This is an optimization exercise on Yosys and OpenROAD, whose aim is small area, a short achievable clock period and few clock cycles per item, not a production implementation.
At most, simulation tests tie the RTL to the original design; equivalence was not proved.
Some runs may be left out. An edit can pass the tests and still lose a function that they never use.
Only the layout flow was run in runs 2 and 3; the RTL was not checked for function there.
Power figures rest on the tool's default switching activity, not on a simulated workload.

<file path="flow/run.sh">
#!/bin/bash
# synth_recipe.tcl (not shown) runs the flow's synth.tcl, then flattens the netlist and writes it again
# the make line also repeats each setting of config.mk as NAME=value (left out here)
make -C /OpenROAD-flow-scripts/flow DESIGN_CONFIG=/design/flow/config.mk WORK_HOME=/design/flow/orfs CLKGATE_MAP_FILE= SYNTH_SCRIPT=/design/flow/synth_recipe.tcl finish
</file>
<file path="flow/constraint.sdc">
create_clock -name core_clock -period 10.0 [get_ports {clk}]
set_input_delay 2.0000 -clock core_clock [delete_from_list [all_inputs] [get_ports {clk}]]
set_output_delay 2.0000 -clock core_clock [all_outputs]
set_load 0.01 [all_outputs]
</file>
<file path="flow/design.v">
`timescale 1ns / 1ps
module qadd
#(
    parameter Q = 23,
    parameter N = 32
)
(
    input  wire         clk        ,
    input  wire         rst        ,
    input  wire         i_start    ,
    input  wire [N-1:0] addend     ,
    input  wire [N-1:0] adder      ,
    output wire [N-1:0] add_res    ,
    output wire         add_res_vld
);
reg [N-1:0] res;
reg         res_vld;
assign add_res = res;
assign add_res_vld = res_vld;
always @(posedge clk) begin
if(rst)begin
    res[N-1:0] <= {N{1'b0}};
    res_vld    <= 1'b0;
end else if(i_start) begin
    res_vld <= 1'b1;
    if(addend[N-1] == adder[N-1]) begin            
        res[N-2:0] = addend[N-2:0] + adder[N-2:0];
        res[N-1] = addend[N-1];
    end else if(addend[N-1] == 0 && adder[N-1] == 1) begin
        if( addend[N-2:0] > adder[N-2:0] ) begin
            res[N-2:0] = addend[N-2:0] - adder[N-2:0];
            res[N-1] = 0;
        end else begin
            res[N-2:0] = adder[N-2:0] - addend[N-2:0];
            if (res[N-2:0] == 0)
                res[N-1] = 0;
            else
                res[N-1] = 1;
        end
    end else begin
        if( addend[N-2:0] > adder[N-2:0] ) begin
            res[N-2:0] = addend[N-2:0] - adder[N-2:0];
            if (res[N-2:0] == 0)
              res[N-1] = 0;
            else
              res[N-1] = 1;
        end else begin
            res[N-2:0] = adder[N-2:0] - addend[N-2:0];
            res[N-1] = 0;
        end
    end
end else begin
    res[N-1:0] <= res[N-1:0]; 
    res_vld    <= 1'b0;
end end
endmodule
`timescale 1ns / 1ps
module qdiv
#(
    parameter Q = 23,
    parameter N = 32
)
(
    input  wire          i_clk         ,
    input  wire          i_rst         ,
    input  wire          i_start       ,
    input  wire  [N-1:0] i_dividend    ,
    input  wire  [N-1:0] i_divisor     ,
    output wire  [N-1:0] o_quotient_out,
    output wire          o_complete    ,
    output wire          o_overflow
);
reg [2*N+Q-3:0] reg_working_quotient;
reg [N-1:0]     reg_quotient;
reg [N-2+Q:0]   reg_working_dividend;
reg [2*N+Q-3:0] reg_working_divisor;
reg [N-1:0]     reg_count;
reg         reg_done;      
reg         reg_sign;      
reg         reg_overflow;    
assign o_quotient_out[N-2:0] = reg_quotient[N-2:0];  
assign o_quotient_out[N-1] = reg_sign;             
assign o_complete = reg_done;
assign o_overflow = reg_overflow;
always @( posedge i_clk ) begin
    if(i_rst)begin
        reg_done <= 1'b1;
        reg_count <= 0; 
        reg_working_quotient <= 0;
        reg_working_dividend <= 0;
        reg_working_divisor <= 0;
        reg_overflow <= 1'b0;
    end else if(   i_start ) begin                    
        reg_done <= 1'b0;
        reg_count <= N+Q-1;                      
        reg_working_quotient <= 0;
        reg_working_dividend <= 0;
        reg_working_divisor <= 0;
        reg_overflow <= 1'b0;
        reg_working_dividend[N+Q-2:Q] <= i_dividend[N-2:0];        
        reg_working_divisor[2*N+Q-3:N+Q-1] <= i_divisor[N-2:0];    
        reg_sign <= i_dividend[N-1] ^ i_divisor[N-1];    
    end else if(!reg_done) begin
        reg_working_divisor <= reg_working_divisor >> 1;   
        reg_count <= reg_count - 1;                
        if(reg_working_dividend >= reg_working_divisor) begin
            reg_working_quotient[reg_count] <= 1'b1;                     
            reg_working_dividend <= reg_working_dividend - reg_working_divisor;  
        end
        if(reg_count == 0) begin
            reg_done <= 1'b1;
            reg_quotient <= reg_working_quotient;
            if (reg_working_quotient[2*N+Q-3:N]>0)
                reg_overflow <= 1'b1;
        end else
            reg_count <= reg_count - 1;
    end
end
endmodule
`timescale 1ns / 1ns
module alt_cal_s1
#(
   parameter s1_coef1 = 32'b1_1100_1100_1101_0010_1010_0001_1110,  
   parameter s1_coef2 = 32'b101_0101_0101_0101_0111_0001,  
   parameter s1_coef3 = 32'b11_0001_0100_1101_0110_0101_0011_0110,  
   parameter recip_s1_amp = 6'd48,
   parameter s1_coef_amp = 6'd22
)
(
   input  wire [00:0] rst      ,
   input  wire [00:0] clk      ,
   input  wire [00:0] i_start  ,
   input wire  [20:0] i_nv     ,
   input wire  [24:0] i_nu     ,
   input wire  [20:0] i_no     ,
   output reg  [00:0] o_s1_busy,
   output reg  [31:0] o_s1     ,
   output reg  [00:0] o_s1_vld ,
   output reg  [00:0] o_s1_error
);
reg [50:0]  k0xnv;
reg [50:0]  k1xnu;
reg [50:0]  k2xno;
reg k0xnv_cpld,k1xnu_cpld,k2xno_cpld;
always@(posedge clk)
    if(rst) k0xnv <= 51'h0;
    else if(i_start) k0xnv[50:0] <= i_nv[20:0]*s1_coef1;
    else k0xnv[50:0] <= k0xnv[50:0];
always@(posedge clk)
    if(rst) k1xnu[50:0] <= 51'h0;
    else if(i_start) k1xnu[50:0] <= i_nu[24:0]*s1_coef2;
    else k1xnu[50:0] <= k1xnu[50:0];
always@(posedge clk)
    if(rst) k2xno[50:0] <= 51'h0;
    else if(i_start) k2xno[50:0] <= i_no[20:0]*s1_coef3;
    else k2xno[50:0] <= k2xno[50:0];
always@(posedge clk)
    if(rst) k0xnv_cpld <= 1'h0;
    else k0xnv_cpld <= i_start;
wire [51:0]add_res0,add_res1;
wire       add_res0_vld,add_res1_vld;
qadd #(.Q(1),.N(52))qadd_inst0
(
    .rst           (rst),
    .clk           (clk),
    .i_start       (k0xnv_cpld),
    .addend        ({1'b0,k0xnv}),
    .adder         ({1'b1,k1xnu}),
    .add_res       (add_res0),
    .add_res_vld   (add_res0_vld)
 );
qadd #(.Q(1),.N(52))qadd_inst1
(
    .rst           (rst),
    .clk           (clk),
    .i_start       (add_res0_vld),
    .addend        (add_res0),
    .adder         ({1'b1,k2xno}),
    .add_res       (add_res1),
    .add_res_vld   (add_res1_vld)
 );
reg [31:0] div,a;
reg        div_vld;
always@(posedge clk)
    if(rst)
        div <= 'h0;
    else if(add_res1_vld)
        div <=  add_res1[51:s1_coef_amp]; 
     else
         div <= div;
always@(posedge clk) div_vld <= add_res1_vld;
reg add_res1_vld_reg;
always@(posedge clk)
    if(rst)begin
    	  o_s1 <= 'h0;
    	  o_s1_vld <= 1'b0;
    end else if(add_res1[51])begin
    	  o_s1 <= 'h0;
    	  o_s1_vld <= div_vld;    	
    end else begin
    	  o_s1 <= div;
    	  o_s1_vld <= div_vld;     	
    end
always@(posedge clk)
    if(rst) o_s1_busy <= 1'b0;
    else if(i_start) o_s1_busy <= 1'b1;
    else if(add_res1_vld) o_s1_busy <= 1'b0;
    else  o_s1_busy <= o_s1_busy;
always@(posedge clk)
    if(rst) o_s1_error <= 1'b0;
    else if(i_start) o_s1_error <= 1'b0;
    else if( (add_res1_vld&&add_res1[51]) || (add_res0_vld&&add_res0[51]))
        o_s1_error <= 1'b1;
    else if(add_res0_vld&&add_res0[50:0]==0)
        o_s1_error <= 1'b1;
    else o_s1_error <= o_s1_error;
endmodule
 `timescale 1ns / 1ns
module alt_cal_e1
#(
    parameter e1_coef1 = 32'b101_1000_0110_1001_1110_0110_1000_0001,  
    parameter e1_coef2 = 33'b1010_0000_0000_0000_0000_0000_0000_0000,  
    parameter recip_s1_amp = 6'd48,
    parameter e1_coef_amp  = 5'd24
)
(
    input  wire [00:0] rst      ,
    input  wire [00:0] clk      ,
    input  wire [00:0] i_start  ,
    input  wire [20:0] i_mv     ,
    input  wire [20:0] i_mo     ,
    input  wire [31:0] i_s1     ,
    input  wire [00:0] i_s1_vld ,
    output reg  [00:0] o_e1_busy,
    output reg  [31:0] o_e1     ,
    output reg  [00:0] o_e1_vld ,
    output reg  [00:0] o_e1_error
);
wire [63:0] CONST0;
wire [63:0] CONST1;  
assign CONST0 = {1'b1 ,{recip_s1_amp{1'b0}}}; 
assign CONST1 = {1'b1 ,{e1_coef_amp{1'b0}}};
reg [52:0] k3xmv,k4xmo;
reg         k3xmv_cpld;
reg [52+recip_s1_amp:0]k3xmv_amp,k4xmo_amp;
reg k3xmv_cpld_amp;
reg [52+recip_s1_amp:0]k3xmv_amp_div,k4xmo_amp_div;
reg k3xmv_vld_amp_div;
always@(posedge clk)
    if(rst) k3xmv <= 53'h0;
    else if(i_start) k3xmv[52:0] <= i_mv[20:0]*e1_coef1;
    else k3xmv[52:0] <= k3xmv[52:0];
always@(posedge clk)
    if(rst) k4xmo[52:0] <= 53'h0;
    else if(i_start) k4xmo[52:0] <= i_mo[20:0]*e1_coef2;
    else k4xmo[52:0] <= k4xmo[52:0];
always@(posedge clk)
    if(rst) k3xmv_cpld <= 1'h0;
    else k3xmv_cpld <= i_start;
always@(posedge clk)
    if(rst) k3xmv_amp <= 'h0;
    else if(k3xmv_cpld) k3xmv_amp <= {k3xmv,{recip_s1_amp{1'b0}}};
    else k3xmv_amp <= k3xmv_amp;
always@(posedge clk)
    if(rst) k4xmo_amp <= 'h0;
    else if(k3xmv_cpld) k4xmo_amp <= {k4xmo,{recip_s1_amp{1'b0}}};
    else k4xmo_amp <= k4xmo_amp;
always@(posedge clk)
    if(rst) k3xmv_cpld_amp <= 1'h0;
    else k3xmv_cpld_amp <= k3xmv_cpld;
wire [53+recip_s1_amp:0]  add_res;
wire         add_res_vld;
qadd
#(
    .Q (0),
    .N (54+recip_s1_amp)
)
qadd_inst0
(
    .rst           (rst),
    .clk           (clk),
    .i_start       (k3xmv_cpld_amp),
    .addend        ({1'b0,k3xmv_amp}),
    .adder         ({1'b1,k4xmo_amp}),
    .add_res       (add_res),
    .add_res_vld   (add_res_vld)
 );
reg [31:0] div;
reg        div_vld;
wire [31:0] qdiv;
wire   qdiv_cpld;
reg    qdiv_cpld_reg;
wire qdiv_vld;
reg [53:0]i_1divs1;
reg i_1divs1_vld;
always@(posedge clk)
    if(rst)
        i_1divs1 <= 'h0;
    else if(i_s1_vld)
        i_1divs1 <= add_res[53+recip_s1_amp:recip_s1_amp];
    else
        i_1divs1 <= i_1divs1;
 always@(posedge clk)begin
     i_1divs1_vld <= i_s1_vld;
     div_vld <= i_1divs1_vld;
 end
qdiv #(.Q (0),.N (54))qdiv_int
(
    .i_clk             (clk),
    .i_rst             (rst),
    .i_start           (i_1divs1_vld),
    .i_dividend        (i_1divs1),
    .i_divisor         ({22'h0,i_s1}),
    .o_quotient_out    (qdiv),
    .o_complete        (qdiv_cpld),
    .o_overflow        ()
);
always@(posedge clk)
    if(rst) qdiv_cpld_reg <= 1'b1;
    else qdiv_cpld_reg <= qdiv_cpld;
assign qdiv_vld = !qdiv_cpld_reg&qdiv_cpld ? 1'b1 : 1'b0;
always@(posedge clk)
    if(rst) begin
         o_e1 <= 'h0;
         o_e1_vld <= 1'b0;
    end else if(i_s1==0)begin
         o_e1 <= 0;
         o_e1_vld <= qdiv_vld;   
    end else if(i_s1==0)begin
         o_e1 <= 0;
         o_e1_vld <= qdiv_vld;         
    end else if(add_res[53+recip_s1_amp])begin
         o_e1 <= 0;
         o_e1_vld <= qdiv_vld;    	
    end else begin
         o_e1 <= qdiv;
         o_e1_vld <= qdiv_vld;
    end
always@(posedge clk)
    if(rst) o_e1_busy <= 1'b0;
    else if(i_start) o_e1_busy <= 1'b1;
    else if(qdiv_vld) o_e1_busy <= 1'b0;
    else  o_e1_busy <= o_e1_busy;
always@(posedge clk)
    if(rst) o_e1_error <= 1'b0;
    else if(i_start) o_e1_error <= 1'b0;
    else if(add_res[53+recip_s1_amp]&&add_res_vld)o_e1_error <= 1'b1;
    else if(add_res[52+recip_s1_amp:0]==0&&add_res_vld)o_e1_error <= 1'b1;
    else if( o_e1_vld && (o_e1>CONST1) || (o_e1<0) )o_e1_error <= 1'b1;
    else o_e1_error <= o_e1_error;
endmodule
`timescale 1ns / 1ns
module err_estimat
#(
   parameter s1_coef1       = 32'b00111001_10011010_01010100_00111101,  
   parameter s1_coef2       = 32'b00000000_01001100_10000001_10010001,  
   parameter s1_coef3       = 32'b01100010_10011010_11001010_01101011,  
   parameter e1_coef1       = 32'b10110000_11010011_11001101_00000010,  
   parameter e1_coef2       = 33'b1_01000000_00000000_00000000_00000000,  
   parameter s1_coef_amp    = 6'd22,
   parameter recip_s1_amp   = 6'd48,
   parameter e1_coef_amp    = 5'd24
)
(
   input wire         clk,
   input wire         rst,
   input wire         i_start,
   input wire  [20:0] i_nv,
   input wire  [24:0] i_nu,
   input wire  [20:0] i_no,
   input wire  [20:0] i_mv,
   input wire  [20:0] i_mo,
   output reg  [31:0] o_s1,
   output reg  [31:0] o_e1,
   output reg         o_vld,
   output reg         o_error
);
reg  [20:0] i_nv_reg    ;
reg  [24:0] i_nu_reg    ;
reg  [20:0] i_no_reg    ;
reg  [20:0] i_mv_reg    ;
reg  [20:0] i_mo_reg    ;
reg         i_start_reg0;
reg         i_start_reg1;
reg         err_cal_start;
always@(posedge clk)i_start_reg0 <= i_start;
always@(posedge clk)i_start_reg1 <= i_start_reg0;
always@(posedge clk)
    if(rst) err_cal_start <= 1'b0;
    else if(~i_start_reg1 & i_start_reg0) err_cal_start <= 1'b1;
    else err_cal_start <= 1'b0;
always@(posedge clk)
    if(rst) begin
         i_nv_reg    <= 'h0;
         i_nu_reg    <= 'h0;
         i_no_reg    <= 'h0;
         i_mv_reg    <= 'h0;
         i_mo_reg    <= 'h0;
    end else if(~i_start_reg0 & i_start)begin
         i_nv_reg    <= i_nv;
         i_nu_reg    <= i_nu;
         i_no_reg    <= i_no;
         i_mv_reg    <= i_mv;
         i_mo_reg    <= i_mo;
    end
wire cal_s1_busy,cal_e1_busy,s1_error;
wire [31:0]s1;
wire       s1_vld;
alt_cal_s1
#(
    .s1_coef1          (s1_coef1),
    .s1_coef2          (s1_coef2),
    .s1_coef3          (s1_coef3),
    .recip_s1_amp      (recip_s1_amp),
    .s1_coef_amp       (s1_coef_amp)
)
cal_s1_inst
(
    .rst               (rst),
    .clk               (clk),
    .i_start           (err_cal_start),
    .i_nv              (i_nv_reg),
    .i_nu              (i_nu_reg),
    .i_no              (i_no_reg),
    .o_s1_busy         (cal_s1_busy),
    .o_s1              (s1),
    .o_s1_vld          (s1_vld),
    .o_s1_error        (s1_error)
);
wire [31:0]e1;
wire e1_vld;
wire e1_error;
alt_cal_e1
#(
    .e1_coef1          (e1_coef1),
    .e1_coef2          (e1_coef2),
    .recip_s1_amp      (recip_s1_amp),
    .e1_coef_amp       (e1_coef_amp)
)
cal_e1_inst
(
    .rst               (rst),
    .clk               (clk),
    .i_start           (err_cal_start),
    .i_mv              (i_mv_reg),
    .i_mo              (i_mo_reg),
    .i_s1              (s1),
    .i_s1_vld          (s1_vld),
    .o_e1_busy         (cal_e1_busy),
    .o_e1              (e1),
    .o_e1_vld          (e1_vld),
    .o_e1_error        (e1_error)
);
wire [31:0] CONST1 = 32'd1 << e1_coef_amp;
always@(posedge clk)
    if(rst) begin
         o_s1    <= 32'h0;
         o_e1    <= 32'h0;
         o_vld   <= 1'b0;
         o_error <= 1'b0;
    end else begin
         o_vld   <= e1_vld;
         if(e1_vld) begin
             o_s1    <= s1;
             o_e1    <= e1;
             o_error <= s1_error | e1_error | (e1 > CONST1);
         end
    end
endmodule
</file>
<file path="flow/config.mk">
export PLATFORM = sky130hd
export DESIGN_NAME = err_estimat
export DESIGN_NICKNAME = err_estimat
export VERILOG_FILES = /design/flow/design.v
export SDC_FILE = /design/flow/constraint.sdc
export NUM_CORES = 4
export LEC_CHECK = 0
export CAP_MARGIN = 20
export CORE_MARGIN = 2
export CORE_UTILIZATION = 40
export PLACE_DENSITY = 0.6
export SLEW_MARGIN = 20
</file>
==> results.ini, run 1 <==
[layout]
multi_input_gates=8121
ff_latch_area_mm2=0.0208
num-nets-final=13135
nonClockInverterCount=1466
final-clk-cell-share=0.0415
multi_input_area_share=0.649
multi_input_area_mm2=0.0682
final-nonclk-buf-share=0.0211
n_clock_buffer=150
final_common_cell=inv_1
antenna_cells=1
nFlopsAndLatches=1020
largestClassByArea=multi-input gates
drive_above_1_share=0.0385
nFillCells=23765
largest-register=cal_e1_inst.qdiv_int.reg_working_divisor
syn_to_final_growth_pct=9.14
final_cell_area_mm2=0.105
largest_reg_flops=83
reg_top3=cal_e1_inst.qdiv_int.reg_working_divisor: 83 flops, cal_e1_inst.qdiv_int.reg_count: 54 flops
final_cell_mix=inv_1, ha_1, nor2_1, dfxtp_1, nand2_1
utilization=0.438
buffers=235
sh_seq_area=0.198

[worst_setup_path]
endpoint=cal_s1_inst.k2xno[49]
r2r_slack_ps=1740
worst-path-stages=25
end_kind=flip-flop
reg2reg_depth=25
crit_type=reg -> reg
startpoint=i_no_reg[19]
crit_top_cell=fa_1
max_stage_delay_ps=770
crit_family=adder cells
crit_path_top_delay_cell=a2111oi_0
reg2reg_to=cal_s1_inst.k2xno[49]
worstSetupStartpointType=flip-flop
cp.arrival_ps=8870
reg2reg_from=i_no_reg[19]
crit_fanout=8
cp.required_ps=10610
critPathBufInv=5

[clock_network]
clock-sinks=1020
path_clk_slew_ps=60
postCtsSetupRepairBufs=0
clock-root-buffer=clkbuf_16
numCtsBuffers=121
hold_buffers=0
htree_levels=3
worstSkewPairLatency_ps=820
cts_tree=yes
clk_path_buf_depth=3
ctsResizeCount=0

[yosys]
ys.flop_type=dfxtp_1
netlist.area_leader.share=0.206
syn_area_per_cell_um2=8.68
synth_top_family_by_area=adder cells
synthXorXnorAreaFrac=0.0454
synth_cell_type_count=112
syn_inst=11086
yosysMostFrequentCell=inv_1
synth_area_leaders=dfxtp_1, ha_1, fa_1
syn_area_mm2=0.0962
ys_seq_area_frac=0.215
synth.top_cells.by_count=inv_1, ha_1, nor2_1
synth-async-reset-ratio=0
synth-simple-area-share=0.138
synth_compound_area_frac=0.149
synth_edf_count=32
synth_fa_ha_area_frac=0.323
yosys_warnings=7
yosys-mux-area-fraction=0.0526
yosys.area.top_type=dfxtp_1
synth_seq_cells=1020

[global_routing]
antenna_found_initial=7
grtUsageMet3=0.0280
use_met2=0.409
grtUsageMet1=0.370
grt_pass1_vias=77985
grt_max_degree=136
overflow=0
grt_pass1_wl_um=486000
grtUsageTotal=0.257

[pwr]
ir_worst_vdd_mv=0.166
combPwrFrac=0.534
swShare=0.451
netSwitchingPower_w=0.00891
powerSeq_w=0.00446
fin_total_pwr_w=0.0198
powerClk_w=0.00476
power-top-group=combinational logic
power.clock.fraction=0.241
internal_power_w=0.0109
seqPwrFrac=0.225
p_comb_w=0.0106
p_leak_nw=49.9
cellPowerDensity_mw_per_mm2=188

[routing]
drt-vias-per-instance=5.49
routed-wl-met3_um=16200
drt_first_pass_iters=6
wirelength_um=319000
ant_nets=0
routed-via-count=78339
highest_layer=met4
drtIter0Drc=6309
wl_met2_um=142000
wl_met1_um=153000
drc=0

[timing]
hold_viol=0
fmax_mhz=121
rsz0062_at_grt=no
setup_ws_ps=1740
max_slew.worst_pin.slew_ps=1090
fin_skew_ps=61.2
slew_viol_final=0
final.period_utilization=0.826
fin_crit_ps=8260
finalSetupViolations=0
setup_tns_ps=0
whs_ps=382
maxSlewHeadroom=0.271

[outcome]
outcome=no timing/DRC/antenna violations

[hold_path]
min_path_type=reg -> reg
hold_start=cal_e1_inst.qdiv_cpld_reg
holdPathEnd=cal_e1_inst.o_e1_vld
whs_path_depth=1

[floorplanning]
tap_cells=3185
fp.dieArea_mm2=0.245
core-area_mm2=0.240
start_util=0.401

[place]
gp_congestion=0.979
dp_cells=14027
dpl_worst_slack_ps=1870
dp_hpwl_um=262000
place_area_mm2=0.101

[run]
maxCapViolations=0

Testbench counts for the RTL of run 1, summed over its fixed seeds: cycles 78,000, items 1,200.
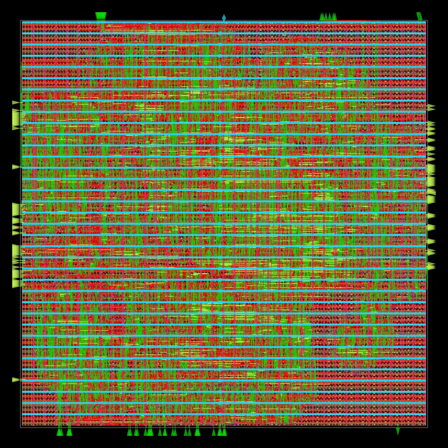
Run 1: final layout
Top Ports: 178
DIE HEIGHT: 495 µm
Die W: 495 µm
non-filler instance count after layout: 14.3k
# rows: 180

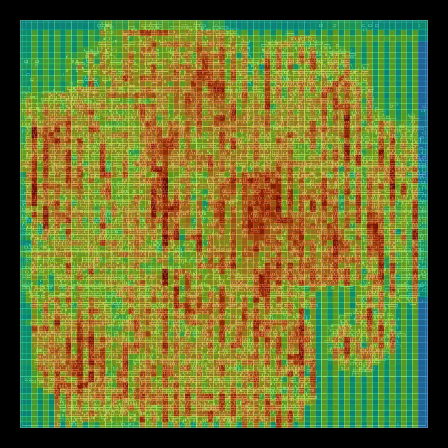
Run 1: congestion heat map
GR peak layer: met2
drt wl/cell: 22.3 µm

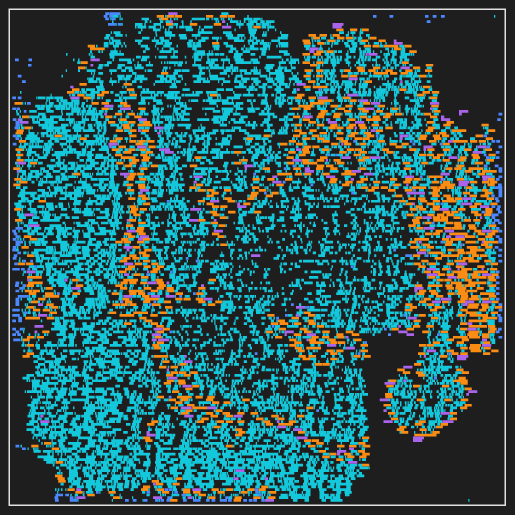
Run 1: cell classes on the final placement
(1 px per µm)
legend:
  remaining buffers and delay cells:
    colour: blue
    cells: 235
    share_of_their_area: 2.2%
  combinational and other logic:
    colour: cyan
    cells: 9587
    share_of_their_area: 73%
  clock drivers and dummy loads:
    colour: purple
    cells: 230
    share_of_their_area: 4.3%
  sequential cells:
    colour: orange
    cells: 1020
    share_of_their_area: 21%

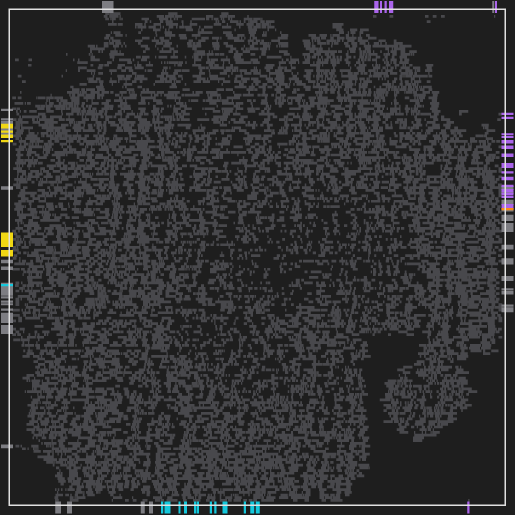
Run 1: I/O pins on the die edge
(1 px per µm) Pins as bars across the die edge, other pins in grey.
legend:
  i_nu:
    colour: cyan
    pins: 25
    direction: input
    edge: 24 south, 1 west
  o_vld:
    colour: orange
    pins: 1
    direction: output
    edge: east
  o_s1:
    colour: purple
    pins: 32
    direction: output
    edge: 24 east, 7 north, 1 south
  i_mv:
    colour: yellow
    pins: 21
    direction: input
    edge: west
Buffers on Ports: 175

==> run 2: a larger rewrite; changed files in full <==
==> flow/design.v <==
module err_estimat
(
   input wire         clk,
   input wire         rst,
   input wire         i_start,
   input wire  [20:0] i_nv,
   input wire  [24:0] i_nu,
   input wire  [20:0] i_no,
   input wire  [20:0] i_mv,
   input wire  [20:0] i_mo,
   output wire [31:0] o_s1,
   output wire [31:0] o_e1,
   output reg         o_vld,
   output wire        o_error
);
localparam [423:0] TT_l_nv = 424'he098543ec64a1894c64a1894c6da4c2a706cda6c5accaa00e09854fe3ec65accaa;
function [52:0] l_nv;
    input [2:0] d;
    integer j;
    for (j = 0; j < 53; j = j + 1) l_nv[j] = TT_l_nv[j*8 + d];
endfunction
localparam [423:0] TT_l_nu = 424'hfefefefefefefefefefefefefefefefefefefefefefefefefefefe7e8eb294c64a98540e3254fefefe3ec64a98540e3254fe1e66aa;
function [52:0] l_nu;
    input [2:0] d;
    integer j;
    for (j = 0; j < 53; j = j + 1) l_nu[j] = TT_l_nu[j*8 + d];
endfunction
localparam [423:0] TT_l_no = 424'hfefefefefefefefefefefefefefefefefefefe3ec64a98547e8e922492b4e62a706cda6c4a18d48e922492b4e62a706cda6c5accaa;
function [52:0] l_no;
    input [2:0] d;
    integer j;
    for (j = 0; j < 53; j = j + 1) l_no[j] = TT_l_no[j*8 + d];
endfunction
localparam [431:0] TT_l_mv = 432'hc0382492b466aa00e01894c6da6c4a9854fe3ec64a1894c65accaa00000000f0ccaa00;
function [53:0] l_mv;
    input [2:0] d;
    integer j;
    for (j = 0; j < 54; j = j + 1) l_mv[j] = TT_l_mv[j*8 + d];
endfunction
localparam [431:0] TT_l_mo = 432'hfefefefefefefefefefefefefefefefefefe7e8e92b466aa000000000000000000000000000000000000000000000000000000000000;
function [53:0] l_mo;
    input [2:0] d;
    integer j;
    for (j = 0; j < 54; j = j + 1) l_mo[j] = TT_l_mo[j*8 + d];
endfunction
localparam [847:0] TT_l_nutop = 848'hfffefffefffefffefffefffefffefffefffefffefffefffefffefffefffefffefffefffefffefffefffefffefffefffefffefffe3ffec07ec78ec9b2529418c6694a3398aa540f0e33325554fffefffe07fef83e18c6694a3398aa540f0e3332555401fe1e1e6666aaaa;
function [52:0] l_nutop;
    input [3:0] d;
    integer j;
    for (j = 0; j < 53; j = j + 1) l_nutop[j] = TT_l_nutop[j*16 + d];
endfunction
reg         sp;                  
reg         st_mul, st_div;
reg   [2:0] cnt;
reg   [5:0] rows;                
reg  [20:0] rnv, rnu, rno, rmv, rmo;
reg  [52:0] ax;
reg  [53:0] ay;
reg  [28:0] rr;                  
reg         wc, wq, noz, ylez;
wire start = ~rst & i_start & ~sp;
wire        xneg  = ax[52] ^ (ax[51] & wc);
wire        xtopz = wc ? (ax[52:51] == 2'b11) : (ax[52:51] == 2'b00);
wire        xzero = xtopz & (ax[50:0] == 51'd0);
wire        s1err = xneg | (xzero & noz);
wire [28:0] sd    = ax[50:22];
wire        s1z   = xneg | (sd == 29'd0);
wire        yneg  = ay[53] ^ wq;
wire        ylez_now = yneg | (ay[52:0] == 53'd0);
wire        first = st_div & (rows == 6'd52);
wire        ez_now = ylez_now | s1z;
wire        ylez_c = first ? ylez_now : ylez;
wire        ez    = ylez_c | s1z;
wire [52:0] yw = ay[52:0];
wire [30:0] t = {rr, yw[52:51]};
wire [31:0] c1 = {1'b0, t} - {3'b0, sd};
wire [31:0] c2 = {1'b0, t} - {2'b0, sd, 1'b0};
wire [31:0] na = ~{3'b0, sd}, nb = ~{2'b0, sd, 1'b0}, ta = {1'b0, t};
wire [31:0] cs_s = ta ^ na ^ nb;
wire [31:0] cs_c = (ta & na) | (ta & nb) | (na & nb);
wire [31:0] c3 = cs_s + {cs_c[30:0], 1'b0} + 32'd2;
wire       g1 = ~c1[31], g2 = ~c2[31], g3 = ~c3[31];
wire       q1 = g2;
wire       q2 = g3 | (g1 & ~g2);
wire [28:0] rnext = g3 ? c3[28:0] : g2 ? c2[28:0] : g1 ? c1[28:0] : t[28:0];
wire [36:0] tm = {rr, yw[52:45]};
wire [36:0] hm;
genvar gi;
generate for (gi = 0; gi <= 36; gi = gi + 1) begin : g_hm
    if (gi >= 28) begin : g1
        assign hm[gi] = 1'b1;
    end else begin : g0
        assign hm[gi] = ~|sd[28:gi+1];
    end
end endgenerate
wire sk = (rows >= 6'd8) & ~|(tm & hm);
wire [52:0] ax_h = (ax << 3) + l_nv(rnv[20:18]) + l_nu(rnu[20:18]) + l_no(rno[20:18]);
wire [53:0] ay_h = (ay << 3) + l_mv(rmv[20:18]) + l_mo(rmo[20:18]);
wire last_mul = (cnt == 3'd6);
wire [5:0] rows_n = rows - (sk ? 6'd8 : 6'd2);
wire div_done = st_div & ((first & ez_now) | (rows_n == 6'd0));
always @(posedge clk) begin
    sp <= i_start;
    if (rst) begin
        st_mul <= 1'b0;
        st_div <= 1'b0;
        o_vld  <= 1'b0;
    end else begin
        o_vld  <= div_done & ~start;
        st_mul <= start | (st_mul & ~last_mul);
        st_div <= ~start & ((st_mul & last_mul) | (st_div & ~div_done));
    end
end
always @(posedge clk) begin
    cnt <= st_mul ? cnt + 3'd1 : 3'd0;
    if (st_mul) begin
        rnv <= rnv << 3;
        rnu <= rnu << 3;
        rno <= rno << 3;
        rmv <= rmv << 3;
        rmo <= rmo << 3;
    end else begin
        rnv <= i_nv;
        rnu <= i_nu[20:0];
        rno <= i_no;
        rmv <= i_mv;
        rmo <= i_mo;
    end
    if (st_mul & (cnt == 3'd0)) begin
        wc  <= (rno[20:0] > 21'd1361165);
        wq  <= (rmo[20:0] > 21'd1677721);
        noz <= (rno[20:0] == 21'd0);
    end
    if (st_mul)
        ax <= ax_h;
    else if (~st_div)
        ax <= l_nutop(i_nu[24:21]);
    rows <= st_div ? rows_n : 6'd52;
    if (st_div & first)
        ylez <= ylez_now;
    if (st_mul) begin
        ay <= ay_h;
    end else if (st_div) begin
        if (sk) begin
            ay[52:0] <= {yw[44:0], 8'd0};
        end else begin
            ay[52:0] <= {yw[50:0], q1, q2};
        end
    end else begin
        ay <= 54'd0;
    end
    if (st_div)
        rr <= sk ? tm[28:0] : rnext;
    else
        rr <= 29'd0;
end
wire [31:0] e1 = {ay[30:0], 1'b0};
wire        e1gt = (|e1[31:25]) | (e1[24] & (|e1[23:0]));
assign o_s1    = s1z ? 32'd0 : {3'd0, sd};
assign o_e1    = ez ? 32'd0 : e1;
assign o_error = s1err | ylez_c | (~ez & e1gt);
endmodule
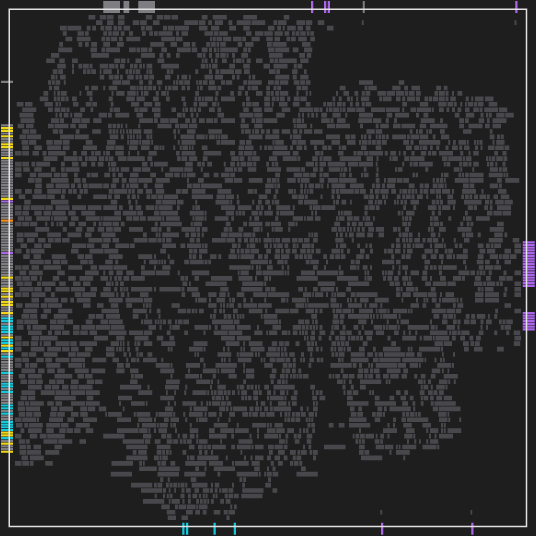
Run 2: I/O pins on the die edge
(2 px per µm) Pins as bars across the die edge, other pins in grey.
legend:
  i_nu:
    colour: cyan
    pins: 25
    direction: input
    edge: 21 west, 4 south
  i_mv:
    colour: yellow
    pins: 21
    direction: input
    edge: west
  o_vld:
    colour: orange
    pins: 1
    direction: output
    edge: west
  o_s1:
    colour: purple
    pins: 32
    direction: output
    edge: 24 east, 4 north, 2 south, 2 west
all pins by edge: 122 west, 26 north, 24 east, 6 south
Die W: 258 µm
Buffers on Ports: 173
DIE HEIGHT: 258 µm

==> run 2 against run 1 <==
Non-clock buffer count fell by 41; global-route usage fell by 0.79 points; critical endpoint is now ax[43]; largest cell class unchanged; cell count fell by 72%; clock-buffer cell count fell by 109; sequential cell count fell by 763; hold slack improved by 55 ps; cell area fell by 72%; clock power fell by 72%; critical path type unchanged.
==> results.ini, run 2 <==
[clock_network]
htree_levels=2  ; -1
hold_buffers=0  ; unchanged
clock-root-buffer=clkbuf_16
path_clk_slew_ps=70  ; about the same
worstSkewPairLatency_ps=560  ; -260 ps
cts_tree=yes
ctsResizeCount=0  ; unchanged
clk_path_buf_depth=3  ; unchanged

[layout]
antenna_cells=0  ; -1
final-nonclk-buf-share=0.0641  ; +0.0430
sh_seq_area=0.194  ; -0.00322
num-nets-final=3615  ; -72%
multi_input_area_mm2=0.0185  ; -73%
utilization=0.460  ; +0.0216
nFillCells=6255  ; -74%
largest_reg_flops=54  ; -35%
nonClockInverterCount=293  ; -80%
buffers=194  ; -17%
nFlopsAndLatches=257  ; -75%
final-clk-cell-share=0.0398  ; -0.00170
reg_top3=ay: 54 flops, ax: 53 flops, rr: 29 flops
syn_to_final_growth_pct=14.2
drive_above_1_share=0.0708  ; +0.0324
final_common_cell=ha_1
ff_latch_area_mm2=0.00573  ; -72%
n_clock_buffer=41  ; -73%
final_cell_area_mm2=0.0295  ; -72%
largestClassByArea=multi-input gates

[timing]
setup_ws_ps=4000  ; +2260 ps
fin_skew_ps=28.3  ; -32.9 ps
fmax_mhz=167  ; +38%
rsz0062_at_grt=no
finalSetupViolations=0  ; unchanged
hold_viol=0  ; unchanged
whs_ps=436  ; +54.6 ps
final.period_utilization=0.600  ; -0.226

[worst_setup_path]
cp.arrival_ps=6270  ; -2600 ps
worstSetupStartpointType=flip-flop
end_kind=flip-flop
reg2reg_from=rnv[18]
crit_fanout=10  ; +2
reg2reg_to=ax[43]
reg2reg_depth=19  ; -24%
crit_path_top_delay_cell=dfxtp_1
max_stage_delay_ps=590  ; -180 ps
worst-path-stages=19  ; -24%
endpoint=ax[43]
r2r_slack_ps=4000  ; +2260 ps
crit_family=compound AO/OA/AOI/OAI gates
critPathBufInv=3  ; -2
crit_type=reg -> reg

[routing]
wl_met1_um=37000  ; -76%
ant_nets=0  ; unchanged
wirelength_um=84000  ; -74%
wl_met2_um=39000  ; -72%
drt-vias-per-instance=5.76  ; +4.8%
highest_layer=met4
routed-via-count=22718  ; -71%
drtIter0Drc=1774  ; -72%
drc=0  ; unchanged
drt_first_pass_iters=7  ; +1

[yosys]
yosys.area.top_type=dfxtp_1
synthXorXnorAreaFrac=0.0563  ; +0.0109
syn_inst=2959  ; -73%
synth_area_leaders=dfxtp_1, ha_1, fa_1
yosys-mux-area-fraction=0.0642  ; +0.0116
synth-simple-area-share=0.131  ; -0.00703
syn_area_per_cell_um2=8.72  ; +0.41%
synth_edf_count=58  ; +81%
syn_area_mm2=0.0258  ; -73%
ys_seq_area_frac=0.222  ; +0.00648
synth_compound_area_frac=0.218  ; +0.0690
yosysMostFrequentCell=ha_1
yosys_warnings=1  ; -6
synth-async-reset-ratio=0  ; unchanged
ys.flop_type=dfxtp_1

[floorplanning]
ioPinCount=178  ; unchanged
core-area_mm2=0.0641  ; -73%
start_util=0.402  ; +0.00104
tap_cells=855  ; -73%
fp.dieArea_mm2=0.0665  ; -73%

[pwr]
swShare=0.481  ; +0.0309
powerClk_w=0.00131  ; -72%
p_comb_w=0.00534  ; -50%
internal_power_w=0.00420  ; -61%
p_leak_nw=13.5  ; -73%
power-top-group=combinational logic
fin_total_pwr_w=0.00809  ; -59%
seqPwrFrac=0.178  ; -0.047
cellPowerDensity_mw_per_mm2=275  ; +46%

[global_routing]
grtUsageMet3=0.0404  ; +0.0125
grtUsageTotal=0.249  ; -0.00794
grt_pass1_wl_um=132000  ; -73%
use_met2=0.416  ; +0.00707
overflow=0  ; unchanged
grt_pass1_vias=22988  ; -71%
grt_max_degree=86  ; -37%
antenna_found_initial=1  ; -6
grtUsageMet1=0.329  ; -0.0408

[place]
gp_congestion=0.950  ; -2.9%
place_area_mm2=0.0283  ; -72%
dpl_worst_slack_ps=4170  ; +2300 ps
dp_cells=3886  ; -72%

[hold_path]
whs_path_depth=1  ; unchanged
hold_start=cnt[0]
min_path_type=reg -> reg

[run]
maxCapViolations=0  ; unchanged

[outcome]
outcome=no timing/DRC/antenna violations

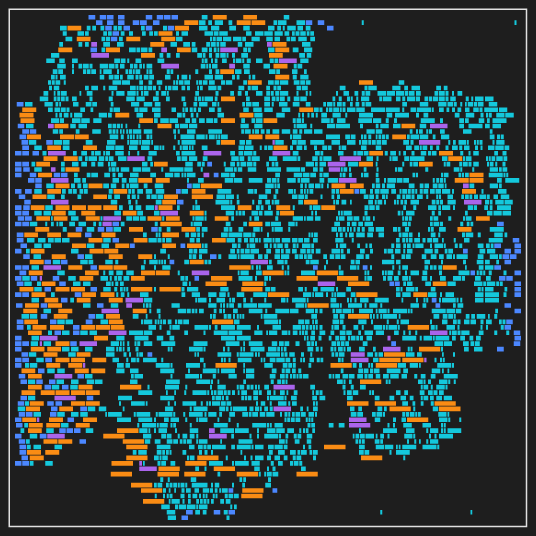
Run 2: cell classes on the final placement
(2 px per µm)
legend:
  remaining buffers and delay cells:
    colour: blue
    cells: 194
    share_of_their_area: 6.7%
  clock drivers and dummy loads:
    colour: purple
    cells: 61
    share_of_their_area: 4.1%
  combinational and other logic:
    colour: cyan
    cells: 2580
    share_of_their_area: 69%
  sequential cells:
    colour: orange
    cells: 257
    share_of_their_area: 20%

## Run 3: what changed since run 2
--- a/flow/config.mk
+++ b/flow/config.mk
@@ -9,4 +9,5 @@
 export CORE_MARGIN = 2
 export CORE_UTILIZATION = 40
 export PLACE_DENSITY = 0.6
+export SETUP_SLACK_MARGIN = 5
 export SLEW_MARGIN = 20
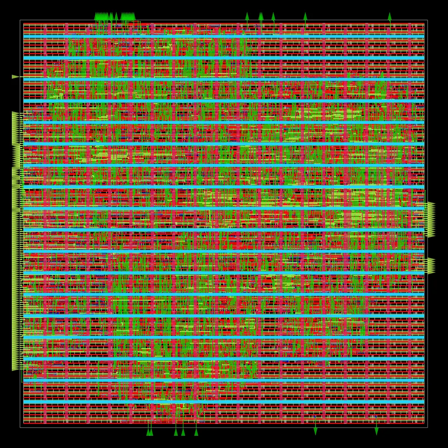
Run 3: final layout
DRT Wirelength: 84500 µm
non-filler instance count after layout: 4006

==> run 3 against run 2 <==
Still clean on timing, DRC and antenna; via count up 1.9%; die area unchanged; routed wire length up 0.70%.
==> results.ini, run 3 <==
[outcome]
outcome=no timing/DRC/antenna violations

[layout]
multi_input_area_mm2=0.0191  ; +3.1%
num-nets-final=3676  ; +1.7%
n_clock_buffer=46  ; +12%
multi_input_gates=2287
syn_to_final_growth_pct=18.6
final_cell_mix=ha_1, inv_1, a21oi_1, nand2_1, dfxtp_1
final_cell_area_mm2=0.0306  ; +3.8%
ff_latch_area_mm2=0.00576  ; +0.46%
multi_input_area_share=0.623
final-clk-cell-share=0.0367  ; -0.00309
final-nonclk-buf-share=0.0791  ; +0.0150
nFillCells=6104  ; -2.4%
nonClockInverterCount=294  ; +0.34%
buffers=254  ; +31%
largestClassByArea=multi-input gates
largest-register=ay
antenna_cells=0  ; unchanged
drive_above_1_share=0.125  ; +0.0542
final_common_cell=ha_1
reg_top3=ay: 54 flops, ax: 53 flops, rr: 29 flops
nFlopsAndLatches=257  ; unchanged
largest_reg_flops=54  ; unchanged

[hold_path]
min_path_type=reg -> reg
whs_path_depth=1  ; unchanged
hold_start=rmv[14]
holdPathEnd=rmv[17]

[worst_setup_path]
reg2reg_depth=17  ; -2
cp.required_ps=8000
crit_type=reg -> out
crit_family=simple AND/OR/NAND/NOR gates
critPathBufInv=2  ; -1
end_kind=output port
max_stage_delay_ps=480  ; -110 ps
crit_path_top_delay_cell=clkdlybuf4s50_1
reg2reg_from=ax[26]
r2r_slack_ps=5100  ; +1100 ps
worstSetupStartpointType=flip-flop
crit_fanout=8  ; -2
worst-path-stages=8  ; -11
endpoint=o_e1[4]
reg2reg_to=rr[13]
cp.arrival_ps=3160  ; -3110 ps

[pwr]
internal_power_w=0.00446  ; +6.2%
p_comb_w=0.00588  ; +10%
powerSeq_w=0.00146
combPwrFrac=0.685
swShare=0.481  ; about the same
p_leak_nw=14.3  ; +5.9%
fin_total_pwr_w=0.00859  ; +6.1%
powerClk_w=0.00125  ; -5%
power.clock.fraction=0.145
cellPowerDensity_mw_per_mm2=281  ; +2.3%
seqPwrFrac=0.169  ; -0.009
netSwitchingPower_w=0.00413
power-top-group=combinational logic
ir_worst_vdd_mv=0.198

[global_routing]
antenna_found_initial=0  ; -1
overflow=0  ; unchanged
grt_pass1_wl_um=131000  ; -0.18%
use_met2=0.409  ; -0.00687
grtUsageMet1=0.331  ; +0.00137
grt_pass1_vias=23024  ; +0.16%
grt_max_degree=72  ; -16%
grtUsageMet3=0.0392  ; -0.00128
busiest_layer=met2
grtUsageTotal=0.248  ; -0.00102

[routing]
routed-via-count=23155  ; +1.9%
drtIter0Drc=1786  ; +0.68%
wl_per_cell_um=21.1
wl_met1_um=37400  ; +0.96%
drt-vias-per-instance=5.78  ; +0.42%
drc=0  ; unchanged
wl_met2_um=38700  ; -0.87%
routed-wl-met3_um=5530
ant_nets=0  ; unchanged
drt_first_pass_iters=5  ; -2
highest_layer=met4

[yosys]
yosys.area.top_type=dfxtp_1
ys.flop_type=dfxtp_1
synth-async-reset-ratio=0  ; unchanged
synth-simple-area-share=0.131  ; unchanged
synth_area_leaders=dfxtp_1, ha_1, fa_1
synthXorXnorAreaFrac=0.0563  ; unchanged
synth.top_cells.by_count=ha_1, inv_1, a21oi_1
synth_edf_count=58  ; unchanged
synth_seq_cells=257
synth_top_family_by_area=adder cells
syn_inst=2959  ; unchanged
ys_seq_area_frac=0.222  ; unchanged
yosysMostFrequentCell=ha_1
synth_compound_area_frac=0.218  ; unchanged
yosys-mux-area-fraction=0.0642  ; unchanged
synth_cell_type_count=88
netlist.area_leader.share=0.154
syn_area_mm2=0.0258  ; unchanged
yosys_warnings=1  ; unchanged
syn_area_per_cell_um2=8.72  ; unchanged

[timing]
slew_viol_final=0
whs_ps=450  ; +14.0 ps
fmax_mhz=194  ; +16%
hold_viol=0  ; unchanged
fin_skew_ps=32.9  ; +4.61 ps
setup_ws_ps=4840  ; +841 ps
fin_crit_ps=5160
rsz0062_at_grt=yes
finalSetupViolations=0  ; unchanged
maxSlewHeadroom=0.369
max_slew.worst_pin.slew_ps=947
setup_tns_ps=0
final.period_utilization=0.516  ; -0.0841

[floorplanning]
fp.dieW_um=258  ; unchanged
start_util=0.402  ; unchanged
fp.dieArea_mm2=0.0665  ; unchanged
tap_cells=855  ; unchanged
die_y_um=258  ; unchanged
row_count=93
ioPinCount=178  ; unchanged

[clock_network]
hold_buffers=0  ; unchanged
htree_levels=2  ; unchanged
numCtsBuffers=34
path_clk_slew_ps=60  ; about the same
clock-root-buffer=clkbuf_16
clock-sinks=257
clk_path_buf_depth=3  ; unchanged
cts_tree=yes
ctsResizeCount=78  ; +78
worstSkewPairLatency_ps=570  ; about the same
postCtsSetupRepairBufs=25

[place]
dpl_worst_slack_ps=4140  ; -21.6 ps
place_area_mm2=0.0283  ; about the same
io_buffers=173  ; unchanged
dp_cells=3886  ; unchanged
dp_hpwl_um=64300
gp_congestion=0.968  ; +1.8%

[run]
maxCapViolations=0  ; unchanged

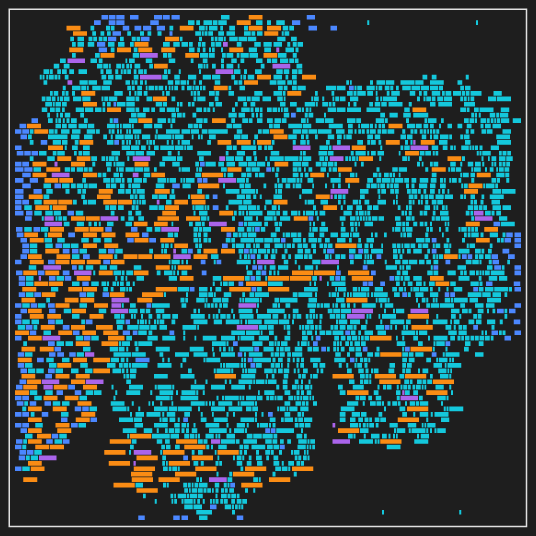
Run 3: cell classes on the final placement
(2 px per µm)
legend:
  combinational and other logic:
    colour: cyan
    cells: 2581
    share_of_their_area: 68%
  remaining buffers and delay cells:
    colour: blue
    cells: 254
    share_of_their_area: 8.2%
  clock drivers and dummy loads:
    colour: purple
    cells: 59
    share_of_their_area: 3.8%
  sequential cells:
    colour: orange
    cells: 257
    share_of_their_area: 20%
Core Util, Final: 0.477
sequential share of cell area: 0.188
core region area: 0.0641 mm²

## Run 4: what changed since run 3
--- a/flow/design.v
+++ b/flow/design.v
@@ -75,10 +75,7 @@
 wire [30:0] t = {rr, yw[52:51]};
 wire [31:0] c1 = {1'b0, t} - {3'b0, sd};
 wire [31:0] c2 = {1'b0, t} - {2'b0, sd, 1'b0};
-wire [31:0] na = ~{3'b0, sd}, nb = ~{2'b0, sd, 1'b0}, ta = {1'b0, t};
-wire [31:0] cs_s = ta ^ na ^ nb;
-wire [31:0] cs_c = (ta & na) | (ta & nb) | (na & nb);
-wire [31:0] c3 = cs_s + {cs_c[30:0], 1'b0} + 32'd2;
+wire [31:0] c3 = {1'b0, t} - {3'b0, sd} - {2'b0, sd, 1'b0};
 wire       g1 = ~c1[31], g2 = ~c2[31], g3 = ~c3[31];
 wire       q1 = g2;
 wire       q2 = g3 | (g1 & ~g2);
--- a/flow/config.mk
+++ b/flow/config.mk
@@ -9,5 +9,4 @@
 export CORE_MARGIN = 2
 export CORE_UTILIZATION = 40
 export PLACE_DENSITY = 0.6
-export SETUP_SLACK_MARGIN = 5
 export SLEW_MARGIN = 20
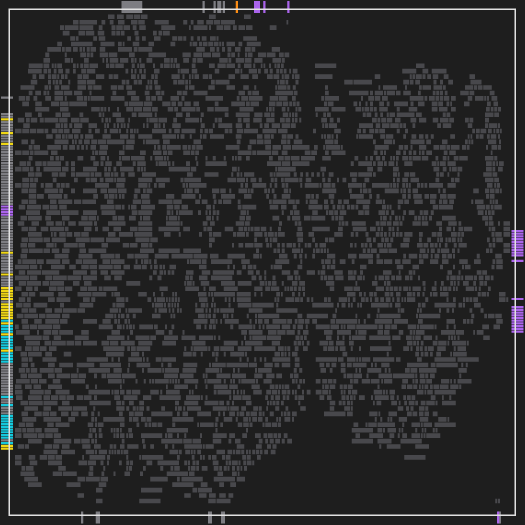
Run 4: I/O pins on the die edge
(2 px per µm) Pins as bars across the die edge, other pins in grey.
legend:
  i_mv:
    colour: yellow
    pins: 21
    direction: input
    edge: west
  o_vld:
    colour: orange
    pins: 1
    direction: output
    edge: north
  i_nu:
    colour: cyan
    pins: 25
    direction: input
    edge: west
  o_s1:
    colour: purple
    pins: 32
    direction: output
    edge: 22 east, 5 north, 4 west, 1 south
all pins by edge: 125 west, 22 north, 22 east, 9 south
DIE HEIGHT: 252 µm
Die W: 252 µm

==> run 4 against run 3 <==
Still clean on timing, DRC and antenna; sequential power down 3%; core utilization down 1.6 points; fmax down 25%; combinational power down 11%; die area down 4.3%; clock skew down 12 ps; routed wire length down 3.7%; non-clock buffer count down 64; critical endpoint is now rr[10]; largest cell class unchanged; highest routed layer is now met5.
==> results.ini, run 4 <==
[clock_network]
postCtsSetupRepairBufs=0  ; -100%
clk_path_buf_depth=3  ; unchanged
hold_buffers=0  ; unchanged
htree_levels=2  ; unchanged
clock-root-buffer=clkbuf_16
path_clk_slew_ps=60  ; about the same
clock-sinks=257  ; unchanged
ctsResizeCount=0  ; -100%
worstSkewPairLatency_ps=550  ; -20 ps
numCtsBuffers=34  ; unchanged
cts_tree=yes

[timing]
rsz0062_at_grt=no
slew_viol_final=0  ; unchanged
fmax_mhz=145  ; -25%
max_slew.worst_pin.slew_ps=1090  ; +142 ps
finalSetupViolations=0  ; unchanged
fin_skew_ps=20.6  ; -12.3 ps
final.period_utilization=0.690  ; +0.174
hold_viol=0  ; unchanged
maxSlewHeadroom=0.274  ; -0.0946
setup_ws_ps=3100  ; -1740 ps
setup_tns_ps=0  ; unchanged
whs_ps=453  ; +2.57 ps
fin_crit_ps=6900  ; +1740 ps

[layout]
largest_reg_flops=54  ; unchanged
nonClockInverterCount=276  ; -6.1%
multi_input_gates=2270  ; -0.74%
reg_top3=ay: 54 flops, ax: 53 flops, rr: 29 flops
largestClassByArea=multi-input gates
final-clk-cell-share=0.0400  ; +0.00322
multi_input_area_mm2=0.0175  ; -8.0%
syn_to_final_growth_pct=14.8
num-nets-final=3517  ; -4.3%
nFlopsAndLatches=257  ; unchanged
fin_cells=3844  ; -4.0%
final_common_cell=ha_1
nFillCells=5923  ; -3.0%
sh_seq_area=0.202  ; +0.0142
multi_input_area_share=0.620  ; -0.00357
antenna_cells=1  ; +1
drive_above_1_share=0.0662  ; -0.0589
final_cell_mix=ha_1, inv_1, a21oi_1, dfxtp_1, nand2_1
final_cell_area_mm2=0.0283  ; -7.4%
largest-register=ay
ff_latch_area_mm2=0.00573  ; -0.46%
n_clock_buffer=45  ; -2.2%

[pwr]
netSwitchingPower_w=0.00380  ; -8.0%
seqPwrFrac=0.179  ; +0.010
power.clock.fraction=0.161  ; +0.016
swShare=0.481  ; -0.000570
p_leak_nw=12.9  ; -10%
power-top-group=combinational logic
powerClk_w=0.00127  ; about the same
p_comb_w=0.00522  ; -11%
cellPowerDensity_mw_per_mm2=279  ; -0.52%
combPwrFrac=0.660  ; -0.025
fin_total_pwr_w=0.00791  ; -7.9%
powerSeq_w=0.00142  ; -3%
ir_worst_vdd_mv=0.180  ; -9.0%
internal_power_w=0.00411  ; -7.8%

[hold_path]
hold_start=rnv[11]
whs_path_depth=1  ; unchanged
min_path_type=reg -> reg
holdPathEnd=rnv[14]

[worst_setup_path]
end_kind=flip-flop
crit_path_top_delay_cell=o311ai_0
crit_type=reg -> reg
crit_family=compound AO/OA/AOI/OAI gates
reg2reg_from=ax[23]
endpoint=rr[10]
reg2reg_to=rr[10]
worstSetupStartpointType=flip-flop
worst-path-stages=22  ; +14
cp.arrival_ps=7370  ; +4210 ps
r2r_slack_ps=3100  ; -2000 ps
critPathBufInv=2  ; unchanged
max_stage_delay_ps=830  ; +350 ps
startpoint=ax[23]
crit_fanout=26  ; +18
reg2reg_depth=22  ; +5
cp.required_ps=10480  ; +2480 ps

[yosys]
synth_edf_count=58  ; unchanged
netlist.area_leader.share=0.162  ; +0.00712
yosys_warnings=1  ; unchanged
synthXorXnorAreaFrac=0.0621  ; +0.00579
synth.top_cells.by_count=ha_1, inv_1, a21oi_1
synth_seq_cells=257  ; unchanged
synth_area_leaders=dfxtp_1, ha_1, fa_1
synth_cell_type_count=83  ; -5.7%
yosys-mux-area-fraction=0.0702  ; +0.00601
synth-simple-area-share=0.137  ; +0.00628
synth_top_family_by_area=compound AO/OA/AOI/OAI gates
synth-async-reset-ratio=0  ; unchanged
yosysMostFrequentCell=ha_1
ys_seq_area_frac=0.232  ; +0.0102
synth_compound_area_frac=0.221  ; +0.00309
syn_area_mm2=0.0247  ; -4.4%
syn_area_per_cell_um2=8.48  ; -2.7%
syn_inst=2908  ; -1.7%
ys.flop_type=dfxtp_1

[place]
dp_hpwl_um=63300  ; -1.7%
dp_cells=3783  ; -2.7%
gp_congestion=0.990  ; +2.3%
place_area_mm2=0.0272  ; -4.0%
dpl_worst_slack_ps=3220  ; -925 ps
io_buffers=173  ; unchanged

[routing]
routed-via-count=22238  ; -4.0%
wl_met1_um=36500  ; -2.2%
drtIter0Drc=1870  ; +4.7%
drc=0  ; unchanged
drt-vias-per-instance=5.79  ; about the same
highest_layer=met5
drt_first_pass_iters=6  ; +1
wl_met2_um=37300  ; -3.6%
routed-wl-met3_um=5450  ; -1.4%
wirelength_um=81400  ; -3.7%
wl_per_cell_um=21.2  ; +0.39%
ant_nets=0  ; unchanged

[global_routing]
grtUsageTotal=0.252  ; +0.00401
antenna_found_initial=4  ; +4
grt_max_degree=179  ; +150%
grt_pass1_wl_um=126000  ; -3.9%
grtUsageMet3=0.0475  ; +0.00831
busiest_layer=met2
grt_pass1_vias=21591  ; -6.2%
use_met2=0.416  ; +0.00739
grtUsageMet1=0.337  ; +0.00598
overflow=0  ; unchanged

[floorplanning]
fp.dieArea_mm2=0.0636  ; -4.3%
row_count=91  ; -2.2%
ioPinCount=178  ; unchanged
tap_cells=790  ; -7.6%

[outcome]
outcome=no timing/DRC/antenna violations

[run]
maxCapViolations=0  ; unchanged

Testbench counts for the RTL of run 4, summed over its fixed seeds: cycles 26,307, items 1,200.
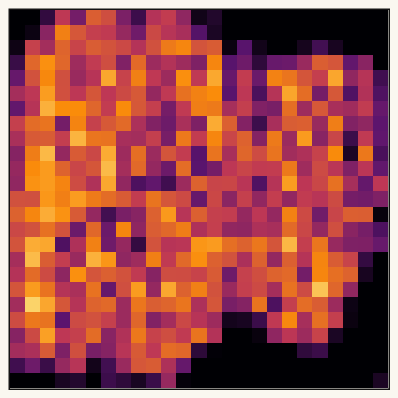
Run 4: cell area per tile
(1.5 px per µm) The die is cut into 25 by 25 equal tiles; black is low, pale yellow is high, 0 to 100% covered.
tiles over 75% full: 6.9%
fullest tile: 90%
nearly empty tiles: 14%
mean over tiles: 43%
emptiest ninth of the die: south-east
densest ninth of the die: west
Initial Utilization: 0.402
Core Util, Final: 0.461
core region area: 0.0614 mm²

==> run 5: a larger rewrite; changed files in full <==
==> flow/design.v <==
module err_estimat
(
   input wire         clk,
   input wire         rst,
   input wire         i_start,
   input wire  [20:0] i_nv,
   input wire  [24:0] i_nu,
   input wire  [20:0] i_no,
   input wire  [20:0] i_mv,
   input wire  [20:0] i_mo,
   output wire [31:0] o_s1,
   output wire [31:0] o_e1,
   output reg         o_vld,
   output wire        o_error
);
localparam [3391:0] TT_l_x6 = 3392'hfe00000000000000fe00000000000000fe00000000000000fe00000000000000fe00000000000000fe00000000000000fe00000000000000fe00000000000000fe00000000000000fe00000000000000fe00000000000000fe00000000000000fe00000000000000fe00000000000000fe00000000000000fe00000000000000fe00000000000000fe00000000000000fe00000000000000feffffff00000000feff0000ffff0000fe00ff00ff00ff00fe000001fffffffffefffffe0000fffffe003ffe00ff003ffe00c0feff0700c0fe1fc07e03f81fc07ee1c78e1c78e1c78e26c9b26c9b26c9b24a5294a5294a5294e318c6318c6318c62d6b5ad6b4a5294a6739cc6319ce739854a5aa5295a94a541ef00f78c33ce10e66333399cccc6632aa5555aa5555aa54ffff00ffff00fffe00ff0f00ff3f00fe007ff001ffc007fe0f81f03e0fc1f83e738e31ce31c639c69496d652525a4a4a313363e6c6cc9c98ad2a52d5a5aa5a547887788ff00ff00e99999b9333333332aaaaa9b5555555540f7ffce000073ffef0873ce10f78c31e3399cc663399cc6655aa55aa55aa55aa;
function [52:0] l_x6;
    input [5:0] d;
    integer j;
    for (j = 0; j < 53; j = j + 1) l_x6[j] = TT_l_x6[j*64 + d];
endfunction
localparam [423:0] TT_l_no = 424'hfefefefefefefefefefefefefefefefefefefe3ec64a98547e8e922492b4e62a706cda6c4a18d48e922492b4e62a706cda6c5accaa;
function [52:0] l_no;
    input [2:0] d;
    integer j;
    for (j = 0; j < 53; j = j + 1) l_no[j] = TT_l_no[j*8 + d];
endfunction
localparam [3455:0] TT_l_y6 = 3456'hf0f0f8f8fcfcfefef0f0f8f8fcfcfefef0f0f8f8fcfcfefef0f0f8f8fcfcfefef0f0f8f8fcfcfefef0f0f8f8fcfcfefef0f0f8f8fcfcfefef0f0f8f8fcfcfefef0f0f8f8fcfcfefef0f0f8f8fcfcfefef0f0f8f8fcfcfefef0f0f8f8fcfcfefef0f0f8f8fcfcfefef0f0f8f8fcfcfefef0f0f8f8fcfcfefef0f0f8f8fcfcfefef0f0f8f8fcfcfefef0f0f8f8fcfcfefef0f0f8f8fcfc7e7ef17138381c1c8e8e3692dbc96d24b6925ab4695ab469d2b43366cc3366cc996655aa5555aa55aaaa00ffff0000ffff00ff00ff00ff00ff000000000000000000ffffff0000000000000000ffff000000ff0000ff00ff0000ffff000000ffff00ffff00ffff00ff0000ffff00ffff000000ff0000ff00ff00ff0000ffff00000000ff00ff00ff0000ffffffffffffff000000ffffffffff00ffff000000ffff0000ff0000ff00ff00000000ffff000000ff0000ff00ff0000ffff000000ffff0000ff00ffff00ff00ffff0000ffff0000ff00ff00ff00ff000000000000000000000000000000000000000000000000000000000000000000ffffffff00000000ffff0000ffff0000ff00ff00ff00ff000000000000000000;
function [53:0] l_y6;
    input [5:0] d;
    integer j;
    for (j = 0; j < 54; j = j + 1) l_y6[j] = TT_l_y6[j*64 + d];
endfunction
localparam [847:0] TT_l_nutop = 848'hfffefffefffefffefffefffefffefffefffefffefffefffefffefffefffefffefffefffefffefffefffefffefffefffefffefffe3ffec07ec78ec9b2529418c6694a3398aa540f0e33325554fffefffe07fef83e18c6694a3398aa540f0e3332555401fe1e1e6666aaaa;
function [52:0] l_nutop;
    input [3:0] d;
    integer j;
    for (j = 0; j < 53; j = j + 1) l_nutop[j] = TT_l_nutop[j*16 + d];
endfunction
reg         sp;                  
reg         st_mul, st_div, dfirst;
reg   [2:0] cnt;
reg   [5:0] rows;                
reg  [20:0] rnv, rnu, rno, rmv, rmo;
reg  [52:0] ax;
reg  [53:0] ay;
reg  [28:0] rr;                  
reg         wc, wq, noz;
reg         f_ylez, f_ez, f_s1z, f_s1err;
wire start = ~rst & i_start & ~sp;
wire [52:0] ox  = ax << 3;
wire [52:0] lx1 = l_x6({rnv[20:18], rnu[20:18]});
wire [52:0] lx2 = l_no(rno[20:18]);
wire [52:0] xa  = ox ^ lx1 ^ lx2;
wire [52:0] xb  = {(ox[51:0] & lx1[51:0]) | (ox[51:0] & lx2[51:0]) | (lx1[51:0] & lx2[51:0]), 1'b0};
wire [52:0] ax_h = xa + xb;
wire [53:0] ay_h = (ay << 3) + l_y6({rmv[20:18], rmo[20:18]});
wire last_mul = (cnt == 3'd6);
wire        xneg  = ax[52] ^ (ax[51] & wc);
wire        xtopz = wc ? (ax[52:51] == 2'b11) : (ax[52:51] == 2'b00);
wire        xzero = xtopz & (ax[50:0] == 51'd0);
wire [28:0] sd    = ax[50:22];
wire        s1z   = xneg | (sd == 29'd0);
wire        yneg  = ay[53] ^ wq;
wire        ylez  = yneg | (ay[52:0] == 53'd0);
wire        ez    = ylez | s1z;
wire [52:0] yw = ay[52:0];
wire [30:0] t  = {rr, yw[52:51]};
wire [31:0] c1 = {1'b0, t} - {3'b0, sd};
wire [31:0] c2 = {1'b0, t} - {2'b0, sd, 1'b0};
wire [31:0] ua = ~{1'b0, t}, ub = {3'b0, sd}, uc = {2'b0, sd, 1'b0};
wire [31:0] us = ua ^ ub ^ uc;
wire [31:0] uk = {(ua[30:0] & ub[30:0]) | (ua[30:0] & uc[30:0]) | (ub[30:0] & uc[30:0]), 1'b0};
wire [31:0] c3 = ~(us + uk);
wire        g1 = ~c1[31], g2 = ~c2[31], g3 = ~c3[31];
wire        q1 = g2;
wire        q0 = g3 | (g1 & ~g2);
wire [28:0] rnext = g3 ? c3[28:0] : g2 ? c2[28:0] : g1 ? c1[28:0] : t[28:0];
wire [44:0] tm = {rr, yw[52:37]};
wire [44:0] hm;
genvar gi;
generate for (gi = 0; gi <= 44; gi = gi + 1) begin : g_hm
    if (gi >= 28) begin : g1
        assign hm[gi] = 1'b1;
    end else begin : g0
        assign hm[gi] = ~|sd[28:gi+1];
    end
end endgenerate
wire sk = (rows >= 6'd16) & ~|(tm & hm);
wire [5:0] rows_n = rows - (sk ? 6'd16 : 6'd2);
wire div_done = st_div & ((dfirst & ez) | (rows_n == 6'd0));
always @(posedge clk) begin
    sp <= i_start;
    if (rst) begin
        st_mul <= 1'b0;
        st_div <= 1'b0;
        o_vld  <= 1'b0;
    end else begin
        o_vld  <= div_done & ~start;
        st_mul <= start | (st_mul & ~last_mul);
        st_div <= ~start & ((st_mul & last_mul) | (st_div & ~div_done));
    end
end
always @(posedge clk) begin
    dfirst <= st_mul & last_mul;
    cnt <= st_mul ? cnt + 3'd1 : 3'd0;
    if (st_mul) begin
        rnv <= rnv << 3;
        rnu <= rnu << 3;
        rno <= rno << 3;
        rmv <= rmv << 3;
        rmo <= rmo << 3;
    end else begin
        rnv <= i_nv;
        rnu <= i_nu[20:0];
        rno <= i_no;
        rmv <= i_mv;
        rmo <= i_mo;
    end
    if (st_mul & (cnt == 3'd0)) begin
        wc  <= (rno > 21'd1361165);
        wq  <= (rmo > 21'd1677721);
        noz <= (rno == 21'd0);
    end
    if (dfirst) begin
        f_ylez  <= ylez;
        f_ez    <= ez;
        f_s1z   <= s1z;
        f_s1err <= xneg | (xzero & noz);
    end
    if (st_mul)
        ax <= ax_h;
    else if (~st_div)
        ax <= l_nutop(i_nu[24:21]);
    if (st_mul) begin
        ay <= ay_h;
    end else if (st_div) begin
        if (sk)
            ay[52:0] <= {yw[36:0], 16'd0};
        else
            ay[52:0] <= {yw[50:0], q1, q0};
    end else begin
        ay <= 54'd0;
    end
    rows <= st_div ? rows_n : 6'd52;
    rr <= ~st_div ? 29'd0 : sk ? tm[28:0] : rnext;
end
wire [31:0] e1   = {ay[30:0], 1'b0};
wire        e1gt = (|e1[31:25]) | (e1[24] & (|e1[23:0]));
assign o_s1    = f_s1z ? 32'd0 : {3'd0, sd};
assign o_e1    = f_ez ? 32'd0 : e1;
assign o_error = f_s1err | f_ylez | (~f_ez & e1gt);
endmodule
==> flow/config.mk <==
export PLATFORM = sky130hd
export DESIGN_NAME = err_estimat
export DESIGN_NICKNAME = err_estimat
export VERILOG_FILES = /design/flow/design.v
export SDC_FILE = /design/flow/constraint.sdc
export NUM_CORES = 4
export LEC_CHECK = 0
export CAP_MARGIN = 20
export CORE_MARGIN = 2
export CORE_UTILIZATION = 40
export PLACE_DENSITY = 0.6
export SETUP_SLACK_MARGIN = 5
export SLEW_MARGIN = 20
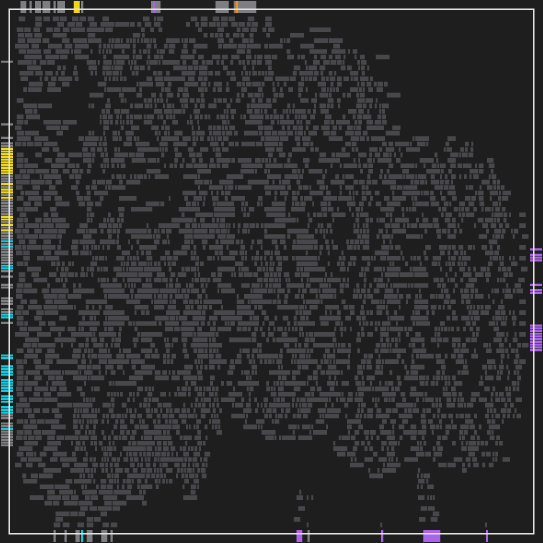
Run 5: I/O pins on the die edge
(2 px per µm) Pins as bars across the die edge, other pins in grey.
legend:
  o_s1:
    colour: purple
    pins: 32
    direction: output
    edge: 17 east, 14 south, 1 north
  o_vld:
    colour: orange
    pins: 1
    direction: output
    edge: north
  i_mv:
    colour: yellow
    pins: 21
    direction: input
    edge: 18 west, 3 north
  i_nu:
    colour: cyan
    pins: 25
    direction: input
    edge: 24 west, 1 south
all pins by edge: 90 west, 44 north, 27 south, 17 east

==> run 5 against run 4 <==
First-iteration DRC count increased by 31%; clock-buffer cell count is 5 lower; synthesized cell count rose by 14%; largest power group unchanged.
==> results.ini, run 5 <==
[floorplanning]
die_y_um=261  ; +3.7%
core-area_mm2=0.0657  ; +7.1%
start_util=0.403  ; +0.00162

[pwr]
power.clock.fraction=0.180  ; +0.019
seqPwrFrac=0.214  ; +0.035
combPwrFrac=0.606  ; -0.054
internal_power_w=0.00350  ; -15%
powerSeq_w=0.00138  ; -3%
netSwitchingPower_w=0.00293  ; -23%
swShare=0.456  ; -0.0246
p_leak_nw=12.7  ; -1.7%
power-top-group=combinational logic
ir_worst_vdd_mv=0.162  ; -9.9%
p_comb_w=0.00390  ; -25%
cellPowerDensity_mw_per_mm2=208  ; -25%

[clock_network]
ctsResizeCount=61  ; +61
clk_path_buf_depth=3  ; unchanged
hold_buffers=0  ; unchanged
clock-root-buffer=clkbuf_16
postCtsSetupRepairBufs=27  ; +27
numCtsBuffers=30  ; -12%
cts_tree=yes
htree_levels=1  ; -1
worstSkewPairLatency_ps=600  ; +50 ps
path_clk_slew_ps=60  ; about the same

[timing]
setup_tns_ps=0  ; unchanged
fmax_mhz=203  ; +40%
whs_ps=433  ; -19.7 ps
fin_crit_ps=4920  ; -1980 ps
slew_viol_final=0  ; unchanged
hold_viol=0  ; unchanged
max_slew.worst_pin.slew_ps=1030  ; -61.9 ps
setup_ws_ps=5080  ; +1980 ps
finalSetupViolations=0  ; unchanged
final.period_utilization=0.492  ; -0.198
rsz0062_at_grt=yes

[yosys]
synth.top_cells.by_count=a21oi_1, nand2_1, nor2_1
synth_area_leaders=dfxtp_1, ha_1, edfxtp_1
synthXorXnorAreaFrac=0.0509  ; -0.0113
ys_seq_area_frac=0.220  ; -0.0122
syn_inst=3321  ; +14%
yosys_warnings=1  ; unchanged
synth_seq_cells=261  ; +1.6%
syn_area_per_cell_um2=7.99  ; -5.8%
syn_area_mm2=0.0265  ; +7.6%
synth-async-reset-ratio=0  ; unchanged
netlist.area_leader.share=0.151  ; -0.0106
yosys-mux-area-fraction=0.0643  ; -0.00588
synth_compound_area_frac=0.269  ; +0.0483
yosysMostFrequentCell=a21oi_1
synth_edf_count=61  ; +5.2%
synth-simple-area-share=0.166  ; +0.0287
ys.flop_type=dfxtp_1
synth_cell_type_count=93  ; +12%
synth_top_family_by_area=compound AO/OA/AOI/OAI gates

[routing]
routed-wl-met3_um=6580  ; +21%
drtIter0Drc=2446  ; +31%
ant_nets=0  ; unchanged
wl_per_cell_um=20.9  ; -1.3%
routed-via-count=25704  ; +16%
highest_layer=met5
drt_first_pass_iters=6  ; unchanged
wl_met2_um=41000  ; +10%
drt-vias-per-instance=5.96  ; +3.1%

[global_routing]
overflow=0  ; unchanged
grt_max_degree=86  ; -52%
grtUsageTotal=0.254  ; +0.00204
antenna_found_initial=1  ; -3
grtUsageMet3=0.0373  ; -0.0102
busiest_layer=met2
grt_pass1_vias=24101  ; +12%
grtUsageMet1=0.344  ; +0.00745
use_met2=0.416  ; -0.000508

[hold_path]
holdPathEnd=cnt[0]
whs_path_depth=1  ; unchanged
min_path_type=reg -> reg
hold_start=cnt[0]

[worst_setup_path]
worstSetupStartpointType=flip-flop
reg2reg_to=ax[52]
critPathBufInv=1  ; -1
r2r_slack_ps=5080  ; +1980 ps
reg2reg_depth=14  ; -36%
cp.required_ps=10330  ; -150 ps
crit_type=reg -> reg
crit_path_top_delay_cell=nor2_1
startpoint=rnv[20]
reg2reg_from=rnv[20]
max_stage_delay_ps=670  ; -160 ps
crit_fanout=50  ; +92%
endpoint=ax[52]
crit_family=compound AO/OA/AOI/OAI gates

[run]
maxCapViolations=0  ; unchanged

[place]
dpl_worst_slack_ps=3850  ; +625 ps
dp_cells=4209  ; +11%
place_area_mm2=0.0288  ; +6.1%
gp_congestion=0.989  ; about the same

[layout]
utilization=0.469  ; +0.00820
sh_seq_area=0.190  ; -0.0128
final_cell_mix=a21oi_1, nand2_1, nor2_1, inv_1, ha_1
nFillCells=6545  ; +11%
nFlopsAndLatches=261  ; +1.6%
largest-register=ay
multi_input_area_mm2=0.0196  ; +11%
reg_top3=ay: 54 flops, ax: 53 flops, rr: 29 flops
multi_input_area_share=0.634  ; +0.0137
syn_to_final_growth_pct=16.4
antenna_cells=0  ; -1
n_clock_buffer=40  ; -11%
drive_above_1_share=0.0975  ; +0.0313
final_common_cell=a21oi_1
num-nets-final=3845  ; +9.3%
largest_reg_flops=54  ; unchanged

[outcome]
outcome=no timing/DRC/antenna violations

Testbench counts for the RTL of run 5, summed over its fixed seeds: cycles 24,000, items 1,200.
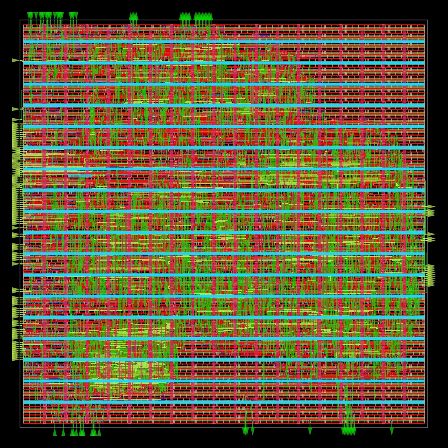
Run 5: final layout
Final Cell Area: 0.0309 mm²
# rows: 94
DRT Wirelength: 90200 µm
non-filler instance count after layout: 4310

==> run 6: too many edits to list; what changed since run 5 <==
flow/design.v: 153 -> 631 lines; modules unchanged: 0
  err_estimat: edited, 153 -> 157 lines
  add53: new, 149 lines
  add54: new, 153 lines
  add32: new, 86 lines
  sub32: new, 86 lines
==> module add53 as of run 6 <==
module add53 (input wire [52:0] a, input wire [52:0] b, output wire [52:0] s);
wire [52:0] p = a ^ b;
wire [52:0] g = a & b;
wire g_0 = g[1] | (p[1] & g[0]);
wire g_1 = g[3] | (p[3] & g[2]), p_1 = p[3] & p[2];
wire g_2 = g[5] | (p[5] & g[4]), p_2 = p[5] & p[4];
wire g_3 = g[7] | (p[7] & g[6]), p_3 = p[7] & p[6];
wire g_4 = g[9] | (p[9] & g[8]), p_4 = p[9] & p[8];
wire g_5 = g[11] | (p[11] & g[10]), p_5 = p[11] & p[10];
wire g_6 = g[13] | (p[13] & g[12]), p_6 = p[13] & p[12];
wire g_7 = g[15] | (p[15] & g[14]), p_7 = p[15] & p[14];
wire g_8 = g[17] | (p[17] & g[16]), p_8 = p[17] & p[16];
wire g_9 = g[19] | (p[19] & g[18]), p_9 = p[19] & p[18];
wire g_10 = g[21] | (p[21] & g[20]), p_10 = p[21] & p[20];
wire g_11 = g[23] | (p[23] & g[22]), p_11 = p[23] & p[22];
wire g_12 = g[25] | (p[25] & g[24]), p_12 = p[25] & p[24];
wire g_13 = g[27] | (p[27] & g[26]), p_13 = p[27] & p[26];
wire g_14 = g[29] | (p[29] & g[28]), p_14 = p[29] & p[28];
wire g_15 = g[31] | (p[31] & g[30]), p_15 = p[31] & p[30];
wire g_16 = g[33] | (p[33] & g[32]), p_16 = p[33] & p[32];
wire g_17 = g[35] | (p[35] & g[34]), p_17 = p[35] & p[34];
wire g_18 = g[37] | (p[37] & g[36]), p_18 = p[37] & p[36];
wire g_19 = g[39] | (p[39] & g[38]), p_19 = p[39] & p[38];
wire g_20 = g[41] | (p[41] & g[40]), p_20 = p[41] & p[40];
wire g_21 = g[43] | (p[43] & g[42]), p_21 = p[43] & p[42];
wire g_22 = g[45] | (p[45] & g[44]), p_22 = p[45] & p[44];
wire g_23 = g[47] | (p[47] & g[46]), p_23 = p[47] & p[46];
wire g_24 = g[49] | (p[49] & g[48]), p_24 = p[49] & p[48];
wire g_25 = g[51] | (p[51] & g[50]), p_25 = p[51] & p[50];
wire g_26 = g[2] | (p[2] & g_0);
wire g_27 = g_1 | (p_1 & g_0);
wire g_28 = g[6] | (p[6] & g_2), p_28 = p[6] & p_2;
wire g_29 = g_3 | (p_3 & g_2), p_29 = p_3 & p_2;
wire g_30 = g[10] | (p[10] & g_4), p_30 = p[10] & p_4;
wire g_31 = g_5 | (p_5 & g_4), p_31 = p_5 & p_4;
wire g_32 = g[14] | (p[14] & g_6), p_32 = p[14] & p_6;
wire g_33 = g_7 | (p_7 & g_6), p_33 = p_7 & p_6;
wire g_34 = g[18] | (p[18] & g_8), p_34 = p[18] & p_8;
wire g_35 = g_9 | (p_9 & g_8), p_35 = p_9 & p_8;
wire g_36 = g[22] | (p[22] & g_10), p_36 = p[22] & p_10;
wire g_37 = g_11 | (p_11 & g_10), p_37 = p_11 & p_10;
wire g_38 = g[26] | (p[26] & g_12), p_38 = p[26] & p_12;
wire g_39 = g_13 | (p_13 & g_12), p_39 = p_13 & p_12;
wire g_40 = g[30] | (p[30] & g_14), p_40 = p[30] & p_14;
wire g_41 = g_15 | (p_15 & g_14), p_41 = p_15 & p_14;
wire g_42 = g[34] | (p[34] & g_16), p_42 = p[34] & p_16;
wire g_43 = g_17 | (p_17 & g_16), p_43 = p_17 & p_16;
wire g_44 = g[38] | (p[38] & g_18), p_44 = p[38] & p_18;
wire g_45 = g_19 | (p_19 & g_18), p_45 = p_19 & p_18;
wire g_46 = g[42] | (p[42] & g_20), p_46 = p[42] & p_20;
wire g_47 = g_21 | (p_21 & g_20), p_47 = p_21 & p_20;
wire g_48 = g[46] | (p[46] & g_22), p_48 = p[46] & p_22;
wire g_49 = g_23 | (p_23 & g_22), p_49 = p_23 & p_22;
wire g_50 = g[50] | (p[50] & g_24), p_50 = p[50] & p_24;
wire g_51 = g_25 | (p_25 & g_24), p_51 = p_25 & p_24;
wire g_52 = g[4] | (p[4] & g_27);
wire g_53 = g_2 | (p_2 & g_27);
wire g_54 = g_28 | (p_28 & g_27);
wire g_55 = g_29 | (p_29 & g_27);
wire g_56 = g[12] | (p[12] & g_31), p_56 = p[12] & p_31;
wire g_57 = g_6 | (p_6 & g_31), p_57 = p_6 & p_31;
wire g_58 = g_32 | (p_32 & g_31), p_58 = p_32 & p_31;
wire g_59 = g_33 | (p_33 & g_31), p_59 = p_33 & p_31;
wire g_60 = g[20] | (p[20] & g_35), p_60 = p[20] & p_35;
wire g_61 = g_10 | (p_10 & g_35), p_61 = p_10 & p_35;
wire g_62 = g_36 | (p_36 & g_35), p_62 = p_36 & p_35;
wire g_63 = g_37 | (p_37 & g_35), p_63 = p_37 & p_35;
wire g_64 = g[28] | (p[28] & g_39), p_64 = p[28] & p_39;
wire g_65 = g_14 | (p_14 & g_39), p_65 = p_14 & p_39;
wire g_66 = g_40 | (p_40 & g_39), p_66 = p_40 & p_39;
wire g_67 = g_41 | (p_41 & g_39), p_67 = p_41 & p_39;
wire g_68 = g[36] | (p[36] & g_43), p_68 = p[36] & p_43;
wire g_69 = g_18 | (p_18 & g_43), p_69 = p_18 & p_43;
wire g_70 = g_44 | (p_44 & g_43), p_70 = p_44 & p_43;
wire g_71 = g_45 | (p_45 & g_43), p_71 = p_45 & p_43;
wire g_72 = g[44] | (p[44] & g_47), p_72 = p[44] & p_47;
wire g_73 = g_22 | (p_22 & g_47), p_73 = p_22 & p_47;
wire g_74 = g_48 | (p_48 & g_47), p_74 = p_48 & p_47;
wire g_75 = g_49 | (p_49 & g_47), p_75 = p_49 & p_47;
wire g_76 = g[52] | (p[52] & g_51), p_76 = p[52] & p_51;
wire g_77 = g[8] | (p[8] & g_55);
wire g_78 = g_4 | (p_4 & g_55);
wire g_79 = g_30 | (p_30 & g_55);
wire g_80 = g_31 | (p_31 & g_55);
wire g_81 = g_56 | (p_56 & g_55);
wire g_82 = g_57 | (p_57 & g_55);
wire g_83 = g_58 | (p_58 & g_55);
wire g_84 = g_59 | (p_59 & g_55);
wire g_85 = g[24] | (p[24] & g_63), p_85 = p[24] & p_63;
wire g_86 = g_12 | (p_12 & g_63), p_86 = p_12 & p_63;
wire g_87 = g_38 | (p_38 & g_63), p_87 = p_38 & p_63;
wire g_88 = g_39 | (p_39 & g_63), p_88 = p_39 & p_63;
wire g_89 = g_64 | (p_64 & g_63), p_89 = p_64 & p_63;
wire g_90 = g_65 | (p_65 & g_63), p_90 = p_65 & p_63;
wire g_91 = g_66 | (p_66 & g_63), p_91 = p_66 & p_63;
wire g_92 = g_67 | (p_67 & g_63), p_92 = p_67 & p_63;
wire g_93 = g[40] | (p[40] & g_71), p_93 = p[40] & p_71;
wire g_94 = g_20 | (p_20 & g_71), p_94 = p_20 & p_71;
wire g_95 = g_46 | (p_46 & g_71), p_95 = p_46 & p_71;
wire g_96 = g_47 | (p_47 & g_71), p_96 = p_47 & p_71;
wire g_97 = g_72 | (p_72 & g_71), p_97 = p_72 & p_71;
wire g_98 = g_73 | (p_73 & g_71), p_98 = p_73 & p_71;
wire g_99 = g_74 | (p_74 & g_71), p_99 = p_74 & p_71;
wire g_100 = g_75 | (p_75 & g_71), p_100 = p_75 & p_71;
wire g_101 = g[16] | (p[16] & g_84);
wire g_102 = g_8 | (p_8 & g_84);
wire g_103 = g_34 | (p_34 & g_84);
wire g_104 = g_35 | (p_35 & g_84);
wire g_105 = g_60 | (p_60 & g_84);
wire g_106 = g_61 | (p_61 & g_84);
wire g_107 = g_62 | (p_62 & g_84);
wire g_108 = g_63 | (p_63 & g_84);
wire g_109 = g_85 | (p_85 & g_84);
wire g_110 = g_86 | (p_86 & g_84);
wire g_111 = g_87 | (p_87 & g_84);
wire g_112 = g_88 | (p_88 & g_84);
wire g_113 = g_89 | (p_89 & g_84);
wire g_114 = g_90 | (p_90 & g_84);
wire g_115 = g_91 | (p_91 & g_84);
wire g_116 = g_92 | (p_92 & g_84);
wire g_117 = g[48] | (p[48] & g_100), p_117 = p[48] & p_100;
wire g_118 = g_24 | (p_24 & g_100), p_118 = p_24 & p_100;
wire g_119 = g_50 | (p_50 & g_100), p_119 = p_50 & p_100;
wire g_120 = g_51 | (p_51 & g_100), p_120 = p_51 & p_100;
wire g_121 = g_76 | (p_76 & g_100), p_121 = p_76 & p_100;
wire g_122 = g[32] | (p[32] & g_116);
wire g_123 = g_16 | (p_16 & g_116);
wire g_124 = g_42 | (p_42 & g_116);
wire g_125 = g_43 | (p_43 & g_116);
wire g_126 = g_68 | (p_68 & g_116);
wire g_127 = g_69 | (p_69 & g_116);
wire g_128 = g_70 | (p_70 & g_116);
wire g_129 = g_71 | (p_71 & g_116);
wire g_130 = g_93 | (p_93 & g_116);
wire g_131 = g_94 | (p_94 & g_116);
wire g_132 = g_95 | (p_95 & g_116);
wire g_133 = g_96 | (p_96 & g_116);
wire g_134 = g_97 | (p_97 & g_116);
wire g_135 = g_98 | (p_98 & g_116);
wire g_136 = g_99 | (p_99 & g_116);
wire g_137 = g_100 | (p_100 & g_116);
wire g_138 = g_117 | (p_117 & g_116);
wire g_139 = g_118 | (p_118 & g_116);
wire g_140 = g_119 | (p_119 & g_116);
wire g_141 = g_120 | (p_120 & g_116);
wire g_142 = g_121 | (p_121 & g_116);
wire [52:0] c = {g_141, g_140, g_139, g_138, g_137, g_136, g_135, g_134, g_133, g_132, g_131, g_130, g_129, g_128, g_127, g_126, g_125, g_124, g_123, g_122, g_116, g_115, g_114, g_113, g_112, g_111, g_110, g_109, g_108, g_107, g_106, g_105, g_104, g_103, g_102, g_101, g_84, g_83, g_82, g_81, g_80, g_79, g_78, g_77, g_55, g_54, g_53, g_52, g_27, g_26, g_0, g[0], 1'b0};
assign s = p ^ c;
endmodule
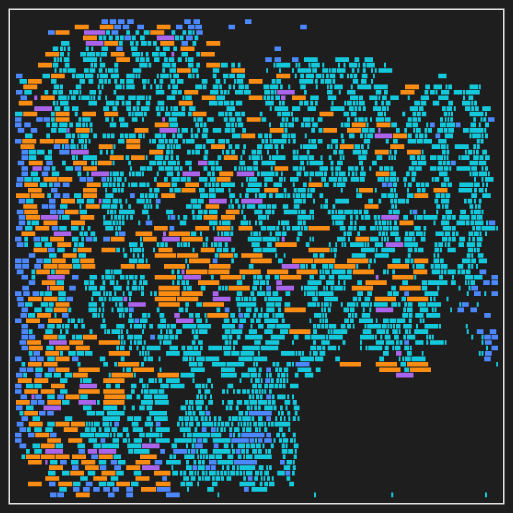
Run 6: cell classes on the final placement
(2 px per µm)
legend:
  clock drivers and dummy loads:
    colour: purple
    cells: 58
    share_of_their_area: 3.9%
  remaining buffers and delay cells:
    colour: blue
    cells: 236
    share_of_their_area: 8.8%
  sequential cells:
    colour: orange
    cells: 261
    share_of_their_area: 22%
  combinational and other logic:
    colour: cyan
    cells: 2328
    share_of_their_area: 66%
Core Util, Final: 0.482
Final Cell Area: 0.0279 mm²

==> run 6 against run 5 <==
Non-clock buffer count fell by 4; register-to-register slack barely moved; cell area fell by 9.6%; via count fell by 18%; global-route usage fell by 1.5 points; sequential power barely moved; first-iteration DRC count fell by 40%; still clean on timing, DRC and antenna; combinational power fell by 23%; highest routed layer unchanged; power fell by 13%; critical path depth rose by 6; clock power barely moved.
==> results.ini, run 6 <==
[yosys]
synth_top_family_by_area=compound AO/OA/AOI/OAI gates
synth-simple-area-share=0.137  ; -0.0288
synth_fa_ha_area_frac=0.204
synth_seq_cells=261  ; unchanged
ys_seq_area_frac=0.248  ; +0.0280
syn_area_mm2=0.0235  ; -11%
synth_area_leaders=dfxtp_1, ha_1, fa_1
synth_edf_count=61  ; unchanged
yosys.area.top_type=dfxtp_1
synthXorXnorAreaFrac=0.0640  ; +0.0132
yosys-mux-area-fraction=0.0737  ; +0.00936
syn_inst=2715  ; -18%
netlist.area_leader.share=0.170  ; +0.0192
yosys_warnings=1  ; unchanged
syn_area_per_cell_um2=8.66  ; +8.5%
yosysMostFrequentCell=ha_1
ys.flop_type=dfxtp_1
synth-async-reset-ratio=0  ; unchanged
synth_cell_type_count=95  ; +2.2%
synth_compound_area_frac=0.216  ; -0.0528
synth.top_cells.by_count=ha_1, a21oi_1, inv_1

[layout]
buffers=236
nonClockInverterCount=217
fin_cells=3648  ; -15%
n_clock_buffer=42  ; +5.0%
num-nets-final=3294  ; -14%
multi_input_area_share=0.603  ; -0.0308
drive_above_1_share=0.120  ; +0.0222
final-clk-cell-share=0.0380
nFillCells=5582  ; -15%
ff_latch_area_mm2=0.00585
reg_top3=ay: 54 flops, ax: 53 flops, rr: 29 flops
largestClassByArea=multi-input gates
final_common_cell=a21oi_1
largest_reg_flops=54  ; unchanged
syn_to_final_growth_pct=18.6
largest-register=ay
multi_input_area_mm2=0.0168  ; -14%
final-nonclk-buf-share=0.0848
nFlopsAndLatches=261  ; unchanged
sh_seq_area=0.210  ; +0.0201
final_cell_mix=a21oi_1, ha_1, inv_1, dfxtp_1, nor2_1
multi_input_gates=2111
antenna_cells=0  ; unchanged

[timing]
fin_skew_ps=45.9
whs_ps=447  ; +13.8 ps
rsz0062_at_grt=yes
final.period_utilization=0.492  ; about the same
fin_crit_ps=4920  ; +0.120 ps
setup_tns_ps=0  ; unchanged
setup_ws_ps=5080  ; -0.120 ps
hold_viol=0  ; unchanged
finalSetupViolations=0  ; unchanged
fmax_mhz=203  ; about the same
maxSlewHeadroom=0.282
max_slew.worst_pin.slew_ps=1080  ; +50.7 ps
slew_viol_final=0  ; unchanged

[routing]
wl_met2_um=34900  ; -15%
routed-via-count=21189  ; -18%
ant_nets=0  ; unchanged
drtIter0Drc=1474  ; -40%
wl_met1_um=32100
wl_per_cell_um=20.5  ; -2.2%
drc=0
drt_first_pass_iters=6  ; unchanged
highest_layer=met5
routed-wl-met3_um=5350  ; -19%
drt-vias-per-instance=5.81  ; -2.6%
wirelength_um=74700  ; -17%

[worst_setup_path]
crit_family=compound AO/OA/AOI/OAI gates
critPathBufInv=3  ; +2
reg2reg_depth=20  ; +6
reg2reg_to=ax[27]
worstSetupStartpointType=flip-flop
path_cells=buf_6 > clkinvlp_4 > ha_4 > buf_6 > nor3_2 > o21ai_1 > o221a_2 > o21ai_4 > fa_2 > ha_4 > o211a_1 > a211o_1 > a211o_4 > a21boi_4 > o21ai_4 > a2111oi_4 > nor2_2 > a21o_1 > xor2_1 > a21o_1
startpoint=rnu[19]
crit_fanout=8  ; -84%
cp.required_ps=10330  ; about the same
crit_path_top_delay_cell=fa_2
end_kind=flip-flop
max_stage_delay_ps=640  ; -30 ps
r2r_slack_ps=5080  ; about the same
reg2reg_from=rnu[19]
endpoint=ax[27]
cp.arrival_ps=5250
worst-path-stages=20
crit_type=reg -> reg

[floorplanning]
row_count=88  ; -6.4%
fp.dieW_um=247
die_y_um=247  ; -5.7%
fp.dieArea_mm2=0.0608
tap_cells=765
core-area_mm2=0.0579  ; -12%
start_util=0.406  ; +0.00279
ioPinCount=178

[pwr]
internal_power_w=0.00326  ; -6.9%
p_leak_nw=11.8  ; -7.1%
powerSeq_w=0.00137  ; about the same
cellPowerDensity_mw_per_mm2=200  ; -4.2%
seqPwrFrac=0.247  ; +0.033
p_comb_w=0.00301  ; -23%
powerClk_w=0.00119
swShare=0.415  ; -0.0404
power-top-group=combinational logic
combPwrFrac=0.540  ; -0.066
power.clock.fraction=0.213  ; +0.033
netSwitchingPower_w=0.00232  ; -21%
ir_worst_vdd_mv=0.144  ; -11%
fin_total_pwr_w=0.00557

[place]
dp_cells=3548  ; -16%
dpl_worst_slack_ps=3830  ; -11.1 ps
dp_hpwl_um=54600
place_area_mm2=0.0259  ; -10%
gp_congestion=0.948  ; -4.1%
io_buffers=173

[hold_path]
holdPathEnd=cnt[0]
min_path_type=reg -> reg
whs_path_depth=1  ; unchanged
hold_start=cnt[0]

[clock_network]
htree_levels=1  ; unchanged
path_clk_slew_ps=60  ; about the same
worstSkewPairLatency_ps=610  ; about the same
hold_buffers=0  ; unchanged
cts_tree=yes
ctsResizeCount=47  ; -23%
postCtsSetupRepairBufs=17  ; -37%
clock-sinks=261
clock-root-buffer=clkbuf_16
clk_path_buf_depth=3  ; unchanged
numCtsBuffers=31  ; +3.3%

[global_routing]
grtUsageTotal=0.239  ; -0.0146
grt_max_degree=93  ; +8.1%
grt_pass1_wl_um=116000
overflow=0  ; unchanged
busiest_layer=met2
antenna_found_initial=1  ; unchanged
grtUsageMet1=0.313  ; -0.0309
grt_pass1_vias=21116  ; -12%
use_met2=0.404  ; -0.0120
grtUsageMet3=0.0383  ; +0.00108

[outcome]
outcome=no timing/DRC/antenna violations

[run]
maxCapViolations=0  ; unchanged

Testbench counts for the RTL of run 6, summed over its fixed seeds: cycles 24,000, items 1,200.
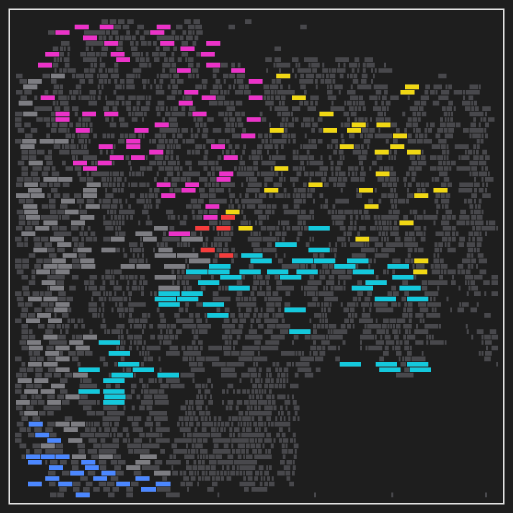
Run 6: sequential cells coloured by netlist name
(2 px per µm) Other sequential cells in the stronger grey, the rest of the logic in the fainter grey.
legend:
  rows:
    colour: red
    placed_flops: 5
    where: centre
  rr:
    colour: yellow
    placed_flops: 29
  rnv:
    colour: blue
    placed_flops: 21
    where: south-west
  ax:
    colour: cyan
    placed_flops: 53
  ay:
    colour: magenta
    placed_flops: 54

## Run 7: large edit since run 6, in outline
flow/design.v: 631 -> 575 lines; modules unchanged: 3
  err_estimat: edited, 157 -> 158 lines
  add37: new, 96 lines
  removed: add54
==> module add37 as of run 7 <==
module add37 (input wire [36:0] a, input wire [36:0] b, output wire [36:0] s);
wire [36:0] p = a ^ b;
wire [36:0] g = a & b;
wire g_0 = g[1] | (p[1] & g[0]);
wire g_1 = g[3] | (p[3] & g[2]), p_1 = p[3] & p[2];
wire g_2 = g[5] | (p[5] & g[4]), p_2 = p[5] & p[4];
wire g_3 = g[7] | (p[7] & g[6]), p_3 = p[7] & p[6];
wire g_4 = g[9] | (p[9] & g[8]), p_4 = p[9] & p[8];
wire g_5 = g[11] | (p[11] & g[10]), p_5 = p[11] & p[10];
wire g_6 = g[13] | (p[13] & g[12]), p_6 = p[13] & p[12];
wire g_7 = g[15] | (p[15] & g[14]), p_7 = p[15] & p[14];
wire g_8 = g[17] | (p[17] & g[16]), p_8 = p[17] & p[16];
wire g_9 = g[19] | (p[19] & g[18]), p_9 = p[19] & p[18];
wire g_10 = g[21] | (p[21] & g[20]), p_10 = p[21] & p[20];
wire g_11 = g[23] | (p[23] & g[22]), p_11 = p[23] & p[22];
wire g_12 = g[25] | (p[25] & g[24]), p_12 = p[25] & p[24];
wire g_13 = g[27] | (p[27] & g[26]), p_13 = p[27] & p[26];
wire g_14 = g[29] | (p[29] & g[28]), p_14 = p[29] & p[28];
wire g_15 = g[31] | (p[31] & g[30]), p_15 = p[31] & p[30];
wire g_16 = g[33] | (p[33] & g[32]), p_16 = p[33] & p[32];
wire g_17 = g[35] | (p[35] & g[34]), p_17 = p[35] & p[34];
wire g_18 = g[2] | (p[2] & g_0);
wire g_19 = g_1 | (p_1 & g_0);
wire g_20 = g[6] | (p[6] & g_2), p_20 = p[6] & p_2;
wire g_21 = g_3 | (p_3 & g_2), p_21 = p_3 & p_2;
wire g_22 = g[10] | (p[10] & g_4), p_22 = p[10] & p_4;
wire g_23 = g_5 | (p_5 & g_4), p_23 = p_5 & p_4;
wire g_24 = g[14] | (p[14] & g_6), p_24 = p[14] & p_6;
wire g_25 = g_7 | (p_7 & g_6), p_25 = p_7 & p_6;
wire g_26 = g[18] | (p[18] & g_8), p_26 = p[18] & p_8;
wire g_27 = g_9 | (p_9 & g_8), p_27 = p_9 & p_8;
wire g_28 = g[22] | (p[22] & g_10), p_28 = p[22] & p_10;
wire g_29 = g_11 | (p_11 & g_10), p_29 = p_11 & p_10;
wire g_30 = g[26] | (p[26] & g_12), p_30 = p[26] & p_12;
wire g_31 = g_13 | (p_13 & g_12), p_31 = p_13 & p_12;
wire g_32 = g[30] | (p[30] & g_14), p_32 = p[30] & p_14;
wire g_33 = g_15 | (p_15 & g_14), p_33 = p_15 & p_14;
wire g_34 = g[34] | (p[34] & g_16), p_34 = p[34] & p_16;
wire g_35 = g_17 | (p_17 & g_16), p_35 = p_17 & p_16;
wire g_36 = g[4] | (p[4] & g_19);
wire g_37 = g_2 | (p_2 & g_19);
wire g_38 = g_20 | (p_20 & g_19);
wire g_39 = g_21 | (p_21 & g_19);
wire g_40 = g[12] | (p[12] & g_23), p_40 = p[12] & p_23;
wire g_41 = g_6 | (p_6 & g_23), p_41 = p_6 & p_23;
wire g_42 = g_24 | (p_24 & g_23), p_42 = p_24 & p_23;
wire g_43 = g_25 | (p_25 & g_23), p_43 = p_25 & p_23;
wire g_44 = g[20] | (p[20] & g_27), p_44 = p[20] & p_27;
wire g_45 = g_10 | (p_10 & g_27), p_45 = p_10 & p_27;
wire g_46 = g_28 | (p_28 & g_27), p_46 = p_28 & p_27;
wire g_47 = g_29 | (p_29 & g_27), p_47 = p_29 & p_27;
wire g_48 = g[28] | (p[28] & g_31), p_48 = p[28] & p_31;
wire g_49 = g_14 | (p_14 & g_31), p_49 = p_14 & p_31;
wire g_50 = g_32 | (p_32 & g_31), p_50 = p_32 & p_31;
wire g_51 = g_33 | (p_33 & g_31), p_51 = p_33 & p_31;
wire g_52 = g[36] | (p[36] & g_35), p_52 = p[36] & p_35;
wire g_53 = g[8] | (p[8] & g_39);
wire g_54 = g_4 | (p_4 & g_39);
wire g_55 = g_22 | (p_22 & g_39);
wire g_56 = g_23 | (p_23 & g_39);
wire g_57 = g_40 | (p_40 & g_39);
wire g_58 = g_41 | (p_41 & g_39);
wire g_59 = g_42 | (p_42 & g_39);
wire g_60 = g_43 | (p_43 & g_39);
wire g_61 = g[24] | (p[24] & g_47), p_61 = p[24] & p_47;
wire g_62 = g_12 | (p_12 & g_47), p_62 = p_12 & p_47;
wire g_63 = g_30 | (p_30 & g_47), p_63 = p_30 & p_47;
wire g_64 = g_31 | (p_31 & g_47), p_64 = p_31 & p_47;
wire g_65 = g_48 | (p_48 & g_47), p_65 = p_48 & p_47;
wire g_66 = g_49 | (p_49 & g_47), p_66 = p_49 & p_47;
wire g_67 = g_50 | (p_50 & g_47), p_67 = p_50 & p_47;
wire g_68 = g_51 | (p_51 & g_47), p_68 = p_51 & p_47;
wire g_69 = g[16] | (p[16] & g_60);
wire g_70 = g_8 | (p_8 & g_60);
wire g_71 = g_26 | (p_26 & g_60);
wire g_72 = g_27 | (p_27 & g_60);
wire g_73 = g_44 | (p_44 & g_60);
wire g_74 = g_45 | (p_45 & g_60);
wire g_75 = g_46 | (p_46 & g_60);
wire g_76 = g_47 | (p_47 & g_60);
wire g_77 = g_61 | (p_61 & g_60);
wire g_78 = g_62 | (p_62 & g_60);
wire g_79 = g_63 | (p_63 & g_60);
wire g_80 = g_64 | (p_64 & g_60);
wire g_81 = g_65 | (p_65 & g_60);
wire g_82 = g_66 | (p_66 & g_60);
wire g_83 = g_67 | (p_67 & g_60);
wire g_84 = g_68 | (p_68 & g_60);
wire g_85 = g[32] | (p[32] & g_84);
wire g_86 = g_16 | (p_16 & g_84);
wire g_87 = g_34 | (p_34 & g_84);
wire g_88 = g_35 | (p_35 & g_84);
wire g_89 = g_52 | (p_52 & g_84);
wire [36:0] c = {g_88, g_87, g_86, g_85, g_84, g_83, g_82, g_81, g_80, g_79, g_78, g_77, g_76, g_75, g_74, g_73, g_72, g_71, g_70, g_69, g_60, g_59, g_58, g_57, g_56, g_55, g_54, g_53, g_39, g_38, g_37, g_36, g_19, g_18, g_0, g[0], 1'b0};
assign s = p ^ c;
endmodule
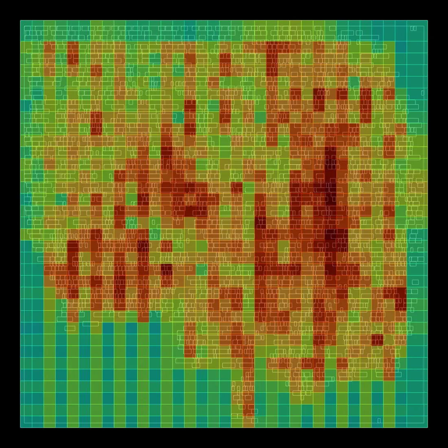
Run 7: congestion heat map
Core Util, Final: 0.486
GRT met1 Usage: 0.313

==> run 7 against run 6 <==
Still clean; die area is 5.2% lower; clock power is 7% lower; sequential power down 7%; core utilization grew 0.40 points; area after synthesis shrank 5.3%; clock-buffer cell count grew 5; combinational power fell by 3%; first-iteration DRC count up 4.7%; critical endpoint is now ax[42].
==> results.ini, run 7 <==
[worst_setup_path]
critPathBufInv=2  ; -1
crit_type=reg -> reg
crit_fanout=5  ; -3
startpoint=rnu[19]
cp.required_ps=10340  ; about the same
reg2reg_depth=20  ; unchanged
path_cells=clkinv_8 > ha_4 > nand2b_4 > o21ai_4 > mux4_2 > a21oi_2 > fa_1 > ha_4 > a211oi_4 > o21ai_1 > o211ai_1 > nand3b_1 > o221ai_4 > o21bai_4 > a221o_1 > buf_4 > a21o_1 > a21oi_2 > xnor2_1 > a21o_1
end_kind=flip-flop
worst-path-stages=20  ; unchanged
reg2reg_to=ax[42]
endpoint=ax[42]
worstSetupStartpointType=flip-flop
crit_path_top_delay_cell=mux4_2
cp.arrival_ps=5420  ; +170 ps
max_stage_delay_ps=520  ; -120 ps
r2r_slack_ps=4920  ; -160 ps
crit_family=compound AO/OA/AOI/OAI gates

[global_routing]
grt_pass1_vias=20165  ; -4.5%
antenna_found_initial=0  ; -1
grtUsageMet3=0.0292  ; -0.00918
grtUsageTotal=0.247  ; +0.00766
overflow=0  ; unchanged
busiest_layer=met2
grt_max_degree=69  ; -26%
use_met2=0.428  ; +0.0246
grt_pass1_wl_um=112000  ; -3.4%

[yosys]
synth_fa_ha_area_frac=0.207  ; +0.00377
synth_compound_area_frac=0.221  ; +0.00448
synth_seq_cells=241  ; -7.7%
syn_area_mm2=0.0223  ; -5.3%
synth_top_family_by_area=compound AO/OA/AOI/OAI gates
netlist.area_leader.share=0.161  ; -0.00933
synth_edf_count=62  ; +1.6%
syn_area_per_cell_um2=8.46  ; -2.3%
synth-simple-area-share=0.148  ; +0.0112
ys.flop_type=dfxtp_1
yosys-mux-area-fraction=0.0564  ; -0.0173
syn_inst=2632  ; -3.1%
yosys.area.top_type=dfxtp_1
synth-async-reset-ratio=0  ; unchanged
ys_seq_area_frac=0.244  ; -0.00362
synthXorXnorAreaFrac=0.0602  ; -0.00388
yosysMostFrequentCell=nand2_1
synth_area_leaders=dfxtp_1, ha_1, fa_1

[clock_network]
worstSkewPairLatency_ps=580  ; -30 ps
htree_levels=1  ; unchanged
path_clk_slew_ps=60  ; about the same
clock-sinks=241  ; -7.7%
clock-root-buffer=clkbuf_16
ctsResizeCount=63  ; +34%
postCtsSetupRepairBufs=20  ; +3
clk_path_buf_depth=3  ; unchanged
numCtsBuffers=29  ; -6.5%
hold_buffers=0  ; unchanged
cts_tree=yes

[layout]
final-clk-cell-share=0.0373  ; -0.000720
multi_input_area_mm2=0.0159  ; -5.5%
final_cell_area_mm2=0.0268  ; -4.1%
largest-register=ax
nonClockInverterCount=219  ; +0.92%
buffers=254  ; +7.6%
sh_seq_area=0.204  ; -0.00557
multi_input_gates=2041  ; -3.3%
num-nets-final=3207  ; -2.6%
nFlopsAndLatches=241  ; -7.7%
largest_reg_flops=53  ; -1.9%
nFillCells=5290  ; -5.2%
final_cell_mix=nand2_1, inv_1, a21oi_1, ha_1, nor2_1
final_common_cell=nand2_1
reg_top3=ax: 53 flops, hy: 34 flops, rr: 29 flops
ff_latch_area_mm2=0.00546  ; -6.6%
final-nonclk-buf-share=0.0967  ; +0.0118
n_clock_buffer=47  ; +12%
syn_to_final_growth_pct=20.2
antenna_cells=0  ; unchanged
largestClassByArea=multi-input gates
drive_above_1_share=0.119  ; -0.000679
fin_cells=3555  ; -2.5%

[place]
dp_cells=3442  ; -3.0%
place_area_mm2=0.0246  ; -4.8%
dp_hpwl_um=54000  ; -1.1%
gp_congestion=0.943  ; -0.53%
dpl_worst_slack_ps=3240  ; -595 ps

[pwr]
cellPowerDensity_mw_per_mm2=198  ; -0.60%
ir_worst_vdd_mv=0.134  ; -6.7%
swShare=0.418  ; +0.00251
combPwrFrac=0.551  ; +0.011
fin_total_pwr_w=0.00531  ; -4.7%
seqPwrFrac=0.241  ; -0.006
power.clock.fraction=0.208  ; -0.005
internal_power_w=0.00309  ; -5.1%
p_comb_w=0.00293  ; -3%
power-top-group=combinational logic
netSwitchingPower_w=0.00222  ; -4.1%
powerSeq_w=0.00128  ; -7%
p_leak_nw=11.2  ; -4.5%
powerClk_w=0.00111  ; -7%

[hold_path]
whs_path_depth=1  ; unchanged
holdPathEnd=cnt[0]
hold_start=cnt[0]
min_path_type=reg -> reg

[routing]
drc=0  ; unchanged
routed-via-count=20473  ; -3.4%
wl_met2_um=35900  ; +2.7%
routed-wl-met3_um=3900  ; -27%
drtIter0Drc=1543  ; +4.7%
drt_first_pass_iters=6  ; unchanged
drt-vias-per-instance=5.76  ; -0.85%
wl_met1_um=30900  ; -3.8%
ant_nets=0  ; unchanged
wl_per_cell_um=20.8  ; +1.4%
highest_layer=met4

[floorplanning]
fp.dieW_um=240  ; -2.6%
tap_cells=748  ; -2.2%
die_y_um=240  ; -2.6%
ioPinCount=178  ; unchanged
start_util=0.404  ; -0.00185
row_count=86  ; -2.3%
core-area_mm2=0.0551  ; -4.9%
fp.dieArea_mm2=0.0576  ; -5.2%

[timing]
whs_ps=438  ; -8.90 ps
rsz0062_at_grt=yes
fmax_mhz=197  ; -3.1%
final.period_utilization=0.508  ; +0.0156
hold_viol=0  ; unchanged
setup_tns_ps=0  ; unchanged
maxSlewHeadroom=0.270  ; -0.0117
fin_skew_ps=16.2  ; -29.7 ps
fin_crit_ps=5080  ; +156 ps
setup_ws_ps=4920  ; -156 ps
slew_viol_final=0  ; unchanged
finalSetupViolations=0  ; unchanged
max_slew.worst_pin.slew_ps=1090  ; +13.8 ps

[outcome]
outcome=no timing/DRC/antenna violations

[run]
maxCapViolations=0  ; unchanged

Testbench counts for the RTL of run 7, summed over its fixed seeds: cycles 22,800, items 1,200.
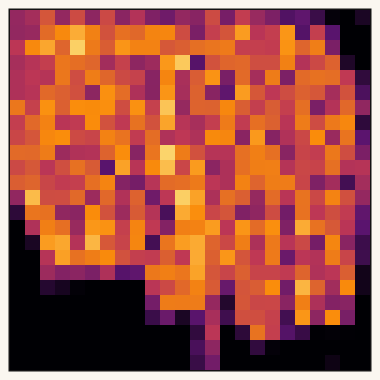
Run 7: cell area per tile
(1.5 px per µm) The die is cut into 24 by 24 equal tiles; black is low, pale yellow is high, 0 to 100% covered.
nearly empty tiles: 17%
tiles over 75% full: 8.9%
emptiest ninth of the die: south-west
fullest tile: 91%

==> run 8: too many edits to list; what changed since run 7 <==
flow/design.v: 575 -> 524 lines; modules unchanged: 3
  err_estimat: edited, 158 -> 165 lines
  add35: new, 91 lines
  removed: add53
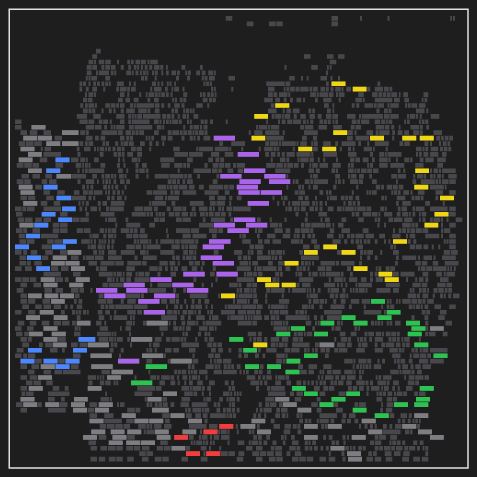
Run 8: sequential cells coloured by netlist name
(2 px per µm) Other sequential cells in the stronger grey, the rest of the logic in the fainter grey.
legend:
  hx:
    colour: purple
    placed_flops: 32
    where: centre
  rr:
    colour: yellow
    placed_flops: 29
  rnv:
    colour: blue
    placed_flops: 21
    where: west
  rows:
    colour: red
    placed_flops: 5
    where: south
  hy:
    colour: green
    placed_flops: 34
not coloured: 100
Sequential Area: 0.00486 mm²
Core Util, Final: 0.476
sequential share of cell area: 0.204

==> run 8 against run 7 <==
Clock skew fell by 6.6 ps; still clean on timing, DRC and antenna; critical endpoint is now hx[30]; cell area fell by 11%; cell count fell by 8.6%; largest power group unchanged; highest routed layer unchanged; sequential power fell by 5%; largest cell class unchanged; die area fell by 9.2%.
==> results.ini, run 8 <==
[layout]
largestClassByArea=multi-input gates
nFlopsAndLatches=221  ; -8.3%
multi_input_gates=1912  ; -6.3%
nonClockInverterCount=173  ; -21%
multi_input_area_share=0.601
fin_cells=3248  ; -8.6%
drive_above_1_share=0.0974  ; -0.0216
final_cell_mix=a21oi_1, nand2_1, o21ai_0, ha_1, nor2_1
final-nonclk-buf-share=0.0919  ; -0.00478
final-clk-cell-share=0.0392  ; +0.00191
n_clock_buffer=35  ; -26%
largest-register=hy
final_cell_area_mm2=0.0238  ; -11%
syn_to_final_growth_pct=18.0
final_common_cell=a21oi_1
num-nets-final=2940  ; -8.3%
nFillCells=4780  ; -9.6%
reg_top3=hy: 34 flops, hx: 32 flops, rr: 29 flops
antenna_cells=0  ; unchanged
multi_input_area_mm2=0.0143  ; -10%
buffers=222  ; -13%
largest_reg_flops=34  ; -36%

[hold_path]
holdPathEnd=cnt[0]
hold_start=cnt[0]
min_path_type=reg -> reg
whs_path_depth=1  ; unchanged

[routing]
wl_met2_um=31100  ; -13%
drc=0  ; unchanged
wirelength_um=67100
drt_first_pass_iters=6  ; unchanged
routed-wl-met3_um=4230  ; +8.4%
highest_layer=met4
routed-via-count=18901  ; -7.7%
drtIter0Drc=1816  ; +18%
wl_met1_um=29300  ; -5.2%
drt-vias-per-instance=5.82  ; +1.0%
ant_nets=0  ; unchanged
wl_per_cell_um=20.7  ; -0.48%

[pwr]
p_comb_w=0.00322  ; +9.9%
power.clock.fraction=0.188  ; -0.020
powerClk_w=0.00103  ; -7%
swShare=0.447  ; +0.0291
netSwitchingPower_w=0.00244  ; +9.7%
cellPowerDensity_mw_per_mm2=229  ; +15%
internal_power_w=0.00301  ; -2.5%
ir_worst_vdd_mv=0.156  ; +16%
seqPwrFrac=0.222  ; -0.019
power-top-group=combinational logic
powerSeq_w=0.00121  ; -5%
combPwrFrac=0.590  ; +0.039
fin_total_pwr_w=0.00545  ; +2.6%
p_leak_nw=9.90  ; -12%

[clock_network]
worstSkewPairLatency_ps=560  ; -20 ps
htree_levels=1  ; unchanged
clk_path_buf_depth=3  ; unchanged
hold_buffers=0  ; unchanged
numCtsBuffers=26  ; -10%
postCtsSetupRepairBufs=19  ; -5.0%
cts_tree=yes
clock-root-buffer=clkbuf_16
clock-sinks=221  ; -8.3%
path_clk_slew_ps=70  ; about the same
ctsResizeCount=40  ; -37%

[worst_setup_path]
worstSetupStartpointType=flip-flop
crit_family=compound AO/OA/AOI/OAI gates
cp.arrival_ps=5200  ; -220 ps
critPathBufInv=3  ; +1
crit_fanout=52  ; +47
startpoint=rnv[2]
reg2reg_from=rnv[2]
end_kind=flip-flop
crit_type=reg -> reg
endpoint=hx[30]
r2r_slack_ps=5120  ; +200 ps
max_stage_delay_ps=480  ; -40 ps
reg2reg_to=hx[30]
worst-path-stages=19  ; -5.0%
crit_path_top_delay_cell=fa_1
cp.required_ps=10320  ; -20 ps
reg2reg_depth=19  ; -5.0%
path_cells=buf_6 > clkinvlp_4 > buf_4 > nor2_1 > nor3_1 > a21oi_1 > fa_1 > ha_1 > a21oi_1 > nand2_1 > o211ai_1 > o21ai_4 > a22oi_2 > o21ai_2 > a31oi_4 > o21bai_1 > fa_1 > xor2_1 > a21o_1

[floorplanning]
die_y_um=229  ; -4.7%
tap_cells=672  ; -10%
row_count=82  ; -4.7%
fp.dieArea_mm2=0.0523  ; -9.2%
core-area_mm2=0.0500  ; -9.3%
ioPinCount=178  ; unchanged
start_util=0.404  ; about the same
fp.dieW_um=229  ; -4.7%

[yosys]
yosys_warnings=1
synth_compound_area_frac=0.226  ; +0.00572
syn_area_mm2=0.0202  ; -9.4%
synth_cell_type_count=78
synth_area_leaders=dfxtp_1, ha_1, fa_1
synthXorXnorAreaFrac=0.0569  ; -0.00331
ys.flop_type=dfxtp_1
synth_top_family_by_area=compound AO/OA/AOI/OAI gates
yosys-mux-area-fraction=0.0631  ; +0.00666
synth-simple-area-share=0.155  ; +0.00650
yosys.area.top_type=dfxtp_1
syn_inst=2431  ; -7.6%
synth.top_cells.by_count=a21oi_1, nand2_1, o21ai_0
synth_fa_ha_area_frac=0.200  ; -0.00750
synth_edf_count=42  ; -32%
yosysMostFrequentCell=a21oi_1
synth_seq_cells=221  ; -8.3%
synth-async-reset-ratio=0  ; unchanged
netlist.area_leader.share=0.178  ; +0.0167
ys_seq_area_frac=0.240  ; -0.00440
syn_area_per_cell_um2=8.30  ; -1.9%

[timing]
maxSlewHeadroom=0.197  ; -0.0731
fin_crit_ps=4880  ; -198 ps
setup_ws_ps=5120  ; +198 ps
hold_viol=0  ; unchanged
fin_skew_ps=9.57  ; -6.61 ps
final.period_utilization=0.488  ; -0.0198
setup_tns_ps=0  ; unchanged
finalSetupViolations=0  ; unchanged
slew_viol_final=0  ; unchanged
rsz0062_at_grt=yes
max_slew.worst_pin.slew_ps=1200  ; +109 ps
fmax_mhz=205  ; +4.1%
whs_ps=438  ; -0.167 ps

[global_routing]
antenna_found_initial=0  ; unchanged
overflow=0  ; unchanged
grtUsageTotal=0.246  ; -0.000850
grt_pass1_vias=17925  ; -11%
grt_max_degree=94  ; +36%
busiest_layer=met2
grt_pass1_wl_um=103000  ; -8.5%

[place]
dp_hpwl_um=49900  ; -7.6%
gp_congestion=0.976  ; +3.5%
io_buffers=173
place_area_mm2=0.0224  ; -9.2%
dp_cells=3168  ; -8.0%
dpl_worst_slack_ps=3580  ; +336 ps

[outcome]
outcome=no timing/DRC/antenna violations

[run]
maxCapViolations=0  ; unchanged

Testbench counts for the RTL of run 8, summed over its fixed seeds: cycles 22,800, items 1,200.
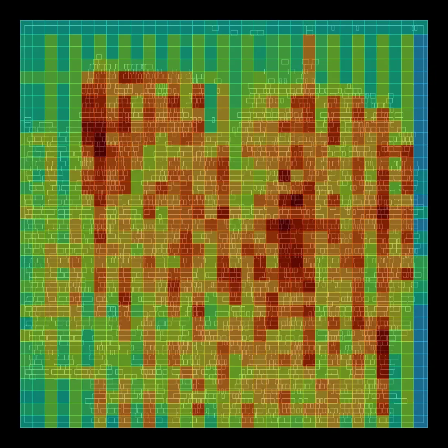
Run 8: congestion heat map
met2 GRT Util: 0.406
GRT met1 Usage: 0.333
met3 Use GR: 0.0297

## Run 9: what changed since run 8
--- a/flow/design.v
+++ b/flow/design.v
@@ -40,11 +40,12 @@
 reg         sp;                  
 reg         st_mul, st_div, dfirst;
 reg   [2:0] cnt;
-reg   [5:0] rows;                
+reg   [4:0] steps;               
+reg         pha;
 reg  [20:0] rnv, rnu, rno, rmv, rmo;
 reg  [31:0] hx;
 reg         xlz;
-reg  [33:0] hy;
+reg   [4:0] hy;
 reg  [28:0] rr;                  
 reg         wc, wq, noz;
 reg         f_ylez, f_ez, f_s1z, f_s1err;
@@ -58,18 +59,19 @@
 add35 u_sx (.a(xa), .b(xb), .s(sx));
 wire [36:0] ly = l_y6({rmv[2:0], rmo[2:0]});
 wire [36:0] sy;
-add37 u_sy (.a({{3{hy[33]}}, hy}), .b(ly), .s(sy));
+add37 u_sy (.a({{3{hy[4]}}, hy, rr}), .b(ly), .s(sy));
 wire last_mul = (cnt == 3'd6);
 wire        xneg  = hx[31] ^ (hx[30] & wc);
 wire        xtopz = wc ? (hx[31:30] == 2'b11) : (hx[31:30] == 2'b00);
 wire        xzero = xtopz & (hx[29:0] == 30'd0) & xlz;
 wire [28:0] sd    = hx[29:1];
 wire        s1z   = xneg | (sd == 29'd0);
-wire [52:0] yw = {hy[31:0], rmv};
-wire        yneg  = hy[32] ^ wq;
+wire [52:0] yw = {hy[2:0], rr, rmv};
+wire        yneg  = hy[3] ^ wq;
 wire        ylez  = yneg | (yw == 53'd0);
 wire        ez    = ylez | s1z;
-wire [30:0] t  = {rr, yw[52:51]};
+wire [31:0] qa = {rnv, rnu[20:10]};
+wire [30:0] t  = {rr, pha ? qa[31:30] : rmv[20:19]};
 wire [31:0] c1, c2, c3x;
 sub32 u_c1 (.a({1'b0, t}), .b(~{3'b0, sd}), .s(c1));
 sub32 u_c2 (.a({1'b0, t}), .b(~{2'b0, sd, 1'b0}), .s(c2));
@@ -82,7 +84,6 @@
 wire        q1 = g2;
 wire        q0 = g3 | (g1 & ~g2);
 wire [28:0] rnext = g3 ? c3[28:0] : g2 ? c2[28:0] : g1 ? c1[28:0] : t[28:0];
-wire [31:0] tm = yw[52:21];
 wire [31:0] hm;
 genvar gi;
 generate for (gi = 0; gi <= 31; gi = gi + 1) begin : g_hm
@@ -92,9 +93,10 @@
         assign hm[gi] = ~|sd[28:gi+1];
     end
 end endgenerate
-wire sk = dfirst & ~|(tm & hm);
-wire [5:0] rows_n = rows - (sk ? 6'd32 : 6'd2);
-wire div_done = st_div & ((dfirst & ez) | (rows_n == 6'd0));
+wire yhsmall = ~|(yw[52:21] & hm);
+wire bstep    = st_div & ~pha & (~dfirst | yhsmall);    
+wire to_pha   = dfirst & ~ez & ~yhsmall;
+wire div_done = st_div & ((dfirst & ez) | (bstep & (steps == 5'd1)));
 always @(posedge clk) begin
     sp <= i_start;
     if (rst) begin
@@ -106,6 +108,7 @@
         st_mul <= start | (st_mul & ~last_mul);
         st_div <= ~start & ((st_mul & last_mul) | (st_div & ~div_done));
     end
+    pha <= st_div & ~start & (to_pha | (pha & (steps != 5'd1)));
 end
 always @(posedge clk) begin
     dfirst <= st_mul & last_mul;
@@ -115,6 +118,11 @@
         rnu <= rnu >> 3;
         rno <= rno >> 3;
         rmo <= rmo >> 3;
+    end else if (st_div) begin
+        if (to_pha)
+            {rnv, rnu[20:10]} <= yw[52:21];
+        else if (pha)
+            {rnv, rnu[20:10]} <= {qa[29:0], q1, q0};
     end else begin
         rnv <= i_nv;
         rnu <= i_nu[24:4];
@@ -143,21 +151,22 @@
         xlz <= 1'b1;
     end
     if (st_mul) begin
-        hy  <= sy[36:3];
+        {hy, rr} <= sy[36:3];
         rmv <= {sy[2:0], rmv[20:3]};
     end else if (st_div) begin
-        if (sk)
-            {hy[31:0], rmv} <= {yw[20:0], 32'd0};
-        else
-            {hy[31:0], rmv} <= {yw[50:0], q1, q0};
+        if (to_pha)
+            rr <= 29'd0;
+        else if (pha | bstep)
+            rr <= rnext;
+        if (bstep)
+            rmv <= {rmv[18:0], q1, q0};
     end else begin
-        hy  <= 34'd0;
+        {hy, rr} <= 34'd0;
         rmv <= i_mv;
     end
-    rows <= st_div ? rows_n : 6'd52;
-    rr <= ~st_div ? 29'd0 : sk ? tm[28:0] : rnext;
+    steps <= ~st_div ? 5'd10 : to_pha ? 5'd16 : (pha & (steps == 5'd1)) ? 5'd10 : (pha | bstep) ? steps - 5'd1 : steps;
 end
-wire [31:0] e1   = {yw[30:0], 1'b0};
+wire [31:0] e1   = {rnu[20:10], rmv[19:0], 1'b0};
 wire        e1gt = (|e1[31:25]) | (e1[24] & (|e1[23:0]));
 assign o_s1    = f_s1z ? 32'd0 : {3'd0, sd};
 assign o_e1    = f_ez ? 32'd0 : e1;
--- a/flow/config.mk
+++ b/flow/config.mk
@@ -7,7 +7,7 @@
 export LEC_CHECK = 0
 export CAP_MARGIN = 20
 export CORE_MARGIN = 2
-export CORE_UTILIZATION = 40
-export PLACE_DENSITY = 0.6
+export CORE_UTILIZATION = 65
+export PLACE_DENSITY = 0.75
 export SETUP_SLACK_MARGIN = 5
 export SLEW_MARGIN = 20
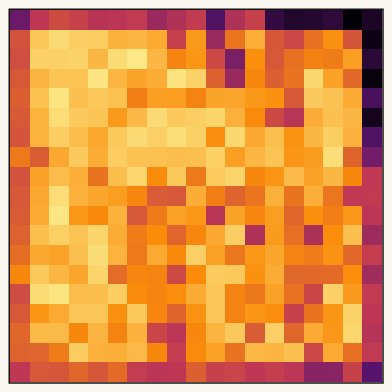
Run 9: cell area per tile
(2 px per µm) The die is cut into 19 by 19 equal tiles; black is low, pale yellow is high, 0 to 100% covered.
emptiest ninth of the die: north-east
nearly empty tiles: 0.60%
fullest tile: 95%
tiles over 75% full: 54%
mean over tiles: 71%

==> run 9 against run 8 <==
Clock power fell by 24%; via count increased by 12%; sequential cell count down 28; sequential share of layout area up 1.5 points; synthesized cell count rose by 1.6%; still clean; non-clock buffer count increased by 51; critical path depth grew 1; sequential power hardly changed; cell area up 6.2%; worst setup slack worse by 300 ps; routed wire length increased by 11%.
==> results.ini, run 9 <==
[pwr]
netSwitchingPower_w=0.00303  ; +24%
powerClk_w=0.000785  ; -24%
ir_worst_vdd_mv=0.199  ; +27%
combPwrFrac=0.674  ; +0.084
p_comb_w=0.00410  ; +27%
power-top-group=combinational logic
power.clock.fraction=0.129  ; -0.059
cellPowerDensity_mw_per_mm2=241  ; +5.1%

[floorplanning]
fp.dieW_um=186  ; -19%
core-area_mm2=0.0326  ; -35%
tap_cells=442  ; -34%
start_util=0.661  ; +0.257

[place]
dp_cells=2980  ; -5.9%
dp_hpwl_um=52500  ; +5.2%
dpl_worst_slack_ps=3910  ; +336 ps
gp_congestion=0.997  ; +2.1%

[timing]
fin_skew_ps=15.4  ; +5.82 ps
max_slew.worst_pin.slew_ps=1160  ; -39.2 ps
setup_ws_ps=4830  ; -296 ps
fin_crit_ps=5170  ; +296 ps
rsz0062_at_grt=yes
whs_ps=467  ; +29.2 ps

[yosys]
synth_top_family_by_area=compound AO/OA/AOI/OAI gates
ys_seq_area_frac=0.257  ; +0.0168
yosys-mux-area-fraction=0.0698  ; +0.00678
synthXorXnorAreaFrac=0.0475  ; -0.00931
yosysMostFrequentCell=nor2_1
ys.flop_type=edfxtp_1
synth_fa_ha_area_frac=0.190  ; -0.00983
synth_area_leaders=edfxtp_1, ha_1, fa_1
synth-simple-area-share=0.147  ; -0.00810
syn_area_mm2=0.0216  ; +6.8%

[layout]
largest_reg_flops=32  ; -5.9%
syn_to_final_growth_pct=17.3
sh_seq_area=0.219  ; +0.0150
multi_input_area_share=0.597  ; -0.00397
antenna_cells=0  ; unchanged
final-clk-cell-share=0.0266  ; -0.0126
final-nonclk-buf-share=0.105  ; +0.0136
nFlopsAndLatches=193  ; -13%
drive_above_1_share=0.109  ; +0.0119
nFillCells=2272  ; -52%
largestClassByArea=multi-input gates
largest-register=hx
multi_input_area_mm2=0.0151  ; +5.5%
final_common_cell=nor2_1
ff_latch_area_mm2=0.00554  ; +14%

[routing]
routed-via-count=21241  ; +12%
ant_nets=0  ; unchanged
drt_first_pass_iters=8  ; +2
drtIter0Drc=2720  ; +50%
drt-vias-per-instance=6.87  ; +18%

[global_routing]
grt_pass1_vias=19728  ; +10%
grtUsageMet3=0.119  ; +0.0891
grt_max_degree=113  ; +20%
busiest_layer=met2
grtUsageTotal=0.424  ; +0.177

[clock_network]
ctsResizeCount=46  ; +15%
postCtsSetupRepairBufs=31  ; +12
cts_tree=yes
clock-root-buffer=clkbuf_16
numCtsBuffers=17  ; -35%
path_clk_slew_ps=90  ; +20 ps

[worst_setup_path]
worstSetupStartpointType=flip-flop
critPathBufInv=4  ; +1
worst-path-stages=20  ; +1
startpoint=rnu[0]

[hold_path]
hold_start=cnt[0]
min_path_type=reg -> reg

[outcome]
outcome=no timing/DRC/antenna violations

Testbench counts for the RTL of run 9, summed over its fixed seeds: cycles 21,600, items 1,200.
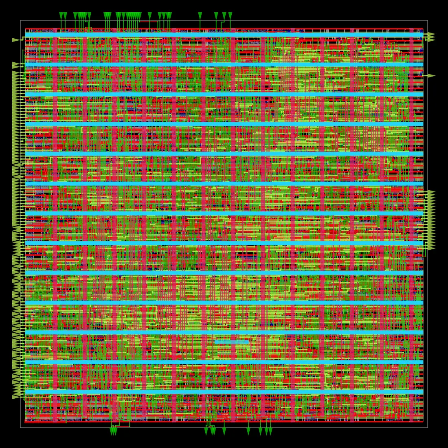
Run 9: final layout
# rows: 66
Core Util, Final: 0.775
Die Area: 0.0346 mm²


==> gallery <==
I/O pins on the die edge.
(2 px per µm) Pins as bars across the die edge, other pins in grey.
shot_01.png
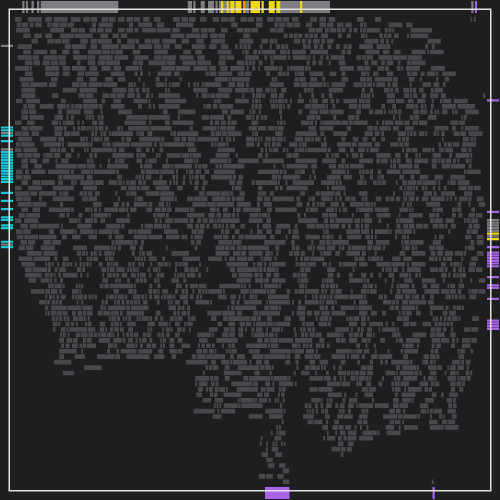
shot_02.png
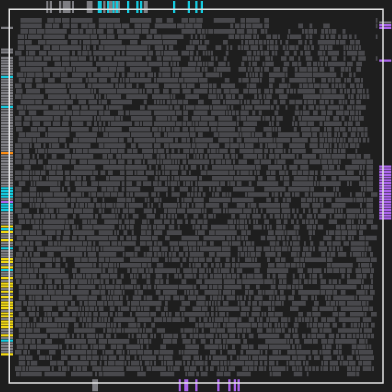
shot_03.png
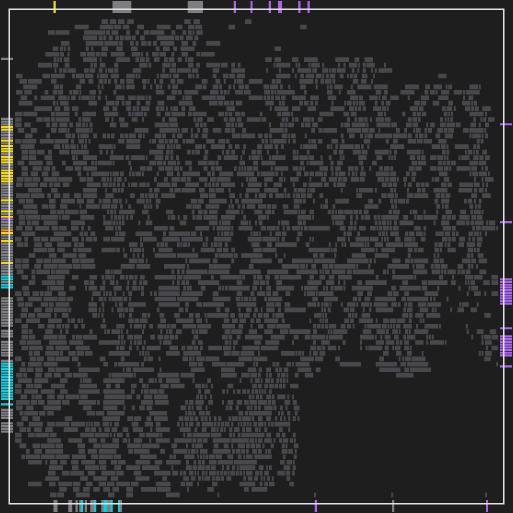
shot_04.png
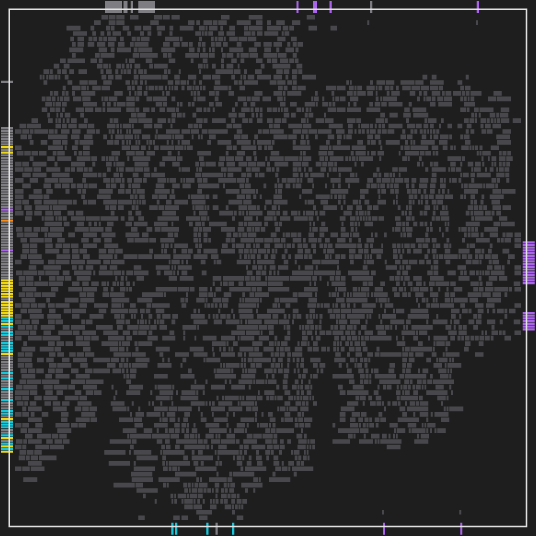
shot_05.png
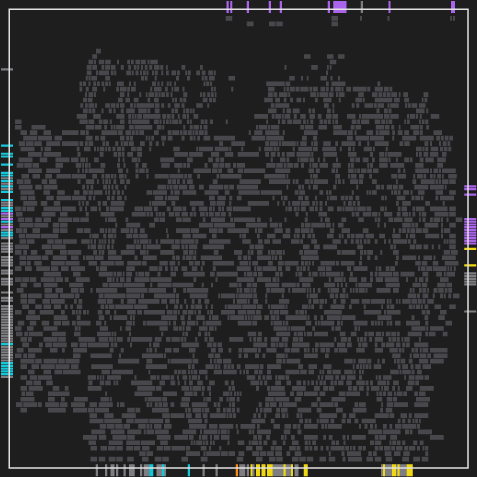
| picture | from |
|---|---|
| shot_01.png | run 7 |
| shot_04.png | run 3 |
| shot_02.png | run 9 |
| shot_03.png | run 6 |
| shot_05.png | run 8 |
Of these, smallest die: shot_02.png

Key to shot_02.png:
legend:
  o_vld:
    colour: orange
    pins: 1
    direction: output
    edge: west
  i_mv:
    colour: yellow
    pins: 21
    direction: input
    edge: west
  i_nu:
    colour: cyan
    pins: 25
    direction: input
    edge: 13 west, 12 north
  o_s1:
    colour: purple
    pins: 32
    direction: output
    edge: 23 east, 8 south, 1 west
all pins by edge: 113 west, 30 north, 24 east, 11 south


## Gallery

Final layout.
picture 1
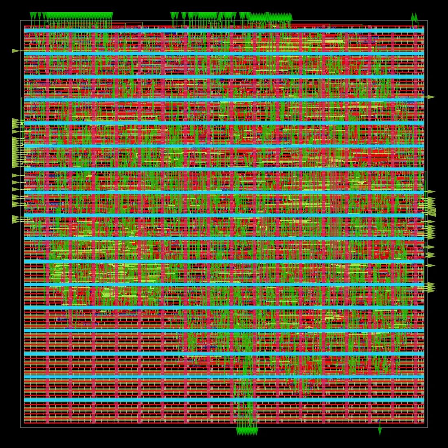
picture 2
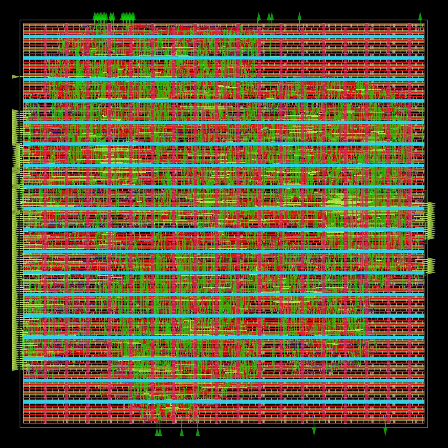
picture 3
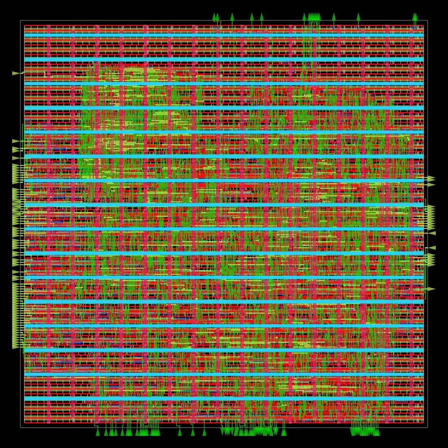
picture 4
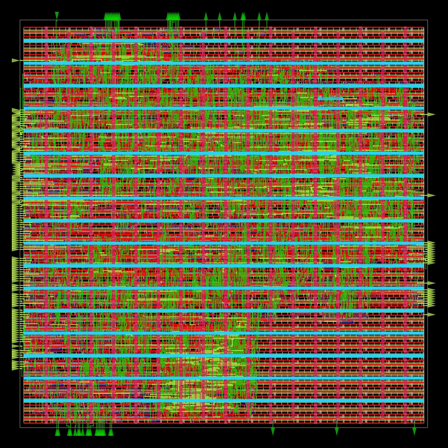
run 7: picture 1
run 2: picture 2
run 6: picture 4
run 8: picture 3

-- re-timing with driven ports --
In the flow no input, the clock included, has a driving cell. The finished layouts below were timed again as built, in two steps.
Step 1 assumes that a clkbuf_16 drives the clock port and a buf_2 every other input.
Step 2 times the ports against the registers' clock, not the clock port: input delays grow and output delays shrink by t, the midpoint of the rising clock arrivals with the driver on.
Three values: ideal ports, drivers, drivers and shift; two values: the first two.
| run | t (ns) | slack for setup (ns) | worst setup path after step 2 | clock arrival spread, ns | cell pins on the clock port's net |
|---|---|---|---|---|---|
| run 1 | 0.891 | 1.743 / 1.743 / 1.743 | register to register | 0.063 / 0.063 | 1 |
| run 2 | 0.607 | 4.003 / 4.003 / 4.003 | register to register | 0.028 / 0.028 | 1 |
| run 3 | 0.616 | 4.844 / 4.783 / 5.098 | register to register | 0.033 / 0.032 | 1 |
| run 4 | 0.597 | 3.102 / 3.102 / 3.102 | register to register | 0.021 / 0.020 | 1 |
| run 5 | 0.649 | 5.080 / 5.080 / 5.080 | register to register | 0.023 / 0.023 | 1 |
| run 6 | 0.644 | 5.080 / 5.080 / 5.080 | register to register | 0.045 / 0.046 | 1 |
| run 7 | 0.631 | 4.925 / 4.925 / 4.925 | register to register | 0.017 / 0.016 | 1 |
| run 8 | 0.613 | 5.123 / 5.123 / 5.123 | register to register | 0.013 / 0.013 | 1 |
| run 9 | 0.506 | 4.827 / 4.827 / 4.827 | register to register | 0.015 / 0.015 | 1 |
After both steps every run listed still meets setup and hold.
